Background: an optimization exercise with open tools, aiming at small area. Do not read the settings as production practice. Function was checked by simulation only, so behaviour that the tests miss may differ from the original. Not every run is shown, and edits may drop behaviour that the tests do not exercise.

$ cat design.v
`timescale 1ns / 1ns
module counter(
	clk,
	reset,
	counter
);
input clk, reset;
output reg [5:0] counter;
always @(posedge clk) begin
	if(reset)
		counter <= 6'd0;
	else
		counter <= counter + 6'd1;
end
endmodule
`timescale 1ns / 1ns
module sobel(
	a,
	b,
	out
);
input  [10:0] a, b;	 
output [7:0] out;
wire sat_a = a[10] ? (~&a[9:7] | ~|a[6:0]) : |a[9:7];
wire sat_b = b[10] ? (~&b[9:7] | ~|b[6:0]) : |b[9:7];
wire [6:0] mag_a = a[10] ? 7'd0 - a[6:0] : a[6:0];
wire [6:0] mag_b = b[10] ? 7'd0 - b[6:0] : b[6:0];
wire [6:0] mx = (mag_a > mag_b) ? mag_a : mag_b;
assign out = (sat_a | sat_b) ? 8'hff : {mx, 1'b0};
endmodule
`timescale 1ns / 1ns
module Top(
	clk,
	data_in,
	data_out,
	element,
	outmatrix
);
input clk, data_in, data_out;
input [7:0] element;
output reg [7:0] outmatrix;
wire [5:0] Wadr, Radr;
counter countin(
	.clk(clk),
	.reset(!data_in),
	.counter(Wadr)
);
counter countout(
	.clk(clk),
	.reset(!data_out),
	.counter(Radr)
);
reg [7:0] px [1:9];
wire [9:0] q0 = element + px[1] + px[8] + px[9];
reg [9:0] qs [1:9];
integer k;
always @(posedge clk) begin
	px[1] <= element;
	qs[1] <= q0;
	for (k = 2; k <= 9; k = k + 1) begin
		px[k] <= px[k-1];
		qs[k] <= qs[k-1];
	end
end
wire [10:0] a = {1'b0, qs[8]} - {1'b0, qs[1]};
wire [10:0] b = {1'b0, q0} - {1'b0, qs[9]};
wire [7:0] res;
sobel Sobel(
	.a(a),
	.b(b),
	.out(res)
);
wire ins = data_in & (|Wadr[5:4]) & (|Wadr[2:1]);
wire [2:0] wrow = Wadr[5:3];
reg [7:0] ring [0:35];
always @(posedge clk) begin
	ring[0] <= ring[35];
	for (k = 1; k < 36; k = k + 1)
		if (ins && k[0] == 1'b0 && k[5:1] == wrow - 3'd1)
			ring[k] <= res;
		else
			ring[k] <= ring[k-1];
end
reg [2:0] ph_hi, ph_lo;
always @(posedge clk) begin
	if (data_in) begin
		ph_hi <= 3'd1;
		ph_lo <= 3'd5;
	end else if (ph_lo >= 3'd5) begin
		ph_lo <= 3'd0;
		ph_hi <= (ph_hi >= 3'd5) ? 3'd0 : ph_hi + 3'd1;
	end else
		ph_lo <= ph_lo + 3'd1;
end
wire [2:0] rrow = Radr[5:3];
wire [2:0] rcol = Radr[2:0];
wire border = (rrow == 3'd0) | (rrow == 3'd7) | (rcol == 3'd0) | (rcol == 3'd7);
wire [3:0] lo_d = {1'b0, ph_lo} - {1'b0, rcol - 3'd1};
wire borrow = lo_d[3];
wire [2:0] pos_lo = borrow ? lo_d[2:0] + 3'd6 : lo_d[2:0];
wire [3:0] hi_d = {1'b0, ph_hi} - {1'b0, rrow - 3'd1} - {3'd0, borrow};
wire [2:0] pos_hi = hi_d[3] ? hi_d[2:0] + 3'd6 : hi_d[2:0];
reg [7:0] col_sel [0:5];
integer g;
always @(*) begin
	for (g = 0; g < 6; g = g + 1)
		case (pos_lo)
			3'd0: col_sel[g] = ring[6*g];
			3'd1: col_sel[g] = ring[6*g+1];
			3'd2: col_sel[g] = ring[6*g+2];
			3'd3: col_sel[g] = ring[6*g+3];
			3'd4: col_sel[g] = ring[6*g+4];
			default: col_sel[g] = ring[6*g+5];
		endcase
end
reg [7:0] rd;
always @(*) begin
	case (pos_hi)
		3'd0: rd = col_sel[0];
		3'd1: rd = col_sel[1];
		3'd2: rd = col_sel[2];
		3'd3: rd = col_sel[3];
		3'd4: rd = col_sel[4];
		default: rd = col_sel[5];
	endcase
end
always @(posedge clk)
	if (data_out)
		outmatrix <= border ? 8'd0 : rd;
endmodule
$ cat run.sh
#!/bin/bash
# synth_recipe.tcl (not shown) runs the flow's synth.tcl, then flattens the netlist and writes it again
# the make line also repeats each setting of config.mk as NAME=value (left out here)
make -C /OpenROAD-flow-scripts/flow DESIGN_CONFIG=/design/flow/config.mk WORK_HOME=/design/flow/orfs CLKGATE_MAP_FILE= SYNTH_SCRIPT=/design/flow/synth_recipe.tcl finish
$ cat config.mk
export PLATFORM = sky130hd
export DESIGN_NAME = Top
export DESIGN_NICKNAME = Top
export VERILOG_FILES = /design/flow/design.v
export SDC_FILE = /design/flow/constraint.sdc
export NUM_CORES = 4
export LEC_CHECK = 0
export CAP_MARGIN = 20
export CORE_MARGIN = 2
export CORE_UTILIZATION = 40
export SLEW_MARGIN = 20
$ cat constraint.sdc
create_clock -name core_clock -period 6.0 [get_ports {clk}]
set_input_delay 1.2000 -clock core_clock [delete_from_list [all_inputs] [get_ports {clk}]]
set_output_delay 1.2000 -clock core_clock [all_outputs]
set_load 0.01 [all_outputs]
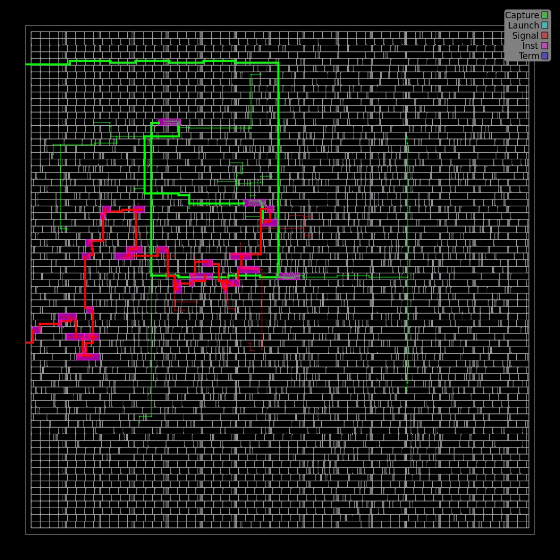
Fig. 1. Path with the least slack (run 1).
PnR worst setup slack: -0.1778 ns
Final Non-Filler Cells: 2,134
final core utilization: 48.70%

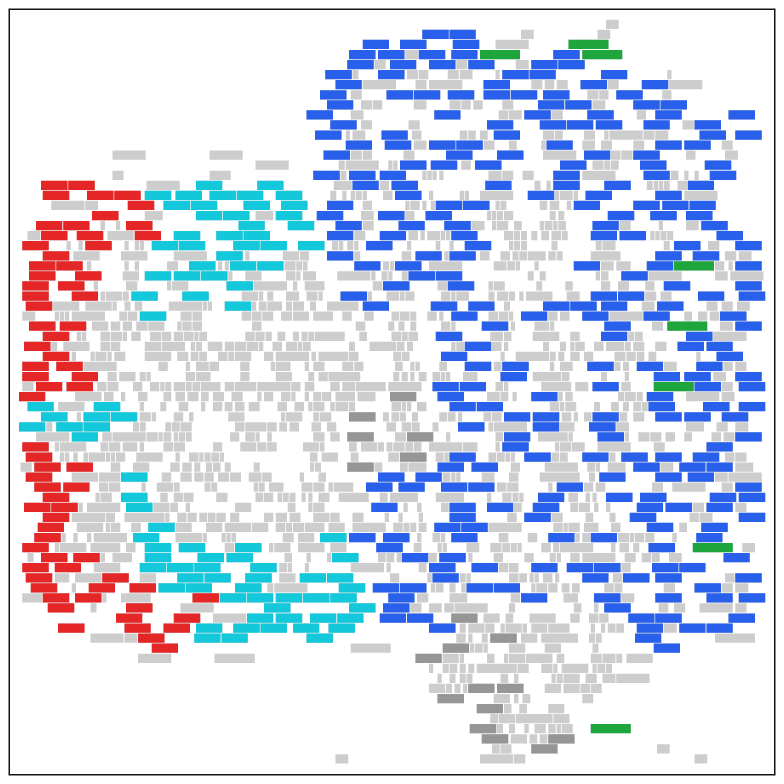
Fig. 2. Where the registers sit (run 1).
red -> `px`  # flops 72
green -> `outmatrix`  # flops 8
cyan -> `qs`  # flops 90
blue -> `ring`  # flops 288
not colored = 18
Seq/total area: 48.54%
register area: 9609 um2

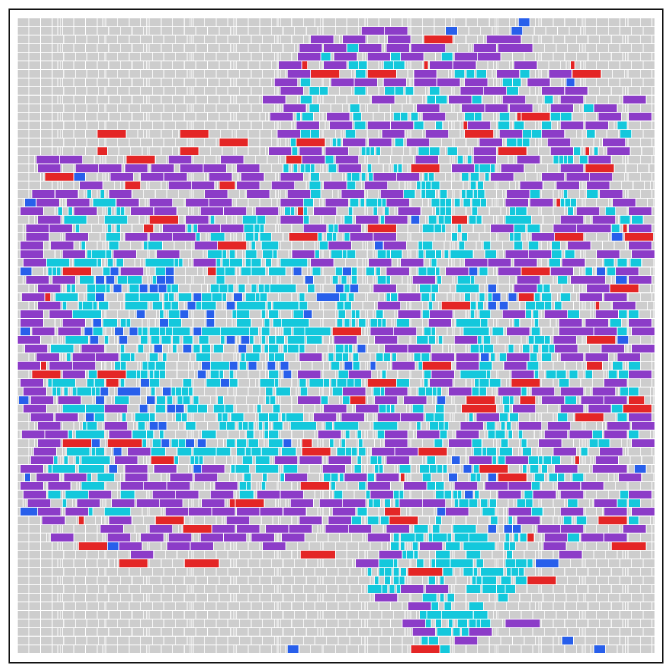
Fig. 3. Placed cells, one color a class (run 1).
Fill, decap, tap and diode cells in gray.
blue -> remaining buffers and delay cells  # cells 110, share of their area 4.7%
purple -> registers  # cells 476, share of their area 50%
red -> clock drivers and dummy loads  # cells 90, share of their area 9.0%
cyan -> remaining logic cells  # cells 926, share of their area 36%
core region area: 40,650 um2
final non-filler cell area: 19,800 um2
site row count: 74

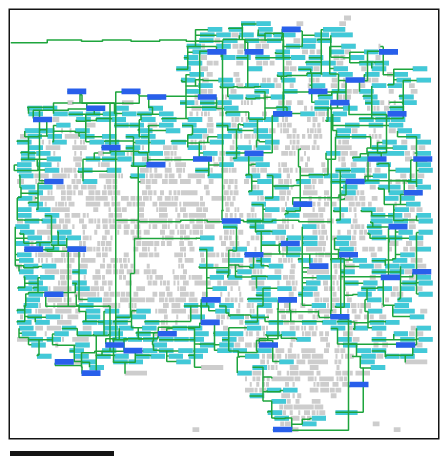
Fig. 4. Clock network drawn from the DEF (run 1).
The bar under the picture is 50 um long.
cyan -> flip-flops  # count 476
blue -> clock-net drivers  # count 49
green -> clock wires  # length 5,460 um
routed clock nets = 50
flops lie = widely spread
clock latency reported for the late side of the worst-skew pair: 0.60 ns

==> run_summary.xml, run 1 <==
<?xml version="1.0" encoding="UTF-8"?>
<metrics>
  <group name="sta">
    <metric name="hold_violations" unit="">0</metric>
    <metric name="finalClockSkew" unit="ns">0.02765</metric>
    <metric name="fin_hold_ws" unit="ns">0.3169</metric>
    <metric name="postLayoutSetupSlackWorst" unit="ns">-0.1778</metric>
    <metric name="final_number_of_setup_violating_endpoints" unit="">30</metric>
    <metric name="slew_violations" unit="">0</metric>
    <metric name="timing.final.crit_share" unit="%">103.0</metric>
  </group>
  <group name="clock_tree">
    <metric name="clock_tree.root_cell" unit="">clkbuf_16</metric>
    <metric name="number_of_buffers_created_by_cts" unit="">49</metric>
    <metric name="worst_setup_hold_path_clk_slew" unit="ns">0.07</metric>
    <metric name="clock-sinks" unit="">476</metric>
    <metric name="cts-root-to-sink-buffers" unit="">3</metric>
    <metric name="ctsHtreeMaxLevel" unit="">2</metric>
  </group>
  <group name="synthesis">
    <metric name="synth.ff_latch_count" unit="">476</metric>
    <metric name="netlist_top_cells_count" unit="">468 x dfxtp_1, 93 x inv_1, 93 x nand2_1</metric>
    <metric name="dominantRegCellSynth" unit="">dfxtp_1</metric>
    <metric name="count_of_cell_types_in_the_netlist" unit="">85</metric>
    <metric name="ys_top_cells_by_area" unit="">dfxtp_1 57%, ha_1 4.3%, fa_1 2.6%, mux2i_1 2.1%, inv_1 2.1%</metric>
    <metric name="synthArstFlopShare" unit="%">0</metric>
    <metric name="yosysSeqAreaShare" unit="%">58.57</metric>
    <metric name="synthesis.area_per_instance" unit="um2">11.23</metric>
    <metric name="synthCells" unit="">1461</metric>
  </group>
  <group name="floorplan">
    <metric name="die_y" unit="um">206.5</metric>
    <metric name="die_outline_area" unit="um2">42650</metric>
    <metric name="initial_utilization" unit="%">40.36</metric>
  </group>
  <group name="placement">
    <metric name="port_buffers" unit="">18</metric>
    <metric name="gp_routability_congestion" unit="">0.8515</metric>
  </group>
  <group name="worst_setup_path">
    <metric name="cp_slowest_stage_delay" unit="ns">0.56</metric>
    <metric name="crit_path_start_kind" unit="">input port</metric>
    <metric name="critical_path_class" unit="">input port to register</metric>
    <metric name="path_max_fanout" unit="">6</metric>
    <metric name="critical_path_arrival" unit="ns">6.60</metric>
    <metric name="worst_ep_required_time" unit="ns">6.42</metric>
    <metric name="crit_family" unit="">adder cells</metric>
    <metric name="timing.critical_path.slowest_stage_cell" unit="">fa_1</metric>
  </group>
  <group name="final_layout">
    <metric name="diodes" unit="">0</metric>
    <metric name="finish.net_count" unit="">1652</metric>
  </group>
  <group name="detailed_routing">
    <metric name="drt_pre_antenna_iters" unit="">6</metric>
    <metric name="detail_route.iter0.violations" unit="">645</metric>
    <metric name="drt-total-wl" unit="mm">37.06</metric>
    <metric name="drt_drc_violations_left" unit="">0</metric>
    <metric name="antenna_violating_nets_post_route" unit="">0</metric>
  </group>
  <group name="global_routing">
    <metric name="globalRouteOverflowTotal" unit="">0</metric>
    <metric name="antenna_violations_before_repair" unit="">0</metric>
    <metric name="grt_use_met2" unit="%">30.49</metric>
    <metric name="busiest_layer" unit="">met2</metric>
    <metric name="grt_first_pass_wirelength" unit="mm">60.37</metric>
    <metric name="grt_start_max_net_pins" unit="">40</metric>
    <metric name="met3_capacity_usage_during_global_routing" unit="%">3.185</metric>
  </group>
  <group name="run_status">
    <metric name="run_status" unit="">complete, but fails checks</metric>
    <metric name="failed_layout_checks" unit="">negative setup slack</metric>
  </group>
  <group name="worst_hold_path">
    <metric name="hold_path_class" unit="">register to register</metric>
  </group>
</metrics>
run 1: stage by stage:
step | utilization (%) | setup WS (ns) | TNS (ns) | instances
after floorplan | - | -0.6100 | -22.11 | 1461
after CTS | 48.51 | -0.2212 | -4.541 | 2131
after global placement | 44.05 | -1.421 | -59.43 | 2038
final | 48.70 | -0.1778 | -3.454 | 2134
after detailed placement | 44.05 | -1.513 | -63.46 | 2038
after global routing | 48.70 | -0.5057 | -16.15 | 2134
run 1: layer usage:
layer  vias up  wire length (um)
li1       5427                 -
met1      5370             16730
met2       254             17280
met3        86              1771
met4         0              1284
met5         -                 0
run 1: area by class of cell:
class | count | area (um2)
multi-input cells | 832 | 6533
well taps | 532 | 665.6
repair buffers | 110 | 903.4
flip-flops and latches | 476 | 9609
fillers | 3639 | 20850
clock buffers | 70 | 1426
clock inverters | 20 | 297.8
inverters | 94 | 360.3
run 1: worst paths after layout:
kind | start | to | slack, ns | cells after the start
max | element[3] | ring[2][6] | -0.18 | 28
min | qs[6][6] | qs[7][6] | 0.32 | 0
max reg2reg | px[8][1] | ring[2][6] | 0.15 | 30
min reg2reg | qs[6][6] | qs[7][6] | 0.32 | 0
run 1: registers in the layout (all words and copies together) (netlist names):
name,cells
countout.counter,6
ring,288
qs,90
ph_lo,3
ph_hi,3
countin.counter,6
px,72
outmatrix,8
run 1: cells in the final DEF (no fill, tap or decap), types with 28 or more instances in the layout:
master     netlist  layout
buf_4            0      88
mux2i_1         35      35
dfxtp_1        468     468
a21oi_1         49      41
nand2_1         93      93
ha_1            57      50
clkbuf_16        0      50
nor2_1          60      58
o21ai_0         44      40
a211oi_1        29      28
inv_1           93      89
a31oi_1         40      38
run 1: what timing repair did:
action                                 CTS  global route
pin swaps                               42            10
endpoints found under the hold margin    0             0
hold buffers                             0             0
resized for setup                       30             8
setup buffers                            3             2
setup endpoints to repair               42            42
run 1: cell families (layout without fill, tap and decap cells):
group | after synthesis | count (layout) | synth area share (%)
buf+inv | 153 | 294 | 3.623
flops | 476 | 476 | 58.57
xor+xnor | 38 | 38 | 2.029
fa+ha+maj | 79 | 79 | 6.971
compound gates | 390 | 390 | 17.11
simple gates | 276 | 276 | 8.298
mux | 49 | 49 | 3.401
Fig. 5: run 1, pin map
Pins as bars across the die edge, other pins in gray.
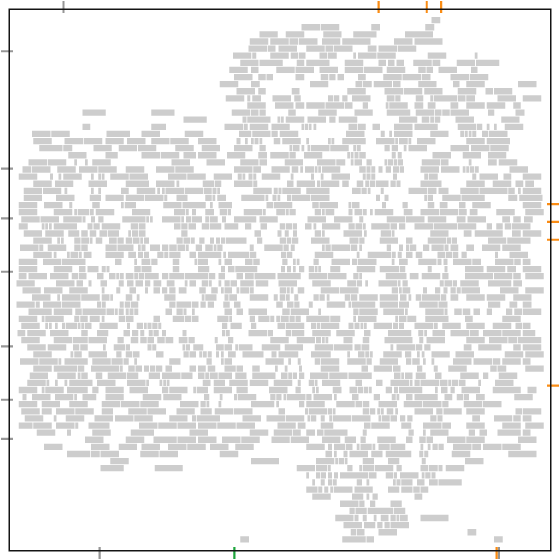

==> run 1 -> run 2 <==
==> design.v (replaced) <==
`timescale 1ns / 1ns
module counter(
	clk,
	reset,
	counter
);
input clk, reset;
output reg [5:0] counter;
always @(posedge clk) begin
	if(reset)
		counter <= 6'd0;
	else
		counter <= counter + 6'd1;
end
endmodule
`timescale 1ns / 1ns
module sobel(
	a,
	b,
	out
);
input  [10:0] a, b;	 
output [7:0] out;
wire sat_a = a[10] ? (~&a[9:7] | ~|a[6:0]) : |a[9:7];
wire sat_b = b[10] ? (~&b[9:7] | ~|b[6:0]) : |b[9:7];
wire [6:0] mag_a = a[10] ? 7'd0 - a[6:0] : a[6:0];
wire [6:0] mag_b = b[10] ? 7'd0 - b[6:0] : b[6:0];
wire [6:0] mx = (mag_a > mag_b) ? mag_a : mag_b;
assign out = (sat_a | sat_b) ? 8'hff : {mx, 1'b0};
endmodule
`timescale 1ns / 1ns
module Top(
	clk,
	data_in,
	data_out,
	element,
	outmatrix
);
input clk, data_in, data_out;
input [7:0] element;
output reg [7:0] outmatrix;
wire [5:0] Wadr, Radr;
reg loading;	 
always @(posedge clk)
	loading <= data_in;
counter countin(
	.clk(clk),
	.reset(!loading),
	.counter(Wadr)
);
counter countout(
	.clk(clk),
	.reset(!data_out),
	.counter(Radr)
);
reg [7:0] px [1:9];
reg [9:0] qs [1:10];
integer k;
always @(posedge clk) begin
	px[1] <= element;
	qs[1] <= element + px[1] + px[8] + px[9];
	for (k = 2; k <= 9; k = k + 1)
		px[k] <= px[k-1];
	for (k = 2; k <= 10; k = k + 1)
		qs[k] <= qs[k-1];
end
wire [10:0] a = {1'b0, qs[9]} - {1'b0, qs[2]};
wire [10:0] b = {1'b0, qs[1]} - {1'b0, qs[10]};
wire [7:0] res;
sobel Sobel(
	.a(a),
	.b(b),
	.out(res)
);
wire ins = loading & (|Wadr[5:4]) & (|Wadr[2:1]);
wire [2:0] wrow = Wadr[5:3];
reg [7:0] ring [0:35];
integer r;
always @(posedge clk)
	for (r = 0; r < 6; r = r + 1) begin
		ring[6*r] <= (ins && wrow == r + 2) ? res : ring[6*r+5];
		for (k = 1; k < 6; k = k + 1)
			ring[6*r+k] <= ring[6*r+k-1];
	end
reg [2:0] ph, burst_ph;
wire [2:0] ph_next = data_in ? 3'd5 : (ph == 3'd5) ? 3'd0 : ph + 3'd1;
always @(posedge clk) begin
	ph <= ph_next;
	if (!data_out)
		burst_ph <= ph_next;
end
wire [2:0] rrow = Radr[5:3];
wire [2:0] rcol = Radr[2:0];
wire border = (rrow == 3'd0) | (rrow == 3'd7) | (rcol == 3'd0) | (rcol == 3'd7);
reg [7:0] rd;
integer g;
always @(*) begin
	rd = 8'd0;
	for (g = 0; g < 36; g = g + 1)
		if (rrow == g / 6 + 1 && burst_ph == g % 6)
			rd = ring[g];
end
always @(posedge clk)
	if (data_out)
		outmatrix <= border ? 8'd0 : rd;
endmodule
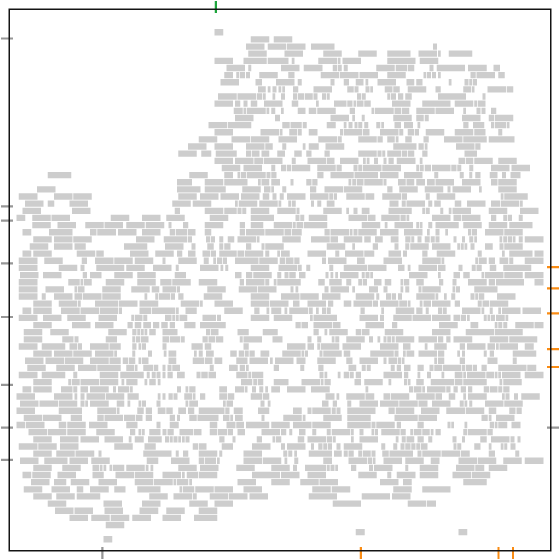
Fig. 6. Pin map (run 2).
Pins as bars across the die edge, other pins in gray.
orange -> `outmatrix`  # pins 8, direction output, edge 5 east, 3 south
green -> `data_in`  # pins 1, direction input, edge north
all pins by edge = 8 west, 6 east, 4 south, 1 north
chip width: 205.7 um
chip height: 205.7 um
port bufs: 18

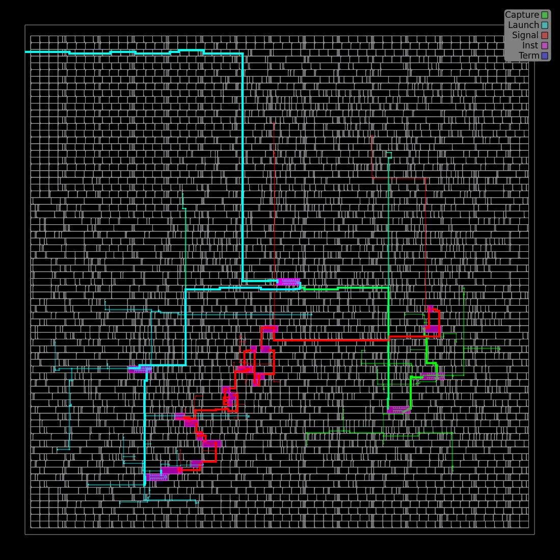
Fig. 7. Path with the least slack (run 2).
final core utilization: 47.06%
PnR worst setup slack: 1.175 ns
TNS Setup: 0 ns
Final Non-Filler Cells: 2,073
Tmin final: 4.825 ns

==> run_summary.xml, run 2 <==
<?xml version="1.0" encoding="UTF-8"?>
<metrics>
  <group name="run_status">
    <metric name="run_status" unit="">no timing/DRC/antenna violations</metric>
  </group>
  <group name="synthesis">
    <metric name="netlist_top_cells_count" unit="">476 x dfxtp_1, 144 x nor2_1, 100 x a21oi_1</metric>
    <metric name="yosysSeqAreaShare" unit="%">60.60</metric>
    <metric name="synthCells" unit="">1472</metric>
    <metric name="synth.ff_latch_count" unit="">487</metric>
    <metric name="count_of_cell_types_in_the_netlist" unit="">91</metric>
  </group>
  <group name="final_layout">
    <metric name="n_all_inverters" unit="">50</metric>
    <metric name="flops_and_latches" unit="">487</metric>
    <metric name="largest_register_ffs" unit="">288</metric>
    <metric name="mostFrequentLayoutCells" unit="">476 x dfxtp_1, 143 x nor2_1, 100 x a21oi_1</metric>
    <metric name="finish.net_count" unit="">1582</metric>
    <metric name="buffers" unit="">48</metric>
    <metric name="cell_group_occupying_the_most_layout_area" unit="">flip-flops and latches</metric>
    <metric name="layout.clock.cell_area_share" unit="%">8.992</metric>
    <metric name="proportion_of_cell_area_occupied_by_multi_input_gates" unit="%">31.87</metric>
    <metric name="layout_commonest_cell" unit="">dfxtp_1</metric>
    <metric name="largest_reg_by_ff_count" unit="">ring</metric>
  </group>
  <group name="clock_tree">
    <metric name="cts_hold_buffers" unit="">0</metric>
    <metric name="number_of_buffers_created_by_cts" unit="">48</metric>
    <metric name="post_cts_resized" unit="">0</metric>
    <metric name="clock-sinks" unit="">487</metric>
    <metric name="worst_setup_hold_path_clk_slew" unit="ns">0.07</metric>
    <metric name="clock_tree.root_cell" unit="">clkbuf_16</metric>
    <metric name="post-cts-setup-buffer-count" unit="">0</metric>
  </group>
  <group name="placement">
    <metric name="dpl.cell_count" unit="">1986</metric>
  </group>
  <group name="detailed_routing">
    <metric name="drt_pre_antenna_iters" unit="">5</metric>
    <metric name="detail_route.iter0.violations" unit="">948</metric>
    <metric name="drt_drc_violations_left" unit="">0</metric>
  </group>
  <group name="worst_setup_path">
    <metric name="worst-r2r-setup-slack" unit="ns">1.17</metric>
    <metric name="cp_slowest_stage_delay" unit="ns">0.68</metric>
    <metric name="crit_path_start_kind" unit="">register</metric>
    <metric name="worst_ep_required_time" unit="ns">6.44</metric>
    <metric name="r2r-end" unit="">ring[30][1]</metric>
    <metric name="timing.critical_path.slowest_stage_cell" unit="">o22ai_1</metric>
    <metric name="critical_path_class" unit="">register to register</metric>
  </group>
  <group name="global_routing">
    <metric name="globalRouteOverflowTotal" unit="">0</metric>
    <metric name="grt_first_pass_wirelength" unit="mm">63.91</metric>
    <metric name="grt_start_max_net_pins" unit="">33</metric>
  </group>
  <group name="worst_hold_path">
    <metric name="hold_start" unit="">qs[8][7]</metric>
    <metric name="hold_path_class" unit="">register to register</metric>
    <metric name="hold_end" unit="">qs[9][7]</metric>
  </group>
  <group name="floorplan">
    <metric name="initial_utilization" unit="%">40.76</metric>
  </group>
  <group name="sta">
    <metric name="hold_violations" unit="">0</metric>
  </group>
</metrics>
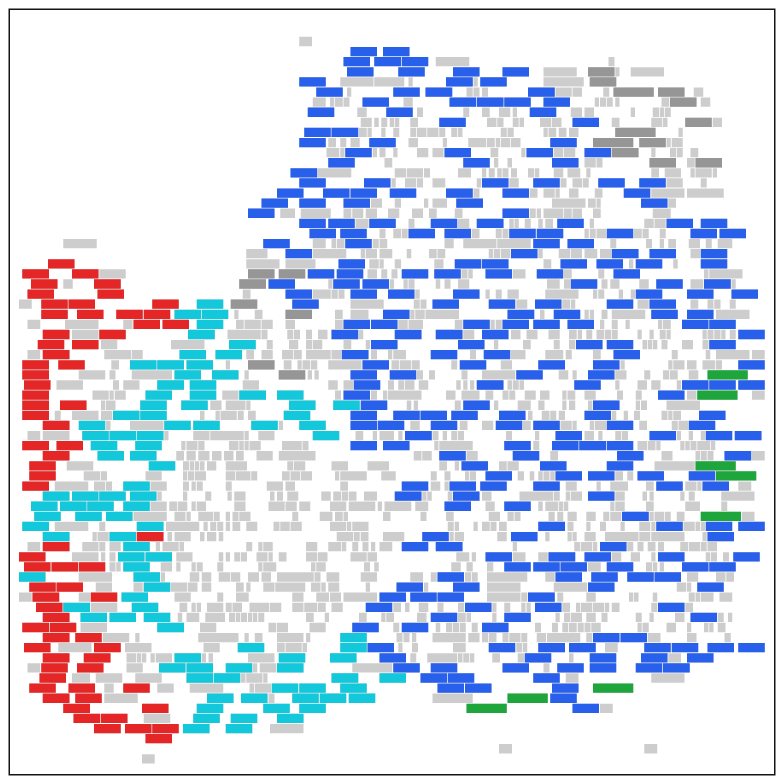
Fig. 8. Where the registers sit (run 2).
red -> `px`  # flops 72
blue -> `ring`  # flops 288
cyan -> `qs`  # flops 100
green -> `outmatrix`  # flops 8
not colored = 19
Seq/total area: 52.48%
register area: 9859 um2

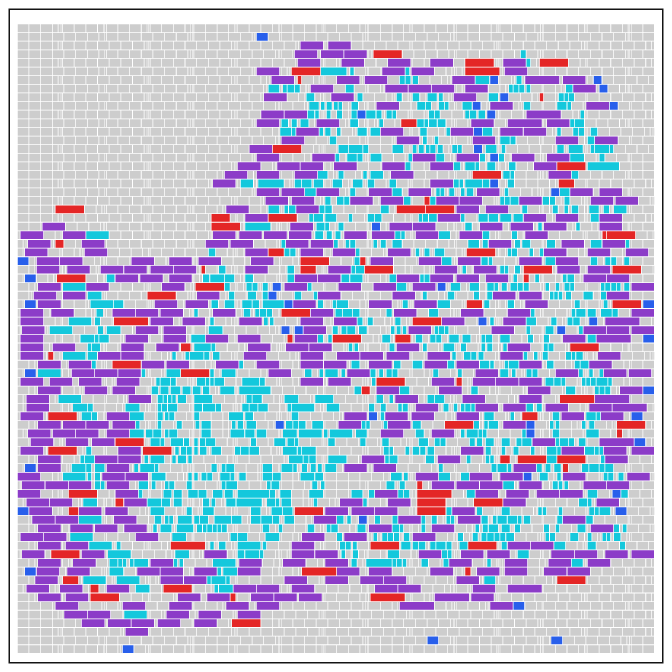
Fig. 9. Placed cells, one color a class (run 2).
Fill, decap, tap and diode cells in gray.
cyan -> remaining logic cells  # cells 926, share of their area 34%
blue -> remaining buffers and delay cells  # cells 48, share of their area 2.2%
purple -> registers  # cells 487, share of their area 54%
red -> clock drivers and dummy loads  # cells 87, share of their area 9.3%
core region area: 39,910 um2
final non-filler cell area: 18,790 um2
site row count: 73

==> run 2: cell count changes in the layout (fill, tap and decap cells not counted), moves of 10 or more <==
cell / delta
a22o_1: -18
mux2i_1: -13
o21ai_0: +35
nor3_1: +10
a211oi_1: -14
a22oi_1: -10
a31oi_1: -17
o2bb2ai_1: -22
a21oi_1: +59
nor2_1: +85
buf_4: -58
nand2_1: -14
inv_1: -41
==> run 2: how the worst max path moves through the flow <==
| stage | cells past startpoint | startpoint | end |
|---|---|---|---|
| after floorplan | 18 | qs[1][0] | ring[30][3] |
| after global placement | 18 | qs[1][0] | ring[18][1] |
| after detailed placement | 18 | qs[1][0] | ring[24][1] |
| after CTS | 18 | qs[1][0] | ring[24][1] |
| after global routing | 18 | qs[1][0] | ring[24][1] |
| final | 18 | qs[1][0] | ring[30][1] |
==> run 2: kinds of logic (layout without fill, tap and decap cells) <==
| family | Yosys count | in the layout | synth area share, % |
|---|---|---|---|
| flip-flops | 487 | 487 | 60.60 |
| buffers and inverters | 109 | 185 | 2.691 |
| multiplexers | 33 | 33 | 2.461 |
| adder cells (fa/ha/maj) | 60 | 60 | 5.444 |
| XOR/XNOR | 36 | 36 | 1.938 |
| AO/OA/AOI/OAI | 370 | 370 | 15.48 |
| AND/OR/NAND/NOR | 377 | 377 | 11.39 |
==> run 2: critical path, delay by kind of cell, from the launching register on <==
| kind | cells | cell delay [ns] |
|---|---|---|
| adders and majority gates | 3 | 0.90 |
| and+or+nand+nor | 3 | 0.89 |
| xor gates and xnor gates | 1 | 0.21 |
| AOI/OAI and AO/OA | 8 | 1.99 |
| muxes | 1 | 0.25 |
| DFF | 1 | 0.32 |
| buffers and inverters | 2 | 0.12 |
==> run 2: metal layers <==
| metal | vias up | routed length, um | global-route usage, % |
|---|---|---|---|
| li1 | 5300 | - | - |
| met1 | 5286 | 17870 | 25.81 |
| met2 | 407 | 18780 | 31.79 |
| met3 | 98 | 2839 | 3.627 |
| met4 | 0 | 1683 | 9.224 |
| met5 | - | 0 | 0 |
Fig. 10: run 2, clock network drawn from the DEF
The bar under the picture is 50 um long.
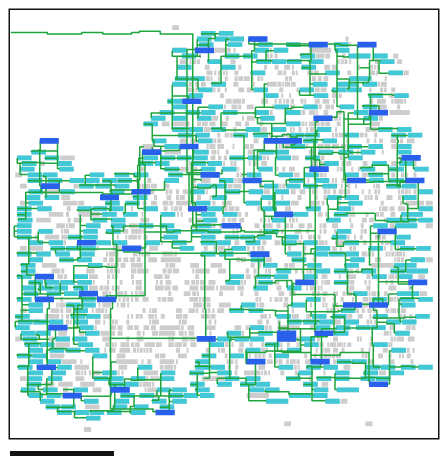

==> run 2 -> run 3 <==
--- a/config.mk
+++ b/config.mk
@@ -7,5 +7,6 @@
 export LEC_CHECK = 0
+export ABC_AREA = 1
 export CAP_MARGIN = 20
 export CORE_MARGIN = 2
-export CORE_UTILIZATION = 40
+export CORE_UTILIZATION = 65
 export SLEW_MARGIN = 20
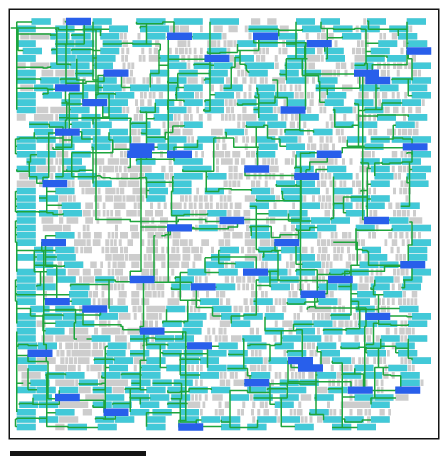
Fig. 11. Clock network drawn from the DEF (run 3).
The bar under the picture is 50 um long.
green -> clock wires  # length 4,800 um
cyan -> flip-flops  # count 487
blue -> clock-net drivers  # count 46
routed clock nets = 47
flops lie = widely spread
clock latency reported for the late side of the worst-skew pair: 0.54 ns

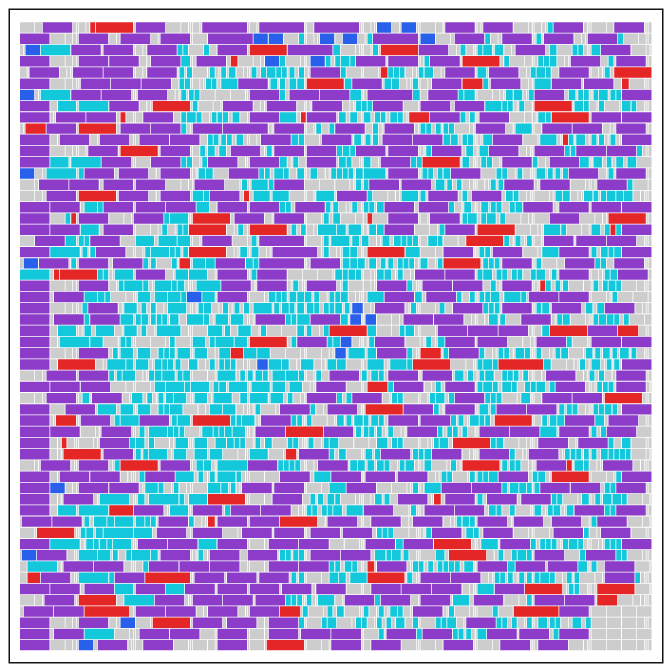
Fig. 12. Placed cells, one color a class (run 3).
Fill, decap, tap and diode cells in gray.
red -> clock drivers and dummy loads  # cells 85, share of their area 9.3%
purple -> registers  # cells 487, share of their area 57%
cyan -> remaining logic cells  # cells 1,016, share of their area 32%
blue -> remaining buffers and delay cells  # cells 24, share of their area 1.3%
site row count: 56
final non-filler cell area: 17,570 um2
Seq/total area: 56.13%
core region area: 23,330 um2
final core utilization: 75.28%

==> run_summary.xml, run 3 <==
<?xml version="1.0" encoding="UTF-8"?>
<metrics>
  <group name="run_status">
    <metric name="run_status" unit="">no timing/DRC/antenna violations</metric>
  </group>
  <group name="clock_tree">
    <metric name="number_of_buffers_created_by_cts" unit="">46</metric>
    <metric name="post_cts_resized" unit="">0</metric>
    <metric name="worst_setup_hold_path_clk_slew" unit="ns">0.06</metric>
    <metric name="clock_tree.root_cell" unit="">clkbuf_16</metric>
    <metric name="cts-root-to-sink-buffers" unit="">3</metric>
  </group>
  <group name="worst_setup_path">
    <metric name="worstSetupPathDepth" unit="">26</metric>
    <metric name="reg2regPathDepth" unit="">26</metric>
    <metric name="path_max_fanout" unit="">9</metric>
    <metric name="r2r-end" unit="">ring[30][1]</metric>
    <metric name="cp_slowest_stage_delay" unit="ns">0.47</metric>
    <metric name="critical_path_class" unit="">register to register</metric>
    <metric name="timing.critical_path.slowest_stage_cell" unit="">a32oi_1</metric>
    <metric name="setup.worst_path.end" unit="">ring[30][1]</metric>
    <metric name="crit_family" unit="">compound AO/OA/AOI/OAI gates</metric>
    <metric name="critical_path_arrival" unit="ns">5.11</metric>
    <metric name="reg2reg_from" unit="">qs[1][0]</metric>
    <metric name="worst-r2r-setup-slack" unit="ns">1.32</metric>
    <metric name="critical_path_buf_inv_count" unit="">4</metric>
    <metric name="startpoint" unit="">qs[1][0]</metric>
  </group>
  <group name="floorplan">
    <metric name="die_outline_area" unit="um2">24940</metric>
    <metric name="initial_utilization" unit="%">66.01</metric>
    <metric name="die_w" unit="um">157.9</metric>
  </group>
  <group name="synthesis">
    <metric name="yosysSeqAreaShare" unit="%">64.02</metric>
    <metric name="synth_compound_area_share" unit="%">5.931</metric>
    <metric name="yosys.area_share.xor_xnor" unit="%">1.649</metric>
    <metric name="simple_gate_area_share_of_the_yosys_netlist" unit="%">15.98</metric>
    <metric name="muxShareOfSynthArea" unit="%">1.999</metric>
    <metric name="dominantRegCellSynth" unit="">dfxtp_1</metric>
    <metric name="synthCells" unit="">1514</metric>
    <metric name="synthArstFlopShare" unit="%">0</metric>
    <metric name="synth.ff_latch_count" unit="">487</metric>
    <metric name="netlist_top_cells_count" unit="">476 x dfxtp_1, 321 x nand2_1, 167 x inv_1</metric>
    <metric name="dominant_combinational_cell_family_by_area_after_synthesis" unit="">simple AND/OR/NAND/NOR gates</metric>
    <metric name="synth-adder-area-share" unit="%">5.752</metric>
  </group>
  <group name="detailed_routing">
    <metric name="detail_route.iter0.violations" unit="">546</metric>
    <metric name="antenna_violating_nets_post_route" unit="">0</metric>
  </group>
  <group name="final_layout">
    <metric name="mostFrequentLayoutCells" unit="">476 x dfxtp_1, 321 x nand2_1, 167 x inv_1</metric>
    <metric name="diodes" unit="">0</metric>
    <metric name="largest_registers" unit="">ring: 288 flops, qs: 100 flops, px: 72 flops</metric>
    <metric name="largest_reg_by_ff_count" unit="">ring</metric>
    <metric name="layout_commonest_cell" unit="">dfxtp_1</metric>
    <metric name="finish.net_count" unit="">1646</metric>
    <metric name="largest_register_ffs" unit="">288</metric>
  </group>
  <group name="placement">
    <metric name="detailedPlace.worstSlack" unit="ns">1.382</metric>
    <metric name="port_buffers" unit="">18</metric>
  </group>
  <group name="global_routing">
    <metric name="antenna_violations_before_repair" unit="">0</metric>
    <metric name="grt_util_met1" unit="%">33.27</metric>
    <metric name="met3_capacity_usage_during_global_routing" unit="%">3.778</metric>
    <metric name="grt_use_met2" unit="%">44.53</metric>
    <metric name="globalRouteOverflowTotal" unit="">0</metric>
  </group>
  <group name="sta">
    <metric name="totalNegativeSetupSlack" unit="ns">0</metric>
    <metric name="hold_violations" unit="">0</metric>
    <metric name="finalClockSkew" unit="ns">0.01429</metric>
    <metric name="timing.final.crit_share" unit="%">78.00</metric>
  </group>
  <group name="worst_hold_path">
    <metric name="hold_path_class" unit="">register to register</metric>
  </group>
</metrics>
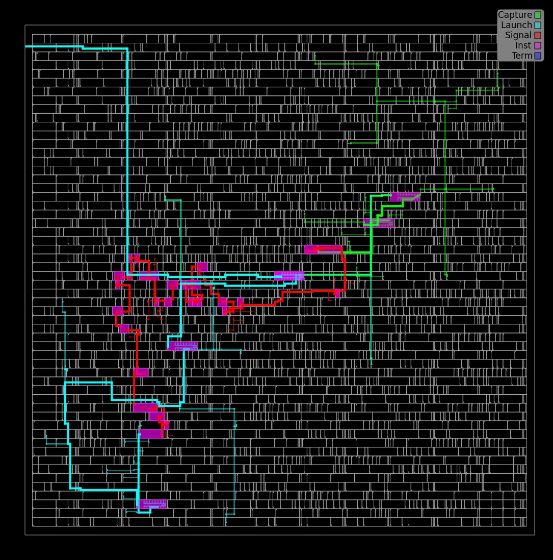
Fig. 13. Path with the least slack (run 3).
PnR worst setup slack: 1.320 ns
Tmin final: 4.680 ns
Final Non-Filler Cells: 1,931

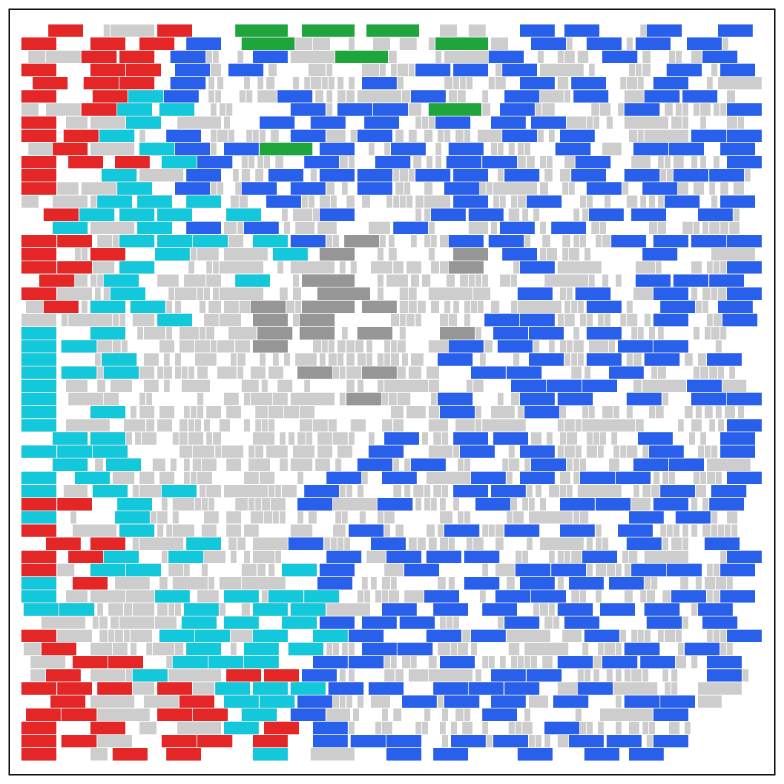
Fig. 14. Where the registers sit (run 3).
green -> `outmatrix`  # flops 8, where north
cyan -> `qs`  # flops 100
blue -> `ring`  # flops 288
red -> `px`  # flops 72, where a vertical strip on the left

[run 3: changes by cell type in the layout (fill, tap and decap cells not counted), sizes merged, moves of 23 or more]
cell,delta
inv,+125
nor2,-29
mux2i,-23
o22ai,-25
o21ai,-28
a21oi,-26
nand4,+45
buf,-24
nand2,+244
[run 3: kinds of logic after synthesis]
family / count (synthesis)
and+or+nand+nor: 575
DFF: 487
buffers and inverters: 188
AOI/OAI and AO/OA: 148
adders and majority gates: 60
xor gates and xnor gates: 29
muxes: 27
[run 3: layer usage]
metal | vias to the layer above | routed length, um
li1 | 4975 | -
met1 | 4565 | 13910
met2 | 171 | 14790
met3 | 58 | 1074
met4 | 0 | 780
met5 | - | 0
[run 3: how the worst min path moves through the flow]
| stage | to | depth (start not counted) | from | slack (ns) |
|---|---|---|---|---|
| after floorplan | px[3][0] | 0 | px[2][0] | 0.31 |
| after global placement | px[6][1] | 0 | px[5][1] | 0.31 |
| after detailed placement | px[6][3] | 0 | px[5][3] | 0.31 |
| after CTS | px[8][2] | 0 | px[7][2] | 0.33 |
| after global routing | px[8][2] | 0 | px[7][2] | 0.33 |
| final | px[8][2] | 0 | px[7][2] | 0.33 |
[run 3: cell type report]
cell class	instances	area, um2
clock inverter	15	198.9
sequential	487	9859
multi-input combinational	839	4822
timing repair buffer	24	225.2
inverter	177	665.6
clock buffer	70	1395
fill	1635	5767
tap	319	399.1
[run 3: metrics by stage]
| stage | hold WS [ns] |
|---|---|
| after CTS | 0.3263 |
| after global placement | 0.3102 |
| after global routing | 0.3273 |
| after floorplan | 0.3096 |
| after detailed placement | 0.3121 |
| final | 0.3252 |
Fig. 15: run 3, pin map
Pins as bars across the die edge, other pins in gray.
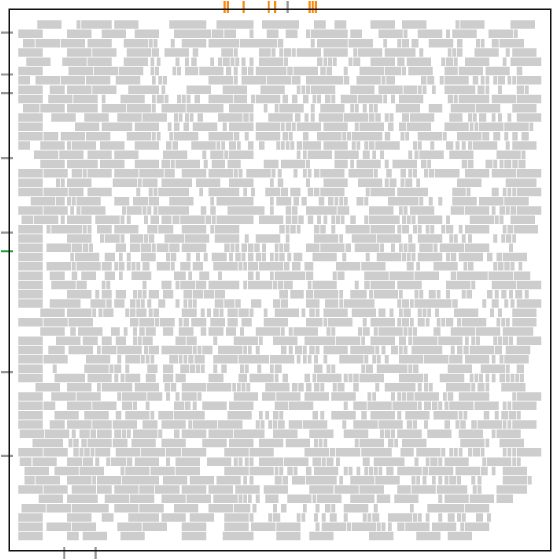

==> run 3 -> run 4 <==
--- a/config.mk
+++ b/config.mk
@@ -11,2 +11,4 @@
 export CORE_UTILIZATION = 65
+export CTS_BUF_LIST = sky130_fd_sc_hd__clkbuf_8
+export CTS_CLUSTER_SIZE = 32
 export SLEW_MARGIN = 20
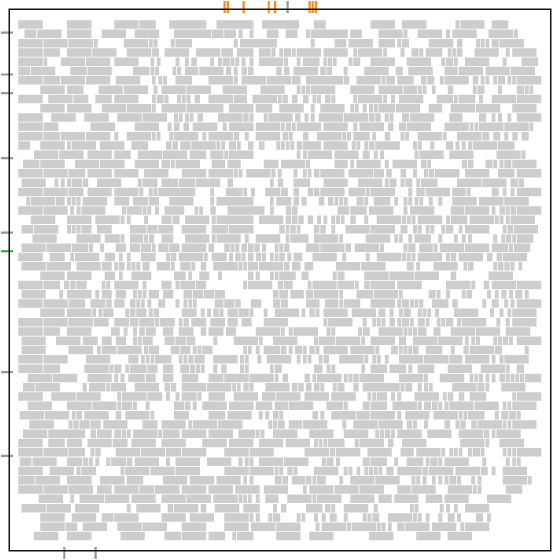
Fig. 16. Pin map (run 4).
Pins as bars across the die edge, other pins in gray.
orange -> `outmatrix`  # pins 8, direction output, edge north
green -> `data_in`  # pins 1, direction input, edge west
chip height: 157.9 um
chip width: 157.9 um

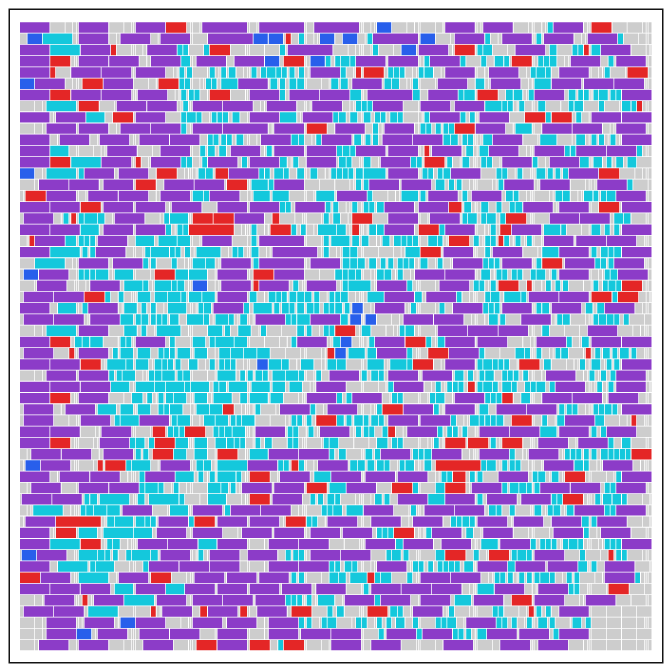
Fig. 17. Placed cells, one color a class (run 4).
Fill, decap, tap and diode cells in gray.
red -> clock drivers and dummy loads  # cells 129, share of their area 8.8%
blue -> remaining buffers and delay cells  # cells 24, share of their area 1.3%
cyan -> remaining logic cells  # cells 1,016, share of their area 32%
purple -> registers  # cells 487, share of their area 58%
final non-filler cell area: 17,470 um2
Seq/total area: 56.42%

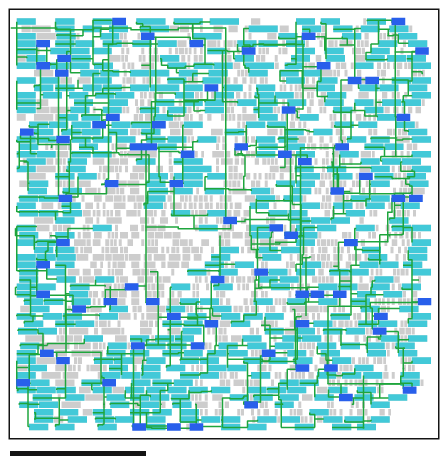
Fig. 18. Clock network drawn from the DEF (run 4).
The bar under the picture is 50 um long.
cyan -> flip-flops  # count 487
blue -> clock-net drivers  # count 73
green -> clock wires  # length 5,230 um
flops lie = widely spread
clock latency reported for the late side of the worst-skew pair: 0.58 ns

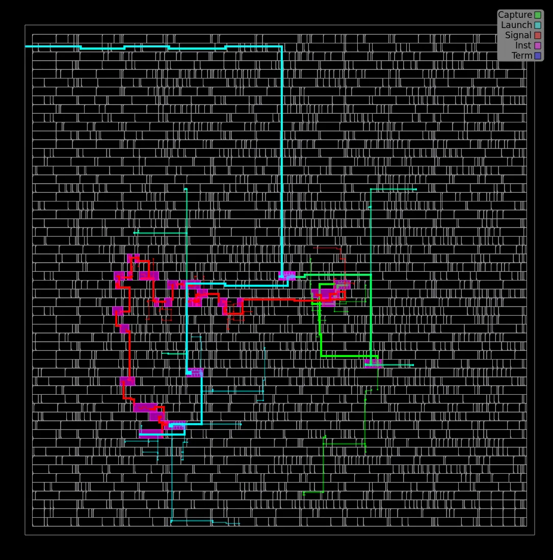
Fig. 19. Path with the least slack (run 4).
PnR worst setup slack: 1.357 ns
Tmin final: 4.643 ns
Final Non-Filler Cells: 1,975

==> run_summary.xml, run 4 <==
<?xml version="1.0" encoding="UTF-8"?>
<metrics>
  <group name="run_status">
    <metric name="run_status" unit="">no timing/DRC/antenna violations</metric>
  </group>
  <group name="placement">
    <metric name="gp_routability_congestion" unit="">0.8569</metric>
  </group>
  <group name="floorplan">
    <metric name="rows" unit="">56</metric>
  </group>
  <group name="synthesis">
    <metric name="synthesis.area_per_instance" unit="um2">10.17</metric>
    <metric name="count_of_cell_types_in_the_netlist" unit="">48</metric>
    <metric name="synthCells" unit="">1514</metric>
    <metric name="synthArstFlopShare" unit="%">0</metric>
  </group>
  <group name="worst_setup_path">
    <metric name="critical_path_class" unit="">register to register</metric>
    <metric name="reg2regPathDepth" unit="">26</metric>
    <metric name="cp_slowest_stage_delay" unit="ns">0.45</metric>
    <metric name="reg2reg_from" unit="">qs[1][0]</metric>
    <metric name="crit_family" unit="">compound AO/OA/AOI/OAI gates</metric>
  </group>
  <group name="global_routing">
    <metric name="grt_start_max_net_pins" unit="">16</metric>
    <metric name="globalRouteOverflowTotal" unit="">0</metric>
  </group>
  <group name="detailed_routing">
    <metric name="detail_route.wirelength.met1" unit="mm">13.57</metric>
    <metric name="drt_drc_violations_left" unit="">0</metric>
    <metric name="antenna_violating_nets_post_route" unit="">0</metric>
  </group>
  <group name="final_layout">
    <metric name="finish.net_count" unit="">1673</metric>
    <metric name="diodes" unit="">0</metric>
    <metric name="largest_reg_by_ff_count" unit="">ring</metric>
    <metric name="largest_register_ffs" unit="">288</metric>
    <metric name="largest_registers" unit="">ring: 288 flops, qs: 100 flops, px: 72 flops</metric>
  </group>
  <group name="clock_tree">
    <metric name="ctsHtreeMaxLevel" unit="">3</metric>
    <metric name="post_cts_resized" unit="">0</metric>
  </group>
  <group name="sta">
    <metric name="final_number_of_setup_violating_endpoints" unit="">0</metric>
  </group>
</metrics>
[run 4: cell counts after synthesis]
No cell type changed its count.
[run 4: metrics by stage]
stage,std cells,utilization [%]
3_3_place_gp,1846,68.45
6_report,1975,74.89
5_1_grt,1975,74.89
3_5_place_dp,1846,68.45
2_1_floorplan,1514,-
4_1_cts,1975,74.87
[run 4: final cells by class]
cell class / instances / area [um2] / share of cell area (%)
inverter: 177 / 665.6 / 3.809
timing repair buffer: 24 / 225.2 / 1.289
sequential: 487 / 9859 / 56.42
tap: 319 / 399.1 / 2.284
clock inverter: 40 / 271.5 / 1.554
clock buffer: 89 / 1225 / 7.010
multi-input combinational: 839 / 4828 / 27.63
[run 4: routing by layer]
| metal | global-route usage, % | vias to the layer above |
|---|---|---|
| met1 | 32.46 | 4722 |
| met3 | 4.544 | 72 |
| met2 | 43.75 | 199 |
| met5 | 0 | - |
| met4 | 10.51 | 0 |
| li1 | - | 5031 |
[run 4: worst max path at each step]
stage               slack, ns  startpoint  depth (start not counted)     endpoint
finish                   1.36    qs[1][0]                         26   ring[6][1]
floorplan                2.18    qs[1][0]                         24   ring[0][3]
detailed placement       1.38    qs[1][0]                         26  ring[30][1]
CTS                      1.37    qs[1][0]                         26   ring[6][1]
global placement         1.47    qs[1][0]                         26   ring[6][2]
global route             0.97    qs[1][0]                         26   ring[6][1]
[run 4: cell families (layout without fill, tap and decap cells)]
family	count (synthesis)	count (layout)	synth area share, %
and+or+nand+nor	575	575	15.98
DFF	487	487	64.02
buffers and inverters	188	330	4.671
AOI/OAI and AO/OA	148	148	5.931
adders and majority gates	60	60	5.752
xor gates and xnor gates	29	29	1.649
muxes	27	27	1.999
Fig. 20: run 4, where the registers sit
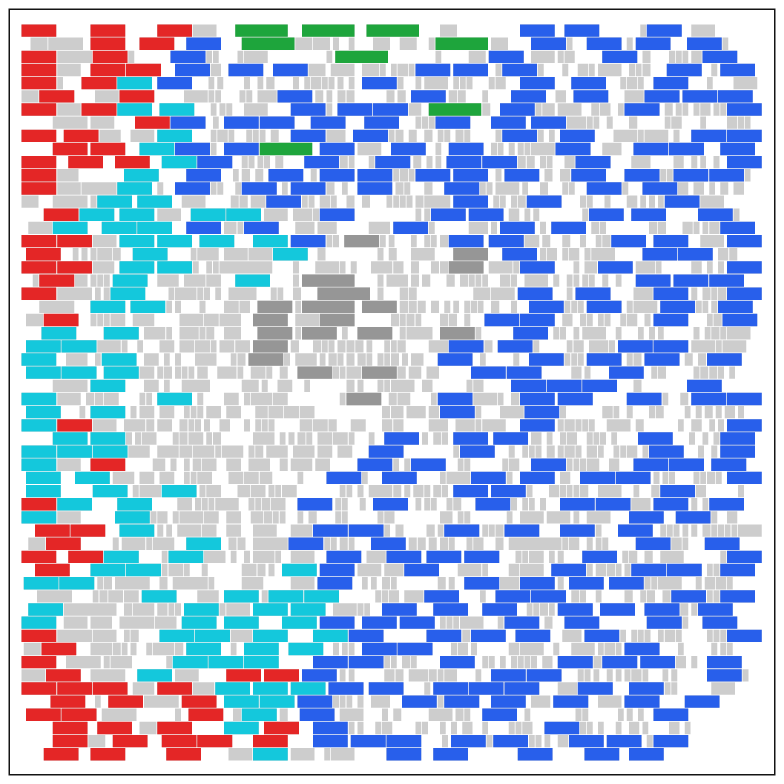

==> run 4 -> run 5 <==
--- a/config.mk
+++ b/config.mk
@@ -11,4 +11,5 @@
 export CORE_UTILIZATION = 65
-export CTS_BUF_LIST = sky130_fd_sc_hd__clkbuf_8
-export CTS_CLUSTER_SIZE = 32
+export CTS_BUF_LIST = sky130_fd_sc_hd__clkbuf_16
+export CTS_CLUSTER_DIAMETER = 100
+export CTS_CLUSTER_SIZE = 24
 export SLEW_MARGIN = 20
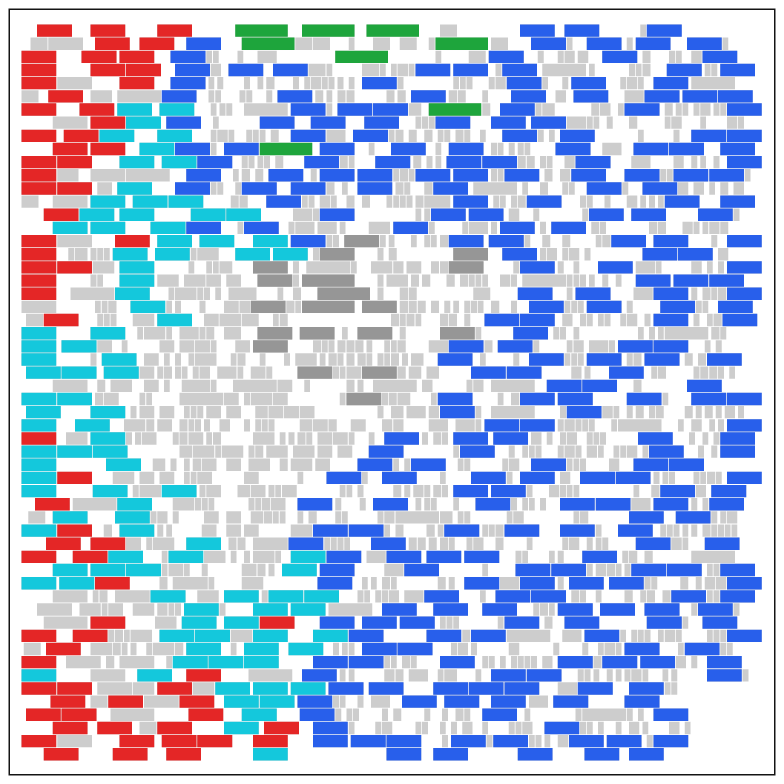
Fig. 21. Where the registers sit (run 5).
green -> `outmatrix`  # flops 8, where north
blue -> `ring`  # flops 288
red -> `px`  # flops 72, where a vertical strip on the left
cyan -> `qs`  # flops 100
not colored = 19
Seq/total area: 59.27%
final core utilization: 71.30%

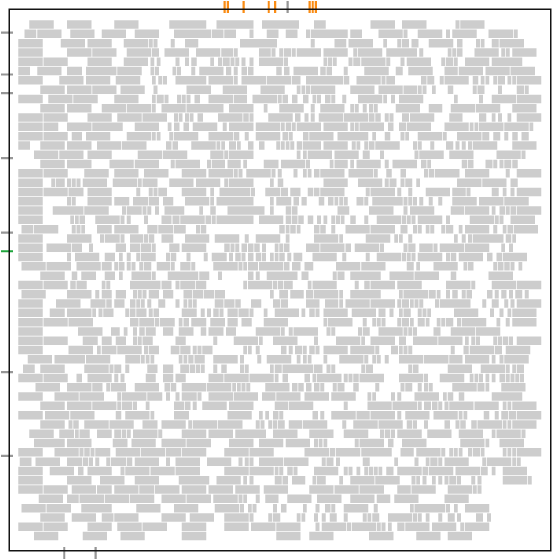
Fig. 22. Pin map (run 5).
Pins as bars across the die edge, other pins in gray.
orange -> `outmatrix`  # pins 8, direction output, edge north
green -> `data_in`  # pins 1, direction input, edge west
all pins by edge = 9 north, 8 west, 2 south

==> run_summary.xml, run 5 <==
<?xml version="1.0" encoding="UTF-8"?>
<metrics>
  <group name="floorplan">
    <metric name="die_y" unit="um">157.9</metric>
    <metric name="die_w" unit="um">157.9</metric>
  </group>
  <group name="global_routing">
    <metric name="grt_start_max_net_pins" unit="">26</metric>
    <metric name="grt_first_pass_wirelength" unit="mm">48.17</metric>
    <metric name="grt_use_met2" unit="%">42.77</metric>
    <metric name="globalRouteOverflowTotal" unit="">0</metric>
  </group>
  <group name="worst_setup_path">
    <metric name="path_max_fanout" unit="">9</metric>
    <metric name="timing.critical_path.slowest_stage_cell" unit="">a32oi_1</metric>
    <metric name="critical_path_arrival" unit="ns">5.06</metric>
    <metric name="worst_ep_required_time" unit="ns">6.44</metric>
    <metric name="crit_path_start_kind" unit="">register</metric>
    <metric name="crit_family" unit="">compound AO/OA/AOI/OAI gates</metric>
    <metric name="critical_path_class" unit="">register to register</metric>
  </group>
  <group name="run_status">
    <metric name="run_status" unit="">no timing/DRC/antenna violations</metric>
  </group>
  <group name="sta">
    <metric name="hold_violations" unit="">0</metric>
    <metric name="fin_hold_ws" unit="ns">0.3164</metric>
    <metric name="finalClockSkew" unit="ns">0.02243</metric>
    <metric name="totalNegativeSetupSlack" unit="ns">0</metric>
  </group>
  <group name="synthesis">
    <metric name="ys_top_cells_by_area" unit="">dfxtp_1 62%, nand2_1 7.8%, inv_1 4.1%, ha_1 3.4%, nor2_1 2.8%</metric>
    <metric name="synth.ff_latch_count" unit="">487</metric>
    <metric name="dominantRegCellSynth" unit="">dfxtp_1</metric>
    <metric name="yosysSeqAreaShare" unit="%">64.02</metric>
    <metric name="synthesis.area_per_instance" unit="um2">10.17</metric>
  </group>
  <group name="final_layout">
    <metric name="largest_register_ffs" unit="">288</metric>
    <metric name="finish.net_count" unit="">1624</metric>
    <metric name="layout_commonest_cell" unit="">dfxtp_1</metric>
    <metric name="seqCellArea" unit="um2">9859</metric>
    <metric name="final.fill_count" unit="">1759</metric>
    <metric name="largest_registers" unit="">ring: 288 flops, qs: 100 flops, px: 72 flops</metric>
    <metric name="largest_reg_by_ff_count" unit="">ring</metric>
  </group>
  <group name="clock_tree">
    <metric name="cts-root-to-sink-buffers" unit="">3</metric>
    <metric name="clock_tree.root_cell" unit="">clkbuf_16</metric>
    <metric name="worst_setup_hold_path_clk_slew" unit="ns">0.10</metric>
    <metric name="post_cts_resized" unit="">0</metric>
    <metric name="ctsHtreeMaxLevel" unit="">1</metric>
  </group>
  <group name="detailed_routing">
    <metric name="detail_route.iter0.violations" unit="">543</metric>
    <metric name="drt_drc_violations_left" unit="">0</metric>
    <metric name="antenna_violating_nets_post_route" unit="">0</metric>
    <metric name="drt-total-wl" unit="mm">29.43</metric>
    <metric name="drt_pre_antenna_iters" unit="">5</metric>
  </group>
  <group name="placement">
    <metric name="gp_routability_congestion" unit="">0.8569</metric>
    <metric name="dpl.cell_count" unit="">1846</metric>
  </group>
  <group name="worst_hold_path">
    <metric name="hold_path_class" unit="">register to register</metric>
  </group>
</metrics>
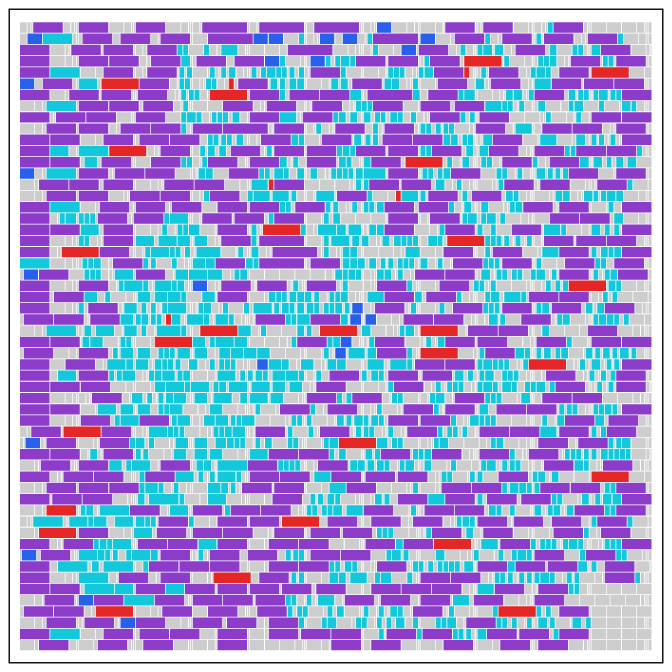
Fig. 23. Placed cells, one color a class (run 5).
Fill, decap, tap and diode cells in gray.
red -> clock drivers and dummy loads  # cells 31, share of their area 4.1%
purple -> registers  # cells 487, share of their area 61%
cyan -> remaining logic cells  # cells 1,016, share of their area 34%
blue -> remaining buffers and delay cells  # cells 24, share of their area 1.4%
final non-filler cell area: 16,640 um2

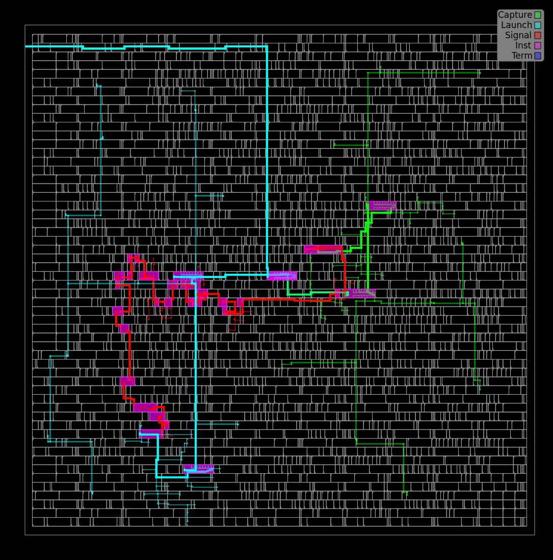
Fig. 24. Path with the least slack (run 5).
Tmin final: 4.626 ns
Final Non-Filler Cells: 1,877
PnR worst setup slack: 1.374 ns

-- run 5: path summary, 6_finish.rpt --
kind              startpoint  cells after the start     endpoint  slack [ns]
setup reg to reg    qs[1][0]                     26  ring[30][1]        1.37
setup / recovery    qs[1][0]                     26  ring[30][1]        1.37
hold / removal      qs[8][5]                      0     qs[9][5]        0.32
hold reg to reg     qs[8][5]                      0     qs[9][5]        0.32
-- run 5: cells by family (layout without fill, tap and decap cells) --
kind of cell / after synthesis / count (layout) / share of synthesized area [%]
AND/OR/NAND/NOR: 575 / 575 / 15.98
flip-flops: 487 / 487 / 64.02
buffers and inverters: 188 / 232 / 4.671
AO/OA/AOI/OAI: 148 / 148 / 5.931
adder cells (fa/ha/maj): 60 / 60 / 5.752
XOR/XNOR: 29 / 29 / 1.649
multiplexers: 27 / 27 / 1.999
-- run 5: area by class of cell --
type                       count  area share, %
clock inverter                 6         0.2332
tap                          319          2.399
multi-input combinational    839          28.99
timing repair buffer          24          1.354
clock buffer                  25          3.761
sequential                   487          59.27
inverter                     177          4.001
-- run 5: metal layers --
| metal | up-vias | part of all wire, % |
|---|---|---|
| met5 | - | 0 |
| met1 | 4471 | 46 |
| met4 | 0 | 2.8 |
| met3 | 57 | 3.6 |
| li1 | 4898 | - |
| met2 | 152 | 47 |
-- run 5: worst register-to-register path: stages, from the launching register on --
cell	delay, ns
dfxtp_1	0.33
inv_1	0.04
ha_1	0.21
fa_1	0.42
o31ai_2	0.33
a21o_1	0.17
a21oi_2	0.06
nor2_1	0.11
o21ai_2	0.07
nand2_1	0.06
nand2_1	0.06
nand2_1	0.10
a21oi_4	0.09
inv_2	0.08
or2_1	0.11
xor2_1	0.14
inv_1	0.08
ha_1	0.29
nand2_1	0.08
nor2_1	0.14
nand2_1	0.07
a32oi_1	0.45
buf_4	0.28
nand2_1	0.07
o21ai_0	0.19
nand2_1	0.20
mux2_2	0.30
Fig. 25: run 5, clock network drawn from the DEF
The bar under the picture is 50 um long.
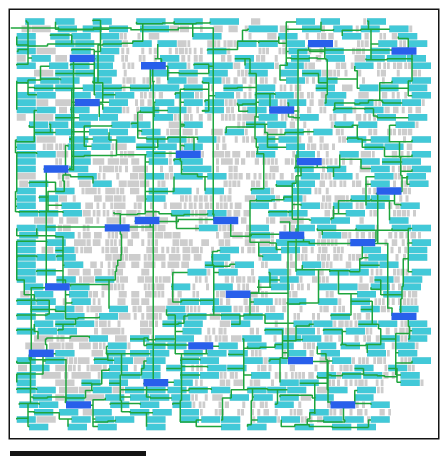

--- run 6 (changed files replaced; the others as in run 5) ---
==> design.v <==
`timescale 1ns / 1ns
module counter(
	reset,
	count,
	next
);
input reset;
input [5:0] count;
output [5:0] next;
assign next = reset ? 6'd0 : count + 6'd1;
endmodule
`timescale 1ns / 1ns
module sobel(
	pa,
	na,
	pb,
	nb,
	code
);
input  [9:0] pa, na, pb, nb;
output [7:0] code;
wire [6:0] alo, blo;	 
wire sa, sb;		 
wire wa, wb;		 
diff Da(.p(pa), .n(na), .lo(alo), .sign(sa), .wide(wa));
diff Db(.p(pb), .n(nb), .lo(blo), .sign(sb), .wide(wb));
wire ge, cy;
ripple_carry #(7) Cge(.a(alo), .b(~blo), .ci(1'b1), .co(ge));
ripple_carry #(7) Ccy(.a(alo), .b(blo), .ci(1'b0), .co(cy));
wire a_big = sa ^ ((sa ^ sb) ? cy : ge);
wire [7:0] ca = {alo ^ {7{sa}}, sa};
wire [7:0] cb = {blo ^ {7{sb}}, sb};
assign code = (wa | wb) ? 8'hff : (a_big ? ca : cb);
endmodule
module diff(
	p,
	n,
	lo,
	sign,
	wide
);
input [9:0] p, n;
output [6:0] lo;
output sign, wide;
wire c7;
ripple_add #(7) Lo(.a(p[6:0]), .b(~n[6:0]), .ci(1'b1), .s(lo), .co(c7));
wire [3:0] h0 = {1'b0, p[9:7]} + {1'b1, ~n[9:7]};
wire [3:0] h1 = {1'b0, p[9:7]} + {1'b1, ~n[9:7]} + 4'd1;
wire [3:0] h = c7 ? h1 : h0;
assign sign = h[3];
assign wide = ~(&h | ~|h);
endmodule
module ripple_add #(parameter N = 8) (
	input [N-1:0] a,
	input [N-1:0] b,
	input ci,
	output [N-1:0] s,
	output co
);
wire [N:0] c;
assign c[0] = ci;
genvar i;
generate for (i = 0; i < N; i = i + 1) begin : fa
	assign s[i] = a[i] ^ b[i] ^ c[i];
	assign c[i+1] = (a[i] & b[i]) | (c[i] & (a[i] ^ b[i]));
end endgenerate
assign co = c[N];
endmodule
module ripple_carry #(parameter N = 8) (
	input [N-1:0] a,
	input [N-1:0] b,
	input ci,
	output co
);
wire [N:0] c;
assign c[0] = ci;
genvar i;
generate for (i = 0; i < N; i = i + 1) begin : fa
	assign c[i+1] = (a[i] & b[i]) | (c[i] & (a[i] | b[i]));
end endgenerate
assign co = c[N];
endmodule
module sobel_decode(
	code,
	out
);
input [7:0] code;
output [7:0] out;
wire [7:0] v = {1'b0, code[7:1]} + {7'd0, code[0]};
assign out = v[7] ? 8'hff : {v[6:0], 1'b0};
endmodule
`timescale 1ns / 1ns
module Top(
	clk,
	data_in,
	data_out,
	element,
	outmatrix
);
input clk, data_in, data_out;
input [7:0] element;
output reg [7:0] outmatrix;
reg loading;		 
reg [5:0] Wadr;		 
reg [5:0] Radr;		 
wire [5:0] Wadr_next, Radr_next;
counter countin(
	.reset(!loading),
	.count(Wadr),
	.next(Wadr_next)
);
counter countout(
	.reset(!data_out),
	.count(Radr),
	.next(Radr_next)
);
always @(posedge clk) begin
	loading <= data_in;
	Wadr <= Wadr_next;
	Radr <= Radr_next;
end
reg [71:0] px;
reg [99:0] qs;
wire [7:0] px1 = px[7:0], px8 = px[63:56], px9 = px[71:64];
wire [7:0] s1 = element ^ px1 ^ px8;
wire [7:0] c1 = (element & px1) | (px8 & (element ^ px1));
wire [8:0] s2 = {c1[7], s1[7:1] ^ c1[6:0] ^ px9[7:1], s1[0] ^ px9[0]};
wire [8:0] c2 = {1'b0, (s1[7:1] & c1[6:0]) | (px9[7:1] & (s1[7:1] ^ c1[6:0])), s1[0] & px9[0]};
wire [9:0] q0;
wire q0_co;
ripple_add #(10) Q(.a({1'b0, s2}), .b({c2, 1'b0}), .ci(1'b0), .s(q0), .co(q0_co));
always @(posedge clk) begin
	px <= {px[63:0], element};
	qs <= {qs[89:0], q0};
end
wire [7:0] code;
sobel Sobel(
	.pa(qs[89:80]),
	.na(qs[19:10]),
	.pb(qs[9:0]),
	.nb(qs[99:90]),
	.code(code)
);
wire ins = loading & (|Wadr[5:4]) & (|Wadr[2:1]);
wire [2:0] wrow = Wadr[5:3];
reg [287:0] ring;
genvar r, i, b;
generate for (r = 0; r < 6; r = r + 1) begin : rows
	always @(posedge clk)
		ring[48*r +: 48] <= {ring[48*r +: 40],
			(ins && wrow == r + 2) ? code : ring[48*r+40 +: 8]};
end endgenerate
reg [2:0] ph, burst_ph;
wire [2:0] ph_next = data_in ? 3'd5 : (ph == 3'd5) ? 3'd0 : ph + 3'd1;
always @(posedge clk) begin
	ph <= ph_next;
	if (!data_out)
		burst_ph <= ph_next;
end
wire [2:0] rrow = Radr[5:3];
wire [2:0] rcol = Radr[2:0];
wire inner_col = (rcol != 3'd0) & (rcol != 3'd7);
wire [5:0] sel_pos, sel_row;
generate for (i = 0; i < 6; i = i + 1) begin : dec
	assign sel_pos[i] = burst_ph == i;
	assign sel_row[i] = inner_col & (rrow == i + 1);
end endgenerate
wire [7:0] rd;
generate for (b = 0; b < 8; b = b + 1) begin : rdbit
	wire [5:0] at_row;
	for (r = 0; r < 6; r = r + 1) begin : row
		sel6 Pos(
			.s(sel_pos),
			.d({ring[48*r+40+b], ring[48*r+32+b], ring[48*r+24+b],
			    ring[48*r+16+b], ring[48*r+8+b], ring[48*r+b]}),
			.y(at_row[r])
		);
	end
	sel6 Row(.s(sel_row), .d(at_row), .y(rd[b]));
end endgenerate
wire [7:0] result;
sobel_decode Dec(
	.code(rd),
	.out(result)
);
always @(posedge clk)
	if (data_out)
		outmatrix <= result;
endmodule
module sel6(
	s,
	d,
	y
);
input [5:0] s, d;
output y;
wire n0, n1;
sel3n Lo(.s(s[2:0]), .d(d[2:0]), .y(n0));
sel3n Hi(.s(s[5:3]), .d(d[5:3]), .y(n1));
assign y = ~(n0 & n1);
endmodule
module sel3n(
	s,
	d,
	y
);
input [2:0] s, d;
output y;
assign y = ~|(s & d);
endmodule
==> config.mk <==
export PLATFORM = sky130hd
export DESIGN_NAME = Top
export DESIGN_NICKNAME = Top
export VERILOG_FILES = /design/flow/design.v
export SDC_FILE = /design/flow/constraint.sdc
export NUM_CORES = 4
export LEC_CHECK = 0
export CAP_MARGIN = 20
export CORE_MARGIN = 2
export CORE_UTILIZATION = 65
export CTS_BUF_LIST = sky130_fd_sc_hd__clkbuf_16
export CTS_CLUSTER_DIAMETER = 100
export CTS_CLUSTER_SIZE = 24
export SLEW_MARGIN = 20
export SYNTH_HIERARCHICAL = 1
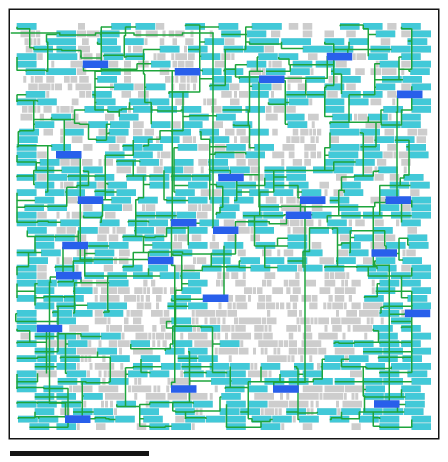
Fig. 26. Clock network drawn from the DEF (run 6).
The bar under the picture is 50 um long.
blue -> clock-net drivers  # count 24
green -> clock wires  # length 4,180 um
cyan -> flip-flops  # count 487
flops lie = widely spread
clock latency reported for the late side of the worst-skew pair: 0.55 ns
worst clock skew: 0.01898 ns

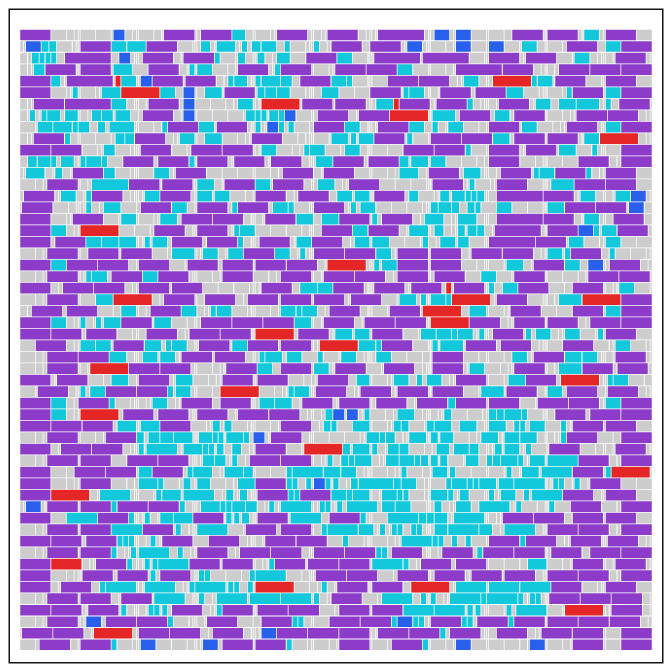
Fig. 27. Placed cells, one color a class (run 6).
Fill, decap, tap and diode cells in gray.
purple -> registers  # cells 487, share of their area 63%
cyan -> remaining logic cells  # cells 586, share of their area 31%
red -> clock drivers and dummy loads  # cells 29, share of their area 4.2%
blue -> remaining buffers and delay cells  # cells 30, share of their area 1.7%
Seq/total area: 61.95%
core region area: 21,960 um2
final non-filler cell area: 15,920 um2
final core utilization: 72.48%
site row count: 54

==> run_summary.xml, run 6 <==
<?xml version="1.0" encoding="UTF-8"?>
<metrics>
  <group name="final_layout">
    <metric name="largest_registers" unit="">ring: 288 flops, qs: 100 flops, px: 72 flops</metric>
    <metric name="largest_reg_by_ff_count" unit="">ring</metric>
    <metric name="mostFrequentLayoutCells" unit="">476 x dfxtp_1, 112 x a222oi_1, 103 x inv_1</metric>
    <metric name="finish.net_count" unit="">1194</metric>
    <metric name="largest_register_ffs" unit="">288</metric>
  </group>
  <group name="placement">
    <metric name="detailedPlace.worstSlack" unit="ns">-0.2317</metric>
    <metric name="port_buffers" unit="">18</metric>
    <metric name="gp_routability_congestion" unit="">0.7904</metric>
  </group>
  <group name="worst_setup_path">
    <metric name="critical_path_buf_inv_count" unit="">7</metric>
  </group>
  <group name="clock_tree">
    <metric name="number_of_buffers_created_by_cts" unit="">24</metric>
    <metric name="worst_setup_hold_path_clk_slew" unit="ns">0.09</metric>
  </group>
  <group name="worst_hold_path">
    <metric name="hold_path_class" unit="">register to register</metric>
  </group>
  <group name="run_status">
    <metric name="run_status" unit="">no timing/DRC/antenna violations</metric>
  </group>
  <group name="detailed_routing">
    <metric name="drt_drc_violations_left" unit="">0</metric>
    <metric name="detail_route.iter0.violations" unit="">966</metric>
  </group>
  <group name="synthesis">
    <metric name="synthCells" unit="">1076</metric>
  </group>
  <group name="global_routing">
    <metric name="met3_capacity_usage_during_global_routing" unit="%">3.692</metric>
    <metric name="grt_use_met2" unit="%">35.75</metric>
    <metric name="antenna_violations_before_repair" unit="">0</metric>
  </group>
  <group name="floorplan">
    <metric name="initial_utilization" unit="%">66.74</metric>
  </group>
</metrics>
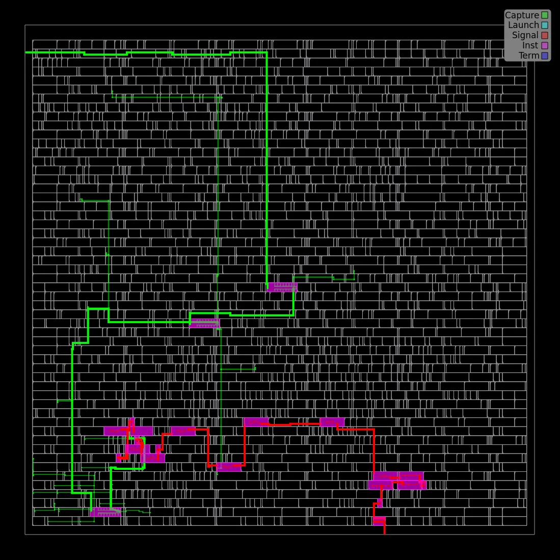
Fig. 28. Path with the least slack (run 6).
Tmin final: 5.664 ns
PnR worst setup slack: 0.3362 ns
Final Non-Filler Cells: 1,412

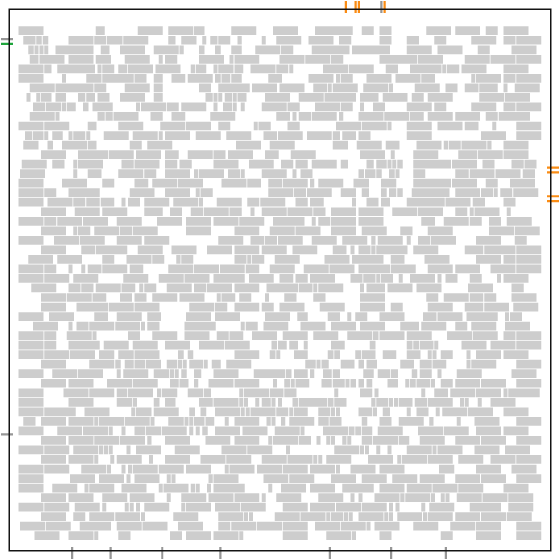
Fig. 29. Pin map (run 6).
Pins as bars across the die edge, other pins in gray.
green -> `data_in`  # pins 1, direction input, edge west
orange -> `outmatrix`  # pins 8, direction output, edge 4 north, 4 east
chip height: 154.2 um
chip width: 154.2 um

## run 6: final timing paths
kind	end	slack [ns]	depth (start not counted)	startpoint
worst max register to register	ring[195]	0.61	17	qs[10]
worst max-delay path	qs[9]	0.34	18	element[1]
worst min-delay path	qs[44]	0.32	0	qs[34]
worst min register to register	qs[44]	0.32	0	qs[34]
## run 6: final cells by class
type	instances	area [um2]
Fill cell	1515	6043
Clock inverter	4	31.28
Sequential cell	487	9859
Inverter	102	382.9
Tap cell	280	350.3
Multi-Input combinational cell	484	4395
Timing Repair Buffer	30	270.3
Clock buffer	25	625.6
## run 6: per-layer routing
metal | share of wire, % | up-vias
li1 | - | 3934
met1 | 48 | 3956
met3 | 6.5 | 35
met5 | 0 | -
met2 | 44 | 235
met4 | 2.2 | 0
## run 6: through the flow
stage | instances | cell area, um2 | util [%] | TNS [ns] | hold WS, ns
global route | 1412 | 15920 | 72.48 | 0 | 0.3315
detailed placement | 1383 | 15260 | 69.49 | -0.2841 | 0.3121
floorplan | 1079 | 14670 | - | 0 | 0.3096
global placement | 1383 | 15260 | 69.49 | -0.1746 | 0.3099
finish | 1412 | 15920 | 72.48 | 0 | 0.3245
CTS | 1412 | 15920 | 72.48 | 0 | 0.3302
Fig. 30: run 6, where the registers sit
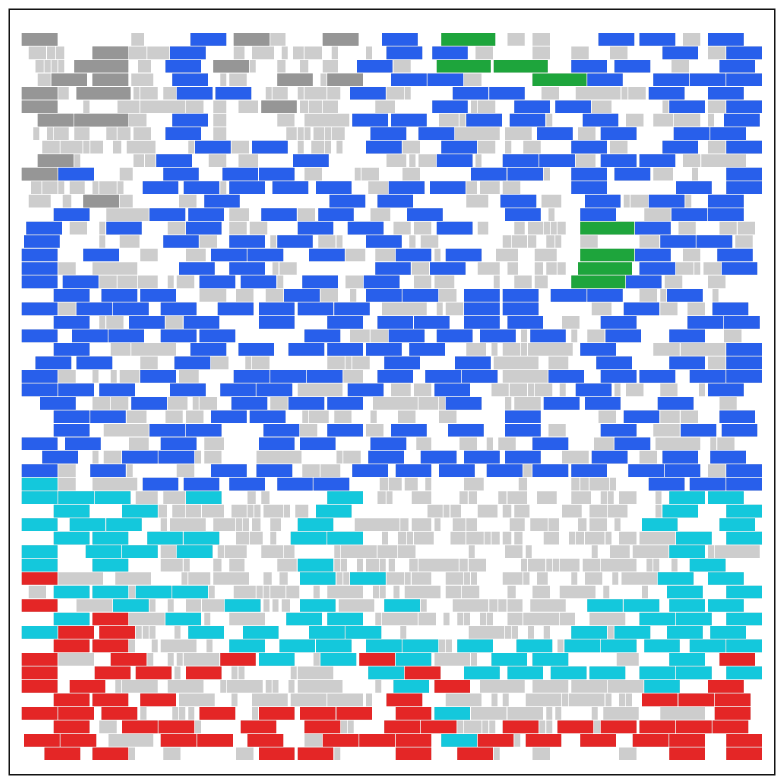

==> run 6 -> run 7 <==
--- a/config.mk
+++ b/config.mk
@@ -11,4 +11,4 @@
 export CTS_BUF_LIST = sky130_fd_sc_hd__clkbuf_16
-export CTS_CLUSTER_DIAMETER = 100
-export CTS_CLUSTER_SIZE = 24
+export CTS_CLUSTER_DIAMETER = 120
+export CTS_CLUSTER_SIZE = 32
 export SLEW_MARGIN = 20
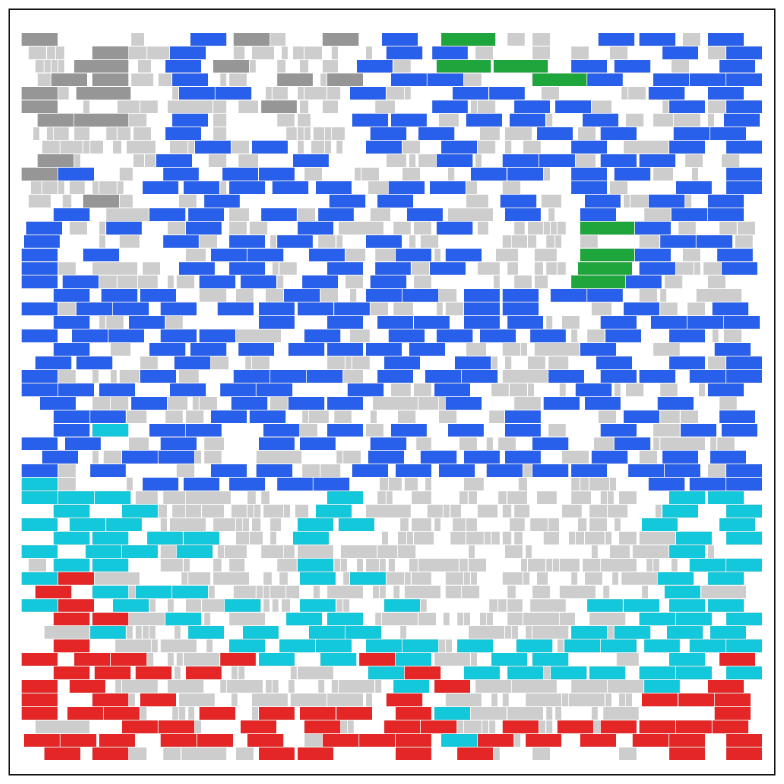
Fig. 31. Where the registers sit (run 7).
red -> `px`  # flops 72, where a band across the bottom
cyan -> `qs`  # flops 100, where a band across the bottom
green -> `outmatrix`  # flops 8, where north-east
blue -> `ring`  # flops 288
Seq/total area: 62.46%
final core utilization: 71.89%

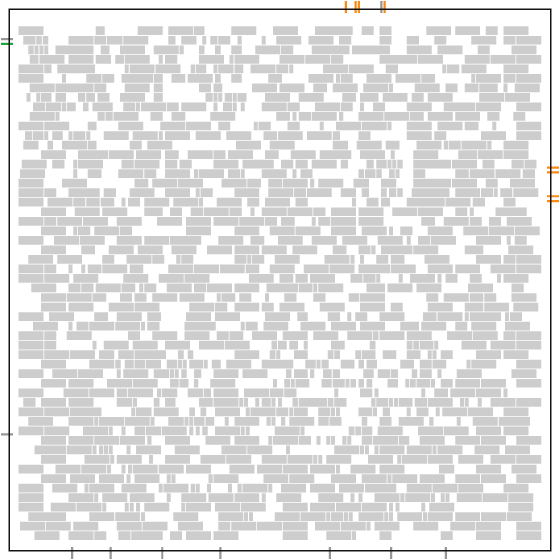
Fig. 32. Pin map (run 7).
Pins as bars across the die edge, other pins in gray.
green -> `data_in`  # pins 1, direction input, edge west
orange -> `outmatrix`  # pins 8, direction output, edge 4 north, 4 east

==> run_summary.xml, run 7 <==
<?xml version="1.0" encoding="UTF-8"?>
<metrics>
  <group name="clock_tree">
    <metric name="ctsHtreeMaxLevel" unit="">1</metric>
    <metric name="post_cts_resized" unit="">0</metric>
    <metric name="clock_tree.root_cell" unit="">clkbuf_16</metric>
    <metric name="cts_hold_buffers" unit="">0</metric>
    <metric name="worst_setup_hold_path_clk_slew" unit="ns">0.11</metric>
    <metric name="cts-root-to-sink-buffers" unit="">3</metric>
  </group>
  <group name="sta">
    <metric name="slew_violations" unit="">0</metric>
    <metric name="timing.final.crit_share" unit="%">94.17</metric>
    <metric name="final_number_of_setup_violating_endpoints" unit="">0</metric>
    <metric name="finalClockSkew" unit="ns">0.02803</metric>
    <metric name="fin_hold_ws" unit="ns">0.3047</metric>
  </group>
  <group name="global_routing">
    <metric name="grt_start_max_net_pins" unit="">49</metric>
    <metric name="grt_first_pass_wirelength" unit="mm">43.55</metric>
    <metric name="globalRouteOverflowTotal" unit="">0</metric>
    <metric name="antenna_violations_before_repair" unit="">0</metric>
  </group>
  <group name="worst_setup_path">
    <metric name="path_max_fanout" unit="">2</metric>
    <metric name="reg2regPathDepth" unit="">17</metric>
    <metric name="cp_slowest_stage_delay" unit="ns">0.51</metric>
    <metric name="timing.critical_path.slowest_stage_cell" unit="">fa_1</metric>
    <metric name="critical_path_arrival" unit="ns">6.10</metric>
    <metric name="worstSetupPathDepth" unit="">18</metric>
    <metric name="critical_path_buf_inv_count" unit="">7</metric>
    <metric name="crit_path_start_kind" unit="">input port</metric>
  </group>
  <group name="run_status">
    <metric name="run_status" unit="">no timing/DRC/antenna violations</metric>
  </group>
  <group name="detailed_routing">
    <metric name="drt-total-wl" unit="mm">26.78</metric>
    <metric name="drt_drc_violations_left" unit="">0</metric>
    <metric name="detail_route.iter0.violations" unit="">1037</metric>
  </group>
  <group name="final_layout">
    <metric name="layout_commonest_cell" unit="">dfxtp_1</metric>
    <metric name="largest_reg_by_ff_count" unit="">ring</metric>
    <metric name="largest_register_ffs" unit="">288</metric>
    <metric name="mostFrequentLayoutCells" unit="">476 x dfxtp_1, 112 x a222oi_1, 103 x inv_1</metric>
    <metric name="largest_registers" unit="">ring: 288 flops, qs: 100 flops, px: 72 flops</metric>
  </group>
  <group name="placement">
    <metric name="gp_routability_congestion" unit="">0.7904</metric>
  </group>
  <group name="floorplan">
    <metric name="fp.coreArea" unit="um2">21960</metric>
    <metric name="die_y" unit="um">154.2</metric>
    <metric name="rows" unit="">54</metric>
    <metric name="die_outline_area" unit="um2">23760</metric>
    <metric name="die_w" unit="um">154.2</metric>
  </group>
  <group name="worst_hold_path">
    <metric name="worst_hold_path.num_cells" unit="">0</metric>
  </group>
  <group name="synthesis">
    <metric name="synthCells" unit="">1076</metric>
  </group>
</metrics>
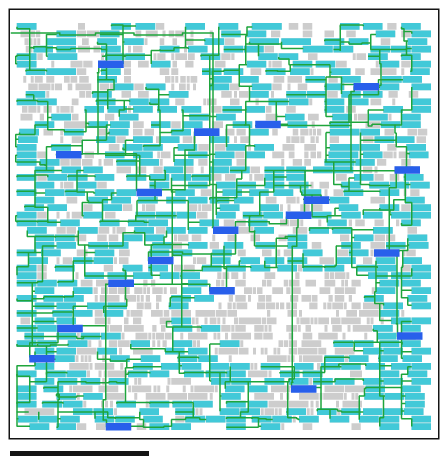
Fig. 33. Clock network drawn from the DEF (run 7).
The bar under the picture is 50 um long.
green -> clock wires  # length 4,030 um
blue -> clock-net drivers  # count 19
cyan -> flip-flops  # count 487
routed clock nets = 20
clock latency reported for the late side of the worst-skew pair: 0.53 ns

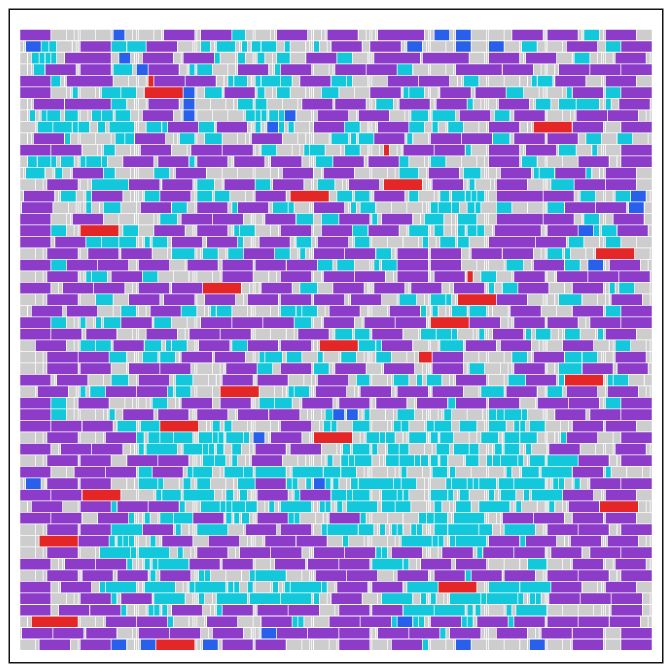
Fig. 34. Placed cells, one color a class (run 7).
Fill, decap, tap and diode cells in gray.
red -> clock drivers and dummy loads  # cells 24, share of their area 3.4%
blue -> remaining buffers and delay cells  # cells 30, share of their area 1.8%
purple -> registers  # cells 487, share of their area 64%
cyan -> remaining logic cells  # cells 586, share of their area 31%
final non-filler cell area: 15,790 um2

==> run 7: routing by layer <==
layer  GRT usage [%]  up-vias  part of all wire [%]
met4           5.162        0                   1.8
met3           3.551       39                   5.9
li1                -     3918                     -
met2           35.64      255                    44
met5               0        -                     0
met1           34.52     3907                    48
==> run 7: cell type report <==
class	count	area, um2	share of cell area (%)
diodes	1	2.502	0.01585
repair buffers	30	270.3	1.712
clock buffers	19	475.5	3.012
flip-flops and latches	487	9859	62.46
inverters	102	382.9	2.425
clock inverters	5	50.05	0.3170
multi-input cells	484	4395	27.84
well taps	280	350.3	2.219
==> run 7: through the flow <==
stage / setup WS (ns) / instances / TNS, ns / area (um2)
2_1_floorplan: 0.4744 / 1079 / 0 / 14670
3_3_place_gp: -0.1728 / 1383 / -0.1746 / 15260
3_5_place_dp: -0.2317 / 1383 / -0.2841 / 15260
4_1_cts: 0.2991 / 1407 / 0 / 15780
5_1_grt: 0.1643 / 1407 / 0 / 15780
6_report: 0.3496 / 1408 / 0 / 15790
==> run 7: final timing paths <==
path / from / endpoint / slack, ns
setup / recovery: element[1] / qs[9] / 0.35
setup reg to reg: qs[10] / ring[195] / 0.66
hold / removal: px[37] / px[45] / 0.30
hold reg to reg: px[37] / px[45] / 0.30
Fig. 35: run 7, path with the least slack
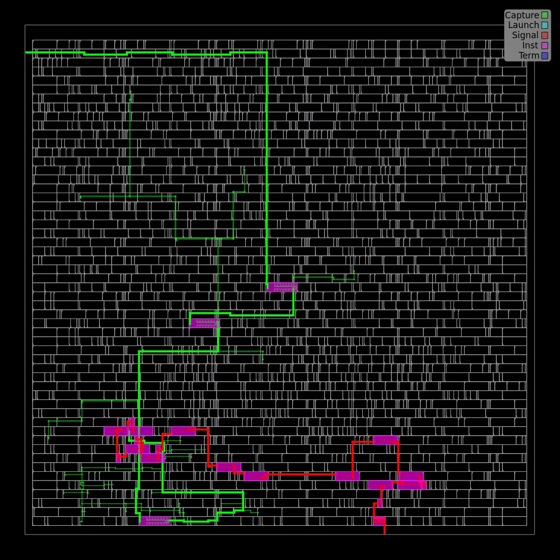

==> run 7 -> run 8 <==
--- a/design.v
+++ b/design.v
@@ -30,5 +30,21 @@
 wire a_big = sa ^ ((sa ^ sb) ? cy : ge);
-wire [7:0] ca = {alo ^ {7{sa}}, sa};
-wire [7:0] cb = {blo ^ {7{sb}}, sb};
-assign code = (wa | wb) ? 8'hff : (a_big ? ca : cb);
+wire s = a_big ? sa : sb;
+wire sat = wa | wb;
+genvar i;
+generate for (i = 0; i < 7; i = i + 1) begin : mag
+	code_bit M(.a(alo[i]), .b(blo[i]), .a_big(a_big), .s(s), .sat(sat), .m(code[i+1]));
+end endgenerate
+assign code[0] = s | sat;
+endmodule
+module code_bit(
+	a,
+	b,
+	a_big,
+	s,
+	sat,
+	m
+);
+input a, b, a_big, s, sat;
+output m;
+assign m = ((a_big ? a : b) ^ s) | sat;
 endmodule
@@ -52,2 +68,33 @@
 endmodule
+module fa(
+	a,
+	b,
+	c,
+	s,
+	co
+);
+input a, b, c;
+output s, co;
+assign {co, s} = a + b + c;
+endmodule
+module ha(
+	a,
+	b,
+	s,
+	co
+);
+input a, b;
+output s, co;
+assign {co, s} = a + b;
+endmodule
+module carry(
+	a,
+	b,
+	c,
+	co
+);
+input a, b, c;
+output co;
+assign co = (a & b) | (a & c) | (b & c);
+endmodule
 module ripple_add #(parameter N = 8) (
@@ -62,5 +109,4 @@
 genvar i;
-generate for (i = 0; i < N; i = i + 1) begin : fa
-	assign s[i] = a[i] ^ b[i] ^ c[i];
-	assign c[i+1] = (a[i] & b[i]) | (c[i] & (a[i] ^ b[i]));
+generate for (i = 0; i < N; i = i + 1) begin : add
+	fa F(.a(a[i]), .b(b[i]), .c(c[i]), .s(s[i]), .co(c[i+1]));
 end endgenerate
@@ -77,4 +123,4 @@
 genvar i;
-generate for (i = 0; i < N; i = i + 1) begin : fa
-	assign c[i+1] = (a[i] & b[i]) | (c[i] & (a[i] | b[i]));
+generate for (i = 0; i < N; i = i + 1) begin : add
+	carry C(.a(a[i]), .b(b[i]), .c(c[i]), .co(c[i+1]));
 end endgenerate
@@ -124,9 +170,22 @@
 wire [7:0] px1 = px[7:0], px8 = px[63:56], px9 = px[71:64];
-wire [7:0] s1 = element ^ px1 ^ px8;
-wire [7:0] c1 = (element & px1) | (px8 & (element ^ px1));
-wire [8:0] s2 = {c1[7], s1[7:1] ^ c1[6:0] ^ px9[7:1], s1[0] ^ px9[0]};
-wire [8:0] c2 = {1'b0, (s1[7:1] & c1[6:0]) | (px9[7:1] & (s1[7:1] ^ c1[6:0])), s1[0] & px9[0]};
+wire [7:0] s1, c1;	 
+wire [8:0] s2;
+wire [7:0] c2;		 
+wire [9:0] k;		 
 wire [9:0] q0;
-wire q0_co;
-ripple_add #(10) Q(.a({1'b0, s2}), .b({c2, 1'b0}), .ci(1'b0), .s(q0), .co(q0_co));
+genvar i, r, b;
+generate for (i = 0; i < 8; i = i + 1) begin : csa
+	fa F1(.a(px1[i]), .b(px8[i]), .c(px9[i]), .s(s1[i]), .co(c1[i]));
+	if (i > 0)
+		fa F2(.a(s1[i]), .b(c1[i-1]), .c(element[i]), .s(s2[i]), .co(c2[i]));
+	else
+		ha H2(.a(s1[0]), .b(element[0]), .s(s2[0]), .co(c2[0]));
+end endgenerate
+assign s2[8] = c1[7];
+assign q0[0] = s2[0];
+ha H(.a(s2[1]), .b(c2[0]), .s(q0[1]), .co(k[2]));
+generate for (i = 2; i < 9; i = i + 1) begin : add
+	fa F(.a(s2[i]), .b(c2[i-1]), .c(k[i]), .s(q0[i]), .co(k[i+1]));
+end endgenerate
+assign q0[9] = k[9];
 always @(posedge clk) begin
@@ -146,3 +205,2 @@
 reg [287:0] ring;
-genvar r, i, b;
 generate for (r = 0; r < 6; r = r + 1) begin : rows
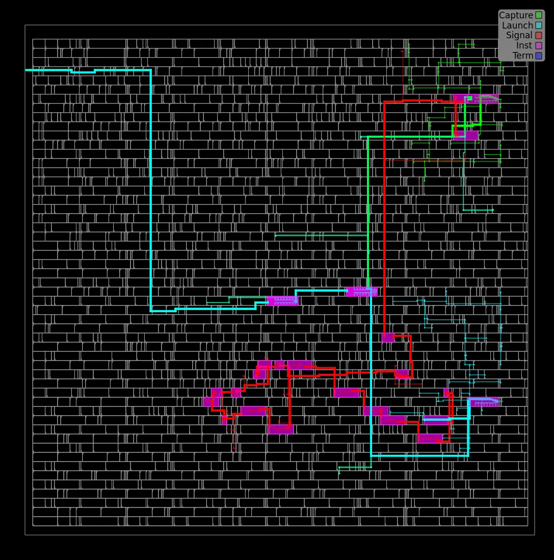
Fig. 36. Path with the least slack (run 8).
Tmin final: 5.667 ns
PnR worst setup slack: 0.3330 ns
final core utilization: 71.95%

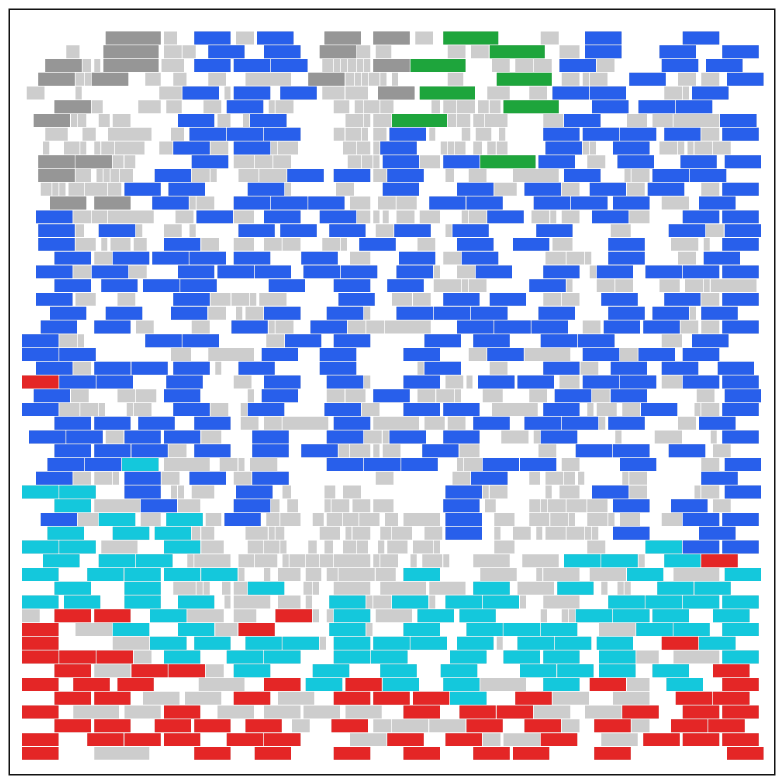
Fig. 37. Where the registers sit (run 8).
red -> `px`  # flops 72, where a band across the bottom
blue -> `ring`  # flops 288
cyan -> `qs`  # flops 100, where a band across the bottom
green -> `outmatrix`  # flops 8
Seq/total area: 64.78%

==> run_summary.xml, run 8 <==
<?xml version="1.0" encoding="UTF-8"?>
<metrics>
  <group name="run_status">
    <metric name="run_status" unit="">no timing/DRC/antenna violations</metric>
  </group>
  <group name="synthesis">
    <metric name="ys_top_cells_by_area" unit="">dfxtp_1 68%, a222oi_1 8.0%, fa_1 5.4%, mux2_2 3.4%, edfxtp_1 2.3%</metric>
    <metric name="synthArstFlopShare" unit="%">0</metric>
    <metric name="synthesis.area_per_instance" unit="um2">14.66</metric>
    <metric name="synthCells" unit="">959</metric>
    <metric name="count_of_cell_types_in_the_netlist" unit="">50</metric>
  </group>
  <group name="floorplan">
    <metric name="die_outline_area" unit="um2">22820</metric>
    <metric name="initial_utilization" unit="%">66.45</metric>
  </group>
  <group name="clock_tree">
    <metric name="worstSkewPairLatency" unit="ns">0.52</metric>
    <metric name="clock-sinks" unit="">487</metric>
  </group>
  <group name="global_routing">
    <metric name="globalRouteOverflowTotal" unit="">0</metric>
    <metric name="grt_start_max_net_pins" unit="">49</metric>
  </group>
  <group name="sta">
    <metric name="totalNegativeSetupSlack" unit="ns">0</metric>
    <metric name="final_number_of_setup_violating_endpoints" unit="">0</metric>
    <metric name="timing.final.crit_share" unit="%">94.45</metric>
    <metric name="hold_violations" unit="">0</metric>
    <metric name="slew_violations" unit="">0</metric>
  </group>
  <group name="worst_setup_path">
    <metric name="reg2regPathDepth" unit="">18</metric>
    <metric name="r2r-end" unit="">ring[50]</metric>
    <metric name="worst-r2r-setup-slack" unit="ns">0.33</metric>
    <metric name="critical_path_class" unit="">register to register</metric>
    <metric name="crit_path_start_kind" unit="">register</metric>
    <metric name="cp_slowest_stage_delay" unit="ns">0.66</metric>
  </group>
  <group name="final_layout">
    <metric name="layoutNonFillerInstCount" unit="">1288</metric>
  </group>
  <group name="detailed_routing">
    <metric name="detail_route.wirelength.met1" unit="mm">11.30</metric>
    <metric name="drt_drc_violations_left" unit="">0</metric>
  </group>
</metrics>
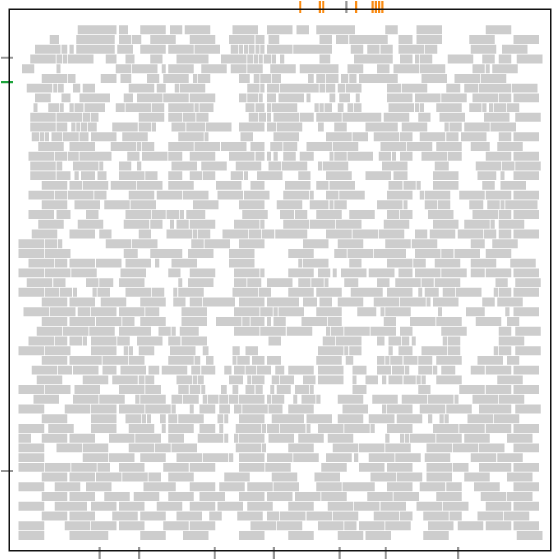
Fig. 38. Pin map (run 8).
Pins as bars across the die edge, other pins in gray.
orange -> `outmatrix`  # pins 8, direction output, edge north
green -> `data_in`  # pins 1, direction input, edge west
chip width: 151.1 um
chip height: 151.1 um

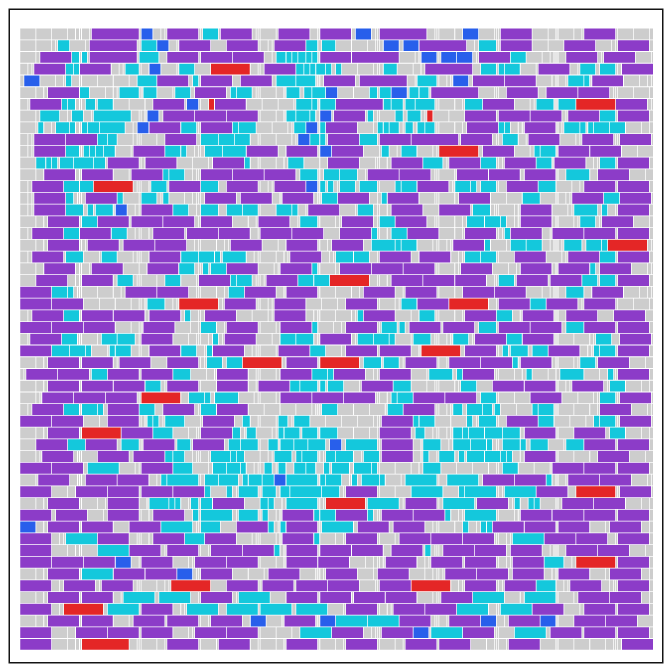
Fig. 39. Placed cells, one color a class (run 8).
Fill, decap, tap and diode cells in gray.
blue -> remaining buffers and delay cells  # cells 33, share of their area 2.0%
cyan -> remaining logic cells  # cells 471, share of their area 28%
red -> clock drivers and dummy loads  # cells 22, share of their area 3.4%
purple -> registers  # cells 487, share of their area 66%
site row count: 53
final non-filler cell area: 15,220 um2
core region area: 21,150 um2

==> run 8: how the worst max path moves through the flow <==
stage                endpoint
floorplan           ring[100]
global placement    ring[245]
detailed placement  ring[194]
CTS                  ring[50]
global route         ring[54]
finish               ring[50]
==> run 8: through the flow <==
step | utilization, % | setup slack, ns
after floorplan | - | 0.6820
after global placement | 69.49 | 0.5902
after detailed placement | 69.49 | 0.3599
after CTS | 71.92 | 0.3285
after global routing | 71.95 | 0.03778
final | 71.95 | 0.3330
==> run 8: critical path, delay by kind of cell (launching register included) <==
kind | cells | cell delay, ns
xor+xnor | 1 | 0.15
fa+ha+maj | 7 | 2.84
simple gates | 2 | 0.19
buf+inv | 3 | 0.43
flops | 1 | 0.33
mux | 5 | 1.68
==> run 8: area by class of cell <==
cell class / count / area [um2] / area share [%]
Clock inverter: 3 / 37.54 / 0.2466
Sequential cell: 487 / 9859 / 64.78
Tap cell: 275 / 344.1 / 2.261
Inverter: 30 / 112.6 / 0.7398
Timing Repair Buffer: 33 / 292.8 / 1.924
Clock buffer: 19 / 475.5 / 3.124
Multi-Input combinational cell: 441 / 4099 / 26.93
==> run 8: cells by family after synthesis <==
group,count (synthesis),synth area share (%)
AOI/OAI and AO/OA,134,8.927
xor gates and xnor gates,14,0.8723
adders and majority gates,66,7.779
buffers and inverters,31,0.8812
DFF,487,70.14
muxes,68,5.518
other,4,0.1068
and+or+nand+nor,155,5.777
==> run 8: metal layers <==
metal | vias to the layer above | GRT usage, %
met2 | 275 | 41.57
li1 | 3589 | -
met1 | 3884 | 32.00
met4 | 0 | 8.832
met3 | 53 | 3.614
met5 | - | 0
Fig. 40: run 8, clock network drawn from the DEF
The bar under the picture is 50 um long.
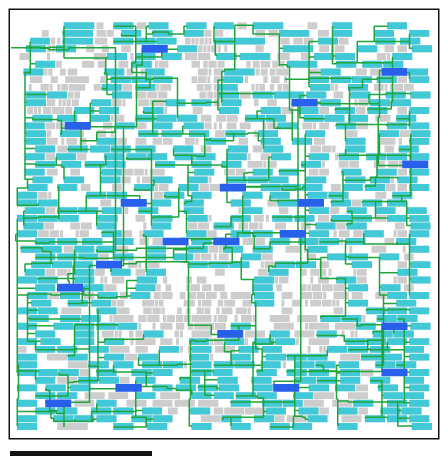

==> run 8 -> run 9 <==
--- a/design.v
+++ b/design.v
@@ -62,7 +62,9 @@
 ripple_add #(7) Lo(.a(p[6:0]), .b(~n[6:0]), .ci(1'b1), .s(lo), .co(c7));
-wire [3:0] h0 = {1'b0, p[9:7]} + {1'b1, ~n[9:7]};
-wire [3:0] h1 = {1'b0, p[9:7]} + {1'b1, ~n[9:7]} + 4'd1;
-wire [3:0] h = c7 ? h1 : h0;
-assign sign = h[3];
-assign wide = ~(&h | ~|h);
+wire [3:0] d = {1'b0, p[9:7]} - {1'b0, n[9:7]};
+wire lt = d[3];				 
+wire le = d[3] | ~|d[2:0];		 
+wire m10 = &d | ~|d;			 
+wire z1 = ~d[3] & ~|d[2:1];		 
+assign sign = c7 ? lt : le;
+assign wide = c7 ? ~m10 : ~z1;
 endmodule
@@ -206,5 +208,10 @@
 generate for (r = 0; r < 6; r = r + 1) begin : rows
+	wire put = ins & (wrow == r + 2);
+	wire keep = ~put;
+	wire [7:0] head;
+	for (b = 0; b < 8; b = b + 1) begin : hb
+		ao22 H(.a1(put), .a2(code[b]), .b1(keep), .b2(ring[48*r+40+b]), .y(head[b]));
+	end
 	always @(posedge clk)
-		ring[48*r +: 48] <= {ring[48*r +: 40],
-			(ins && wrow == r + 2) ? code : ring[48*r+40 +: 8]};
+		ring[48*r +: 48] <= {ring[48*r +: 40], head};
 end endgenerate
@@ -247,2 +254,13 @@
 endmodule
+module ao22(
+	a1,
+	a2,
+	b1,
+	b2,
+	y
+);
+input a1, a2, b1, b2;
+output y;
+assign y = (a1 & a2) | (b1 & b2);
+endmodule
 module sel6(
--- a/config.mk
+++ b/config.mk
@@ -9,3 +9,3 @@
 export CORE_MARGIN = 2
-export CORE_UTILIZATION = 65
+export CORE_UTILIZATION = 78
 export CTS_BUF_LIST = sky130_fd_sc_hd__clkbuf_16
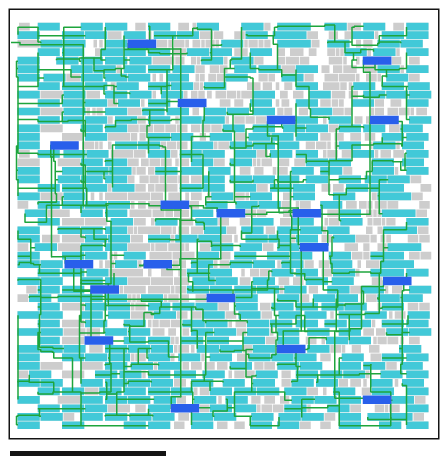
Fig. 41. Clock network drawn from the DEF (run 9).
The bar under the picture is 50 um long.
blue -> clock-net drivers  # count 19
cyan -> flip-flops  # count 487
green -> clock wires  # length 3,880 um
flops lie = widely spread

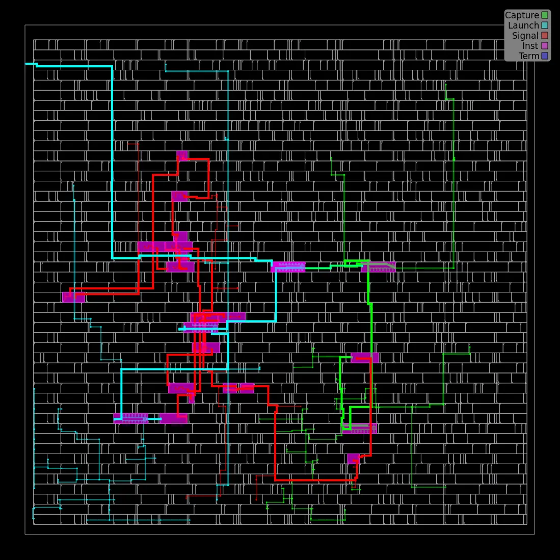
Fig. 42. Path with the least slack (run 9).
PnR worst setup slack: 0.06720 ns
final core utilization: 86.58%

==> run_summary.xml, run 9 <==
<?xml version="1.0" encoding="UTF-8"?>
<metrics>
  <group name="worst_setup_path">
    <metric name="cp_slowest_stage_delay" unit="ns">0.60</metric>
    <metric name="path_max_fanout" unit="">7</metric>
    <metric name="critical_path_buf_inv_count" unit="">3</metric>
    <metric name="worst_ep_required_time" unit="ns">6.48</metric>
    <metric name="worstSetupPathDepth" unit="">16</metric>
    <metric name="reg2reg_from" unit="">qs[90]</metric>
    <metric name="crit_path_start_kind" unit="">register</metric>
    <metric name="critical_path_class" unit="">register to register</metric>
    <metric name="critical_path_arrival" unit="ns">6.41</metric>
    <metric name="startpoint" unit="">qs[90]</metric>
    <metric name="timing.critical_path.slowest_stage_cell" unit="">mux2i_1</metric>
  </group>
  <group name="global_routing">
    <metric name="antenna_violations_before_repair" unit="">0</metric>
    <metric name="grt_first_pass_wirelength" unit="mm">49.38</metric>
  </group>
  <group name="floorplan">
    <metric name="die_y" unit="um">137.3</metric>
    <metric name="initial_utilization" unit="%">79.82</metric>
    <metric name="fp.coreArea" unit="um2">17360</metric>
  </group>
  <group name="clock_tree">
    <metric name="post-cts-setup-buffer-count" unit="">0</metric>
    <metric name="worst_setup_hold_path_clk_slew" unit="ns">0.11</metric>
    <metric name="ctsHtreeMaxLevel" unit="">1</metric>
    <metric name="clock-sinks" unit="">487</metric>
  </group>
  <group name="sta">
    <metric name="finalClockSkew" unit="ns">0.02642</metric>
    <metric name="hold_violations" unit="">0</metric>
    <metric name="totalNegativeSetupSlack" unit="ns">0</metric>
    <metric name="slew_violations" unit="">0</metric>
    <metric name="final_number_of_setup_violating_endpoints" unit="">0</metric>
    <metric name="timing.final.crit_share" unit="%">98.88</metric>
  </group>
  <group name="final_layout">
    <metric name="seqCellArea" unit="um2">9859</metric>
    <metric name="largest_register_ffs" unit="">288</metric>
    <metric name="multi_input_area" unit="um2">3920</metric>
    <metric name="finish.net_count" unit="">1069</metric>
    <metric name="diodes" unit="">0</metric>
  </group>
  <group name="synthesis">
    <metric name="dominantRegCellSynth" unit="">dfxtp_1</metric>
    <metric name="ys_top_cells_by_area" unit="">dfxtp_1 69%, a222oi_1 8.1%, fa_1 5.5%, a22o_1 3.0%, edfxtp_1 2.4%</metric>
    <metric name="synthCells" unit="">952</metric>
  </group>
  <group name="placement">
    <metric name="gp_routability_congestion" unit="">0.7986</metric>
    <metric name="detailedPlace.worstSlack" unit="ns">0.3178</metric>
    <metric name="port_buffers" unit="">18</metric>
  </group>
  <group name="worst_hold_path">
    <metric name="hold_path_class" unit="">register to register</metric>
    <metric name="worst_hold_path.num_cells" unit="">0</metric>
  </group>
  <group name="detailed_routing">
    <metric name="drt-total-wl" unit="mm">32.51</metric>
    <metric name="detail_route.iter0.violations" unit="">1429</metric>
  </group>
  <group name="run_status">
    <metric name="run_status" unit="">no timing/DRC/antenna violations</metric>
  </group>
</metrics>
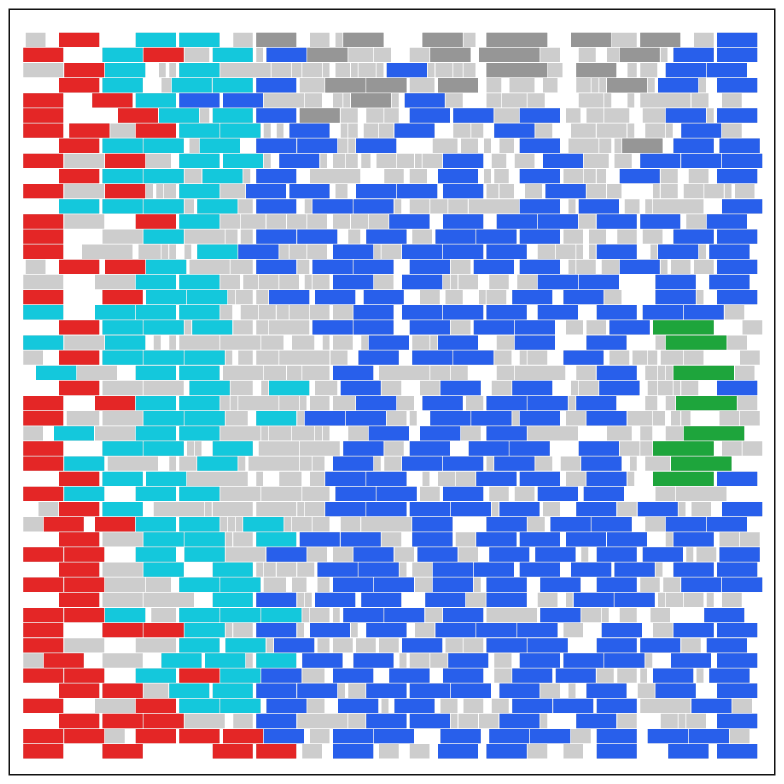
Fig. 43. Where the registers sit (run 9).
blue -> `ring`  # flops 288
red -> `px`  # flops 72, where a vertical strip on the left
cyan -> `qs`  # flops 100, where a vertical strip on the left
green -> `outmatrix`  # flops 8, where east
Seq/total area: 65.61%

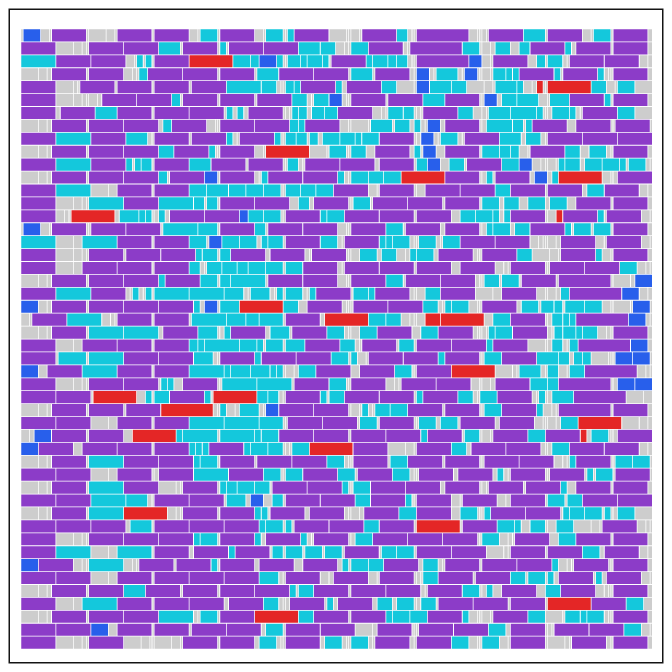
Fig. 44. Placed cells, one color a class (run 9).
Fill, decap, tap and diode cells in gray.
blue -> remaining buffers and delay cells  # cells 36, share of their area 2.1%
purple -> registers  # cells 487, share of their area 67%
cyan -> remaining logic cells  # cells 464, share of their area 27%
red -> clock drivers and dummy loads  # cells 24, share of their area 3.6%
site row count: 48
final non-filler cell area: 15,030 um2

## run 9: final cells by class
class / instances / area share, %
Clock inverter: 5 / 0.3331
Timing Repair Buffer: 36 / 2.082
Sequential cell: 487 / 65.61
Multi-Input combinational cell: 430 / 26.09
Tap cell: 225 / 1.873
Inverter: 34 / 0.8493
Clock buffer: 19 / 3.164
## run 9: worst reg2reg max path, delay by kind of cell (launching register included)
kind / cells / cell delay (ns)
adder cells (fa/ha/maj): 7 / 2.92
buffers and inverters: 3 / 0.53
multiplexers: 4 / 1.32
AO/OA/AOI/OAI: 2 / 0.78
flip-flops: 1 / 0.33
## run 9: final timing paths
kind               end  slack (ns)
max          ring[241]        0.07
min             qs[52]        0.32
max reg2reg  ring[241]        0.07
min reg2reg     qs[52]        0.32
## run 9: per-layer routing
metal | global-route usage (%) | vias up
met1 | 43.50 | 4200
li1 | - | 3638
met5 | 0 | -
met3 | 5.740 | 133
met2 | 59.45 | 537
met4 | 16.15 | 0
## run 9: stage by stage
stage	hold slack [ns]	area [um2]	std cells	utilization, %
3_3_place_gp	0.3123	14480	1211	83.41
6_report	0.3177	15030	1236	86.58
5_1_grt	0.3215	15030	1236	86.58
2_1_floorplan	0.3096	13850	952	-
3_5_place_dp	0.3121	14480	1212	83.43
4_1_cts	0.3214	15010	1236	86.46
## run 9: per-module statistics from Yosys, one instance, submodules excluded, excerpt
module	times used	flops+latches	cells	cell area, um2
Top	1	487	533	10180
diff	2	0	26	165.2
sobel_decode	1	0	22	153.9
counter	2	0	16	111.4
sobel	1	0	17	102.6
code_bit	7	0	4	30.03
fa	36	0	1	20.02
ha	2	0	1	12.51
carry	14	0	1	11.26
sel3n	112	0	1	10.01
ao22	48	0	1	8.758
sel6	56	0	1	3.754
## run 9: logic make-up after synthesis
group | Yosys count | share of synthesized area [%]
AOI/OAI and AO/OA | 179 | 12.03
xor gates and xnor gates | 10 | 0.6322
adders and majority gates | 64 | 7.712
buffers and inverters | 35 | 1.002
DFF | 487 | 71.16
muxes | 20 | 1.463
other | 4 | 0.1083
and+or+nand+nor | 153 | 5.888
Fig. 45: run 9, pin map
Pins as bars across the die edge, other pins in gray.
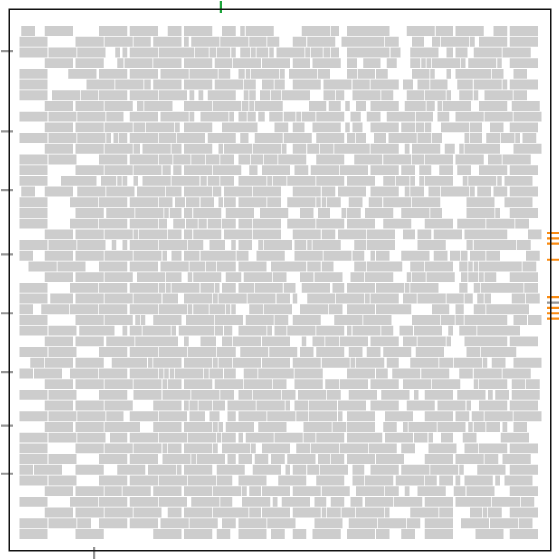

==> run 9 -> run 10 <==
--- a/config.mk
+++ b/config.mk
@@ -9,3 +9,3 @@
 export CORE_MARGIN = 2
-export CORE_UTILIZATION = 78
+export CORE_UTILIZATION = 70
 export CTS_BUF_LIST = sky130_fd_sc_hd__clkbuf_16
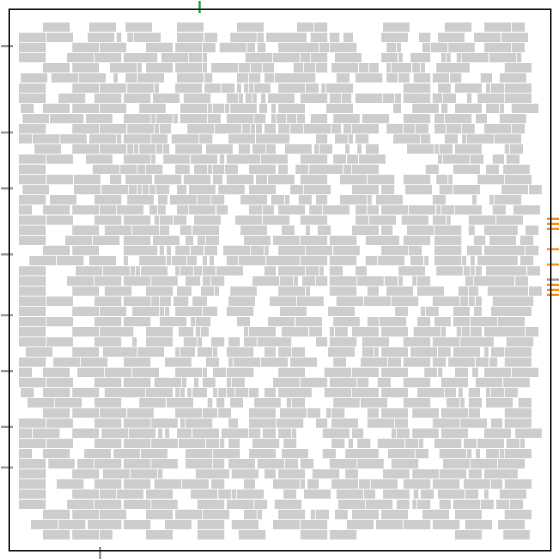
Fig. 46. Pin map (run 10).
Pins as bars across the die edge, other pins in gray.
orange -> `outmatrix`  # pins 8, direction output, edge east
green -> `data_in`  # pins 1, direction input, edge north
chip height: 144.7 um
chip width: 144.7 um

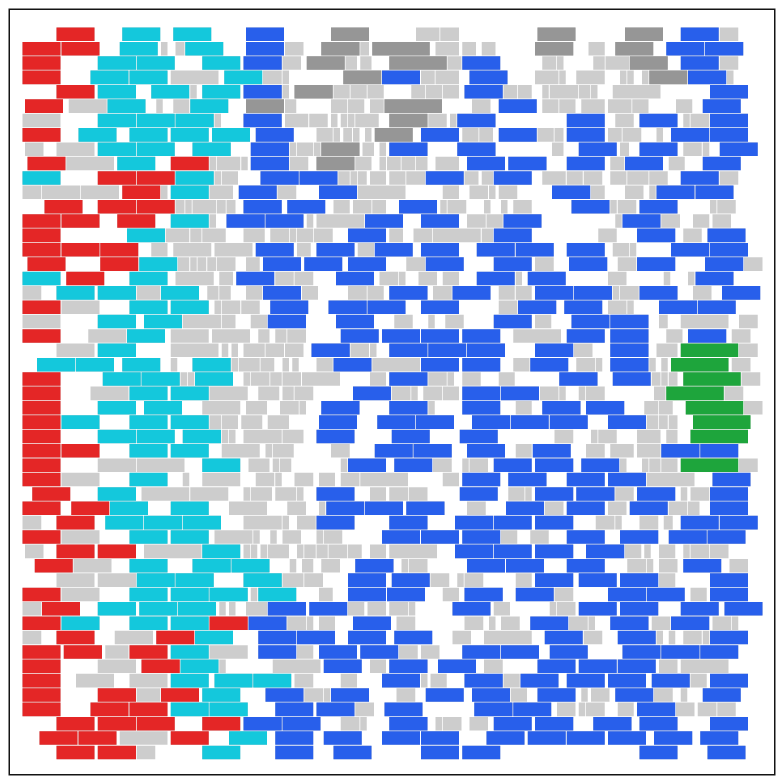
Fig. 47. Where the registers sit (run 10).
blue -> `ring`  # flops 288
red -> `px`  # flops 72, where a vertical strip on the left
cyan -> `qs`  # flops 100, where a vertical strip on the left
green -> `outmatrix`  # flops 8, where east
Seq/total area: 65.39%
final core utilization: 77.47%

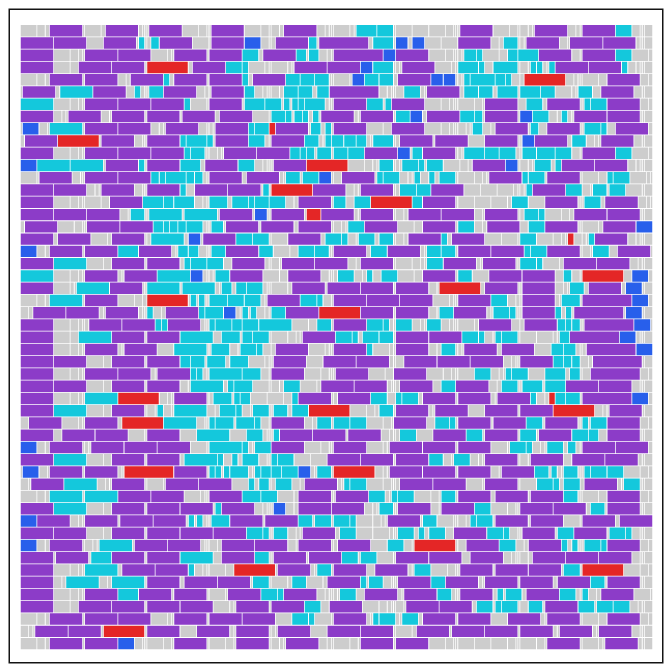
Fig. 48. Placed cells, one color a class (run 10).
Fill, decap, tap and diode cells in gray.
red -> clock drivers and dummy loads  # cells 24, share of their area 3.6%
blue -> remaining buffers and delay cells  # cells 37, share of their area 2.2%
purple -> registers  # cells 487, share of their area 67%
cyan -> remaining logic cells  # cells 464, share of their area 27%
core region area: 19,460 um2
final non-filler cell area: 15,080 um2

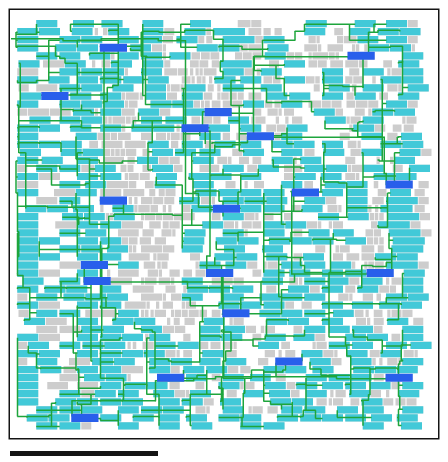
Fig. 49. Clock network drawn from the DEF (run 10).
The bar under the picture is 50 um long.
green -> clock wires  # length 3,910 um
cyan -> flip-flops  # count 487
blue -> clock-net drivers  # count 19
routed clock nets = 20
worst clock skew: 0.02708 ns

==> run_summary.xml, run 10 <==
<?xml version="1.0" encoding="UTF-8"?>
<metrics>
  <group name="clock_tree">
    <metric name="cts_hold_buffers" unit="">0</metric>
    <metric name="number_of_buffers_created_by_cts" unit="">19</metric>
  </group>
  <group name="global_routing">
    <metric name="grt_first_pass_wirelength" unit="mm">45.80</metric>
    <metric name="grt_util_met1" unit="%">35.99</metric>
    <metric name="antenna_violations_before_repair" unit="">0</metric>
  </group>
  <group name="worst_setup_path">
    <metric name="worst-r2r-setup-slack" unit="ns">0.31</metric>
    <metric name="crit_path_start_kind" unit="">register</metric>
    <metric name="r2r-end" unit="">ring[49]</metric>
    <metric name="setup.worst_path.end" unit="">ring[49]</metric>
    <metric name="worst_ep_required_time" unit="ns">6.49</metric>
  </group>
  <group name="placement">
    <metric name="port_buffers" unit="">18</metric>
    <metric name="dpl.cell_count" unit="">1253</metric>
  </group>
  <group name="sta">
    <metric name="timing.final.crit_period" unit="ns">5.690</metric>
    <metric name="timing.final.crit_share" unit="%">94.83</metric>
  </group>
  <group name="run_status">
    <metric name="run_status" unit="">no timing/DRC/antenna violations</metric>
  </group>
  <group name="synthesis">
    <metric name="synth.ff_latch_count" unit="">487</metric>
    <metric name="dominant_combinational_cell_family_by_area_after_synthesis" unit="">compound AO/OA/AOI/OAI gates</metric>
    <metric name="synthArstFlopShare" unit="%">0</metric>
    <metric name="synthCells" unit="">952</metric>
  </group>
  <group name="final_layout">
    <metric name="finish.net_count" unit="">1070</metric>
    <metric name="final.fill_count" unit="">1128</metric>
    <metric name="layout_commonest_cell" unit="">dfxtp_1</metric>
  </group>
  <group name="floorplan">
    <metric name="die_outline_area" unit="um2">20930</metric>
    <metric name="initial_utilization" unit="%">71.19</metric>
  </group>
</metrics>
## run 10: stage by stage
stage / worst slack (ns) / area [um2] / utilization, %
final: 0.3105 / 15080 / 77.47
after global routing: 0.05760 / 15080 / 77.47
after CTS: 0.3091 / 15080 / 77.47
after detailed placement: 0.3821 / 14550 / 74.77
after global placement: 0.6513 / 14540 / 74.72
after floorplan: 0.5773 / 13850 / -
## run 10: how the worst min path moves through the flow
stage | start | to | slack, ns | cells after the start
2_1_floorplan | px[8] | px[16] | 0.31 | 0
3_3_place_gp | qs[45] | qs[55] | 0.31 | 0
3_5_place_dp | px[29] | px[37] | 0.31 | 0
4_1_cts | qs[72] | qs[82] | 0.31 | 0
5_1_grt | qs[72] | qs[82] | 0.32 | 0
6_report | qs[72] | qs[82] | 0.31 | 0
## run 10: critical path: stages (launching register included)
cell and delay, ns:
dfxtp_1 0.33, inv_1 0.05, fa_1 0.40, fa_1 0.42, fa_1 0.39, fa_1 0.39, fa_1 0.41, fa_1 0.41
fa_1 0.40, o41ai_1 0.39, buf_4 0.21, mux2_1 0.33, mux2i_1 0.17, buf_4 0.21, mux2i_1 0.26, mux2i_1 0.59
a22o_1 0.26
## run 10: logic make-up (layout without fill, tap and decap cells)
group,Yosys count,count (layout)
mux,20,20
buf+inv,35,95
fa+ha+maj,64,64
xor+xnor,10,10
simple gates,153,153
flops,487,487
other cells,4,4
compound gates,179,179
## run 10: layout make-up
class                      instances  area share (%)
clock buffer                      19           3.154
timing repair buffer              37           2.141
tap                              265           2.199
multi-input combinational        430           25.93
inverter                          34          0.8465
sequential                       487           65.39
clock inverter                     5          0.3319
## run 10: routing by layer
metal,vias to the layer above,wire length [um]
li1,3641,-
met1,4022,11430
met2,314,14860
met3,64,1830
met4,0,762
met5,-,0

## port drivers added, routing unchanged
No port has a modelled driver above. Below, the same layouts with a new extraction and two added sets of constraints. Step 1 assumes that a clkbuf_16 drives the clock port and a buf_2 every other input. Step 2 adds t to the input delays and takes it off the output delays; t is the mean of the earliest and latest rising clock arrival at the registers after step 1. Input paths then give back, and output paths get back, about the clock's delay inside the block. Slacks: ideal ports / drivers / drivers and shift; pairs: ideal ports / drivers.
| run | t (ns) | setup WS [ns] | latest minus earliest clock arrival (ns) | worst slew at a driven data input, ns |
|---|---|---|---|---|
| run 1 | 0.639 | -0.178 / -0.148 / -0.787 | 0.030 / 0.029 | 0.05 |
| run 2 | 0.623 | 1.175 / 1.175 / 1.175 | 0.030 / 0.029 | 0.03 |
| run 3 | 0.585 | 1.320 / 1.320 / 1.320 | 0.015 / 0.016 | 0.05 |
| run 4 | 0.613 | 1.357 / 1.357 / 1.357 | 0.022 / 0.023 | 0.05 |
| run 5 | 0.586 | 1.374 / 1.374 / 1.374 | 0.023 / 0.022 | 0.05 |
| run 6 | 0.586 | 0.336 / 0.361 / -0.225 | 0.024 / 0.024 | 0.03 |
| run 7 | 0.570 | 0.350 / 0.375 / -0.194 | 0.031 / 0.031 | 0.03 |
| run 8 | 0.559 | 0.333 / 0.333 / 0.333 | 0.030 / 0.031 | 0.04 |
| run 9 | 0.576 | 0.067 / 0.067 / 0.067 | 0.028 / 0.028 | 0.04 |
| run 10 | 0.573 | 0.310 / 0.310 / 0.310 | 0.030 / 0.029 | 0.03 |
Met with ideal ports but missed after step 2: setup timing in run 6 and run 7. For run 1, which loses most, drivers alone change the setup slack by +0.030 ns; drivers and shift together by -0.609 ns.
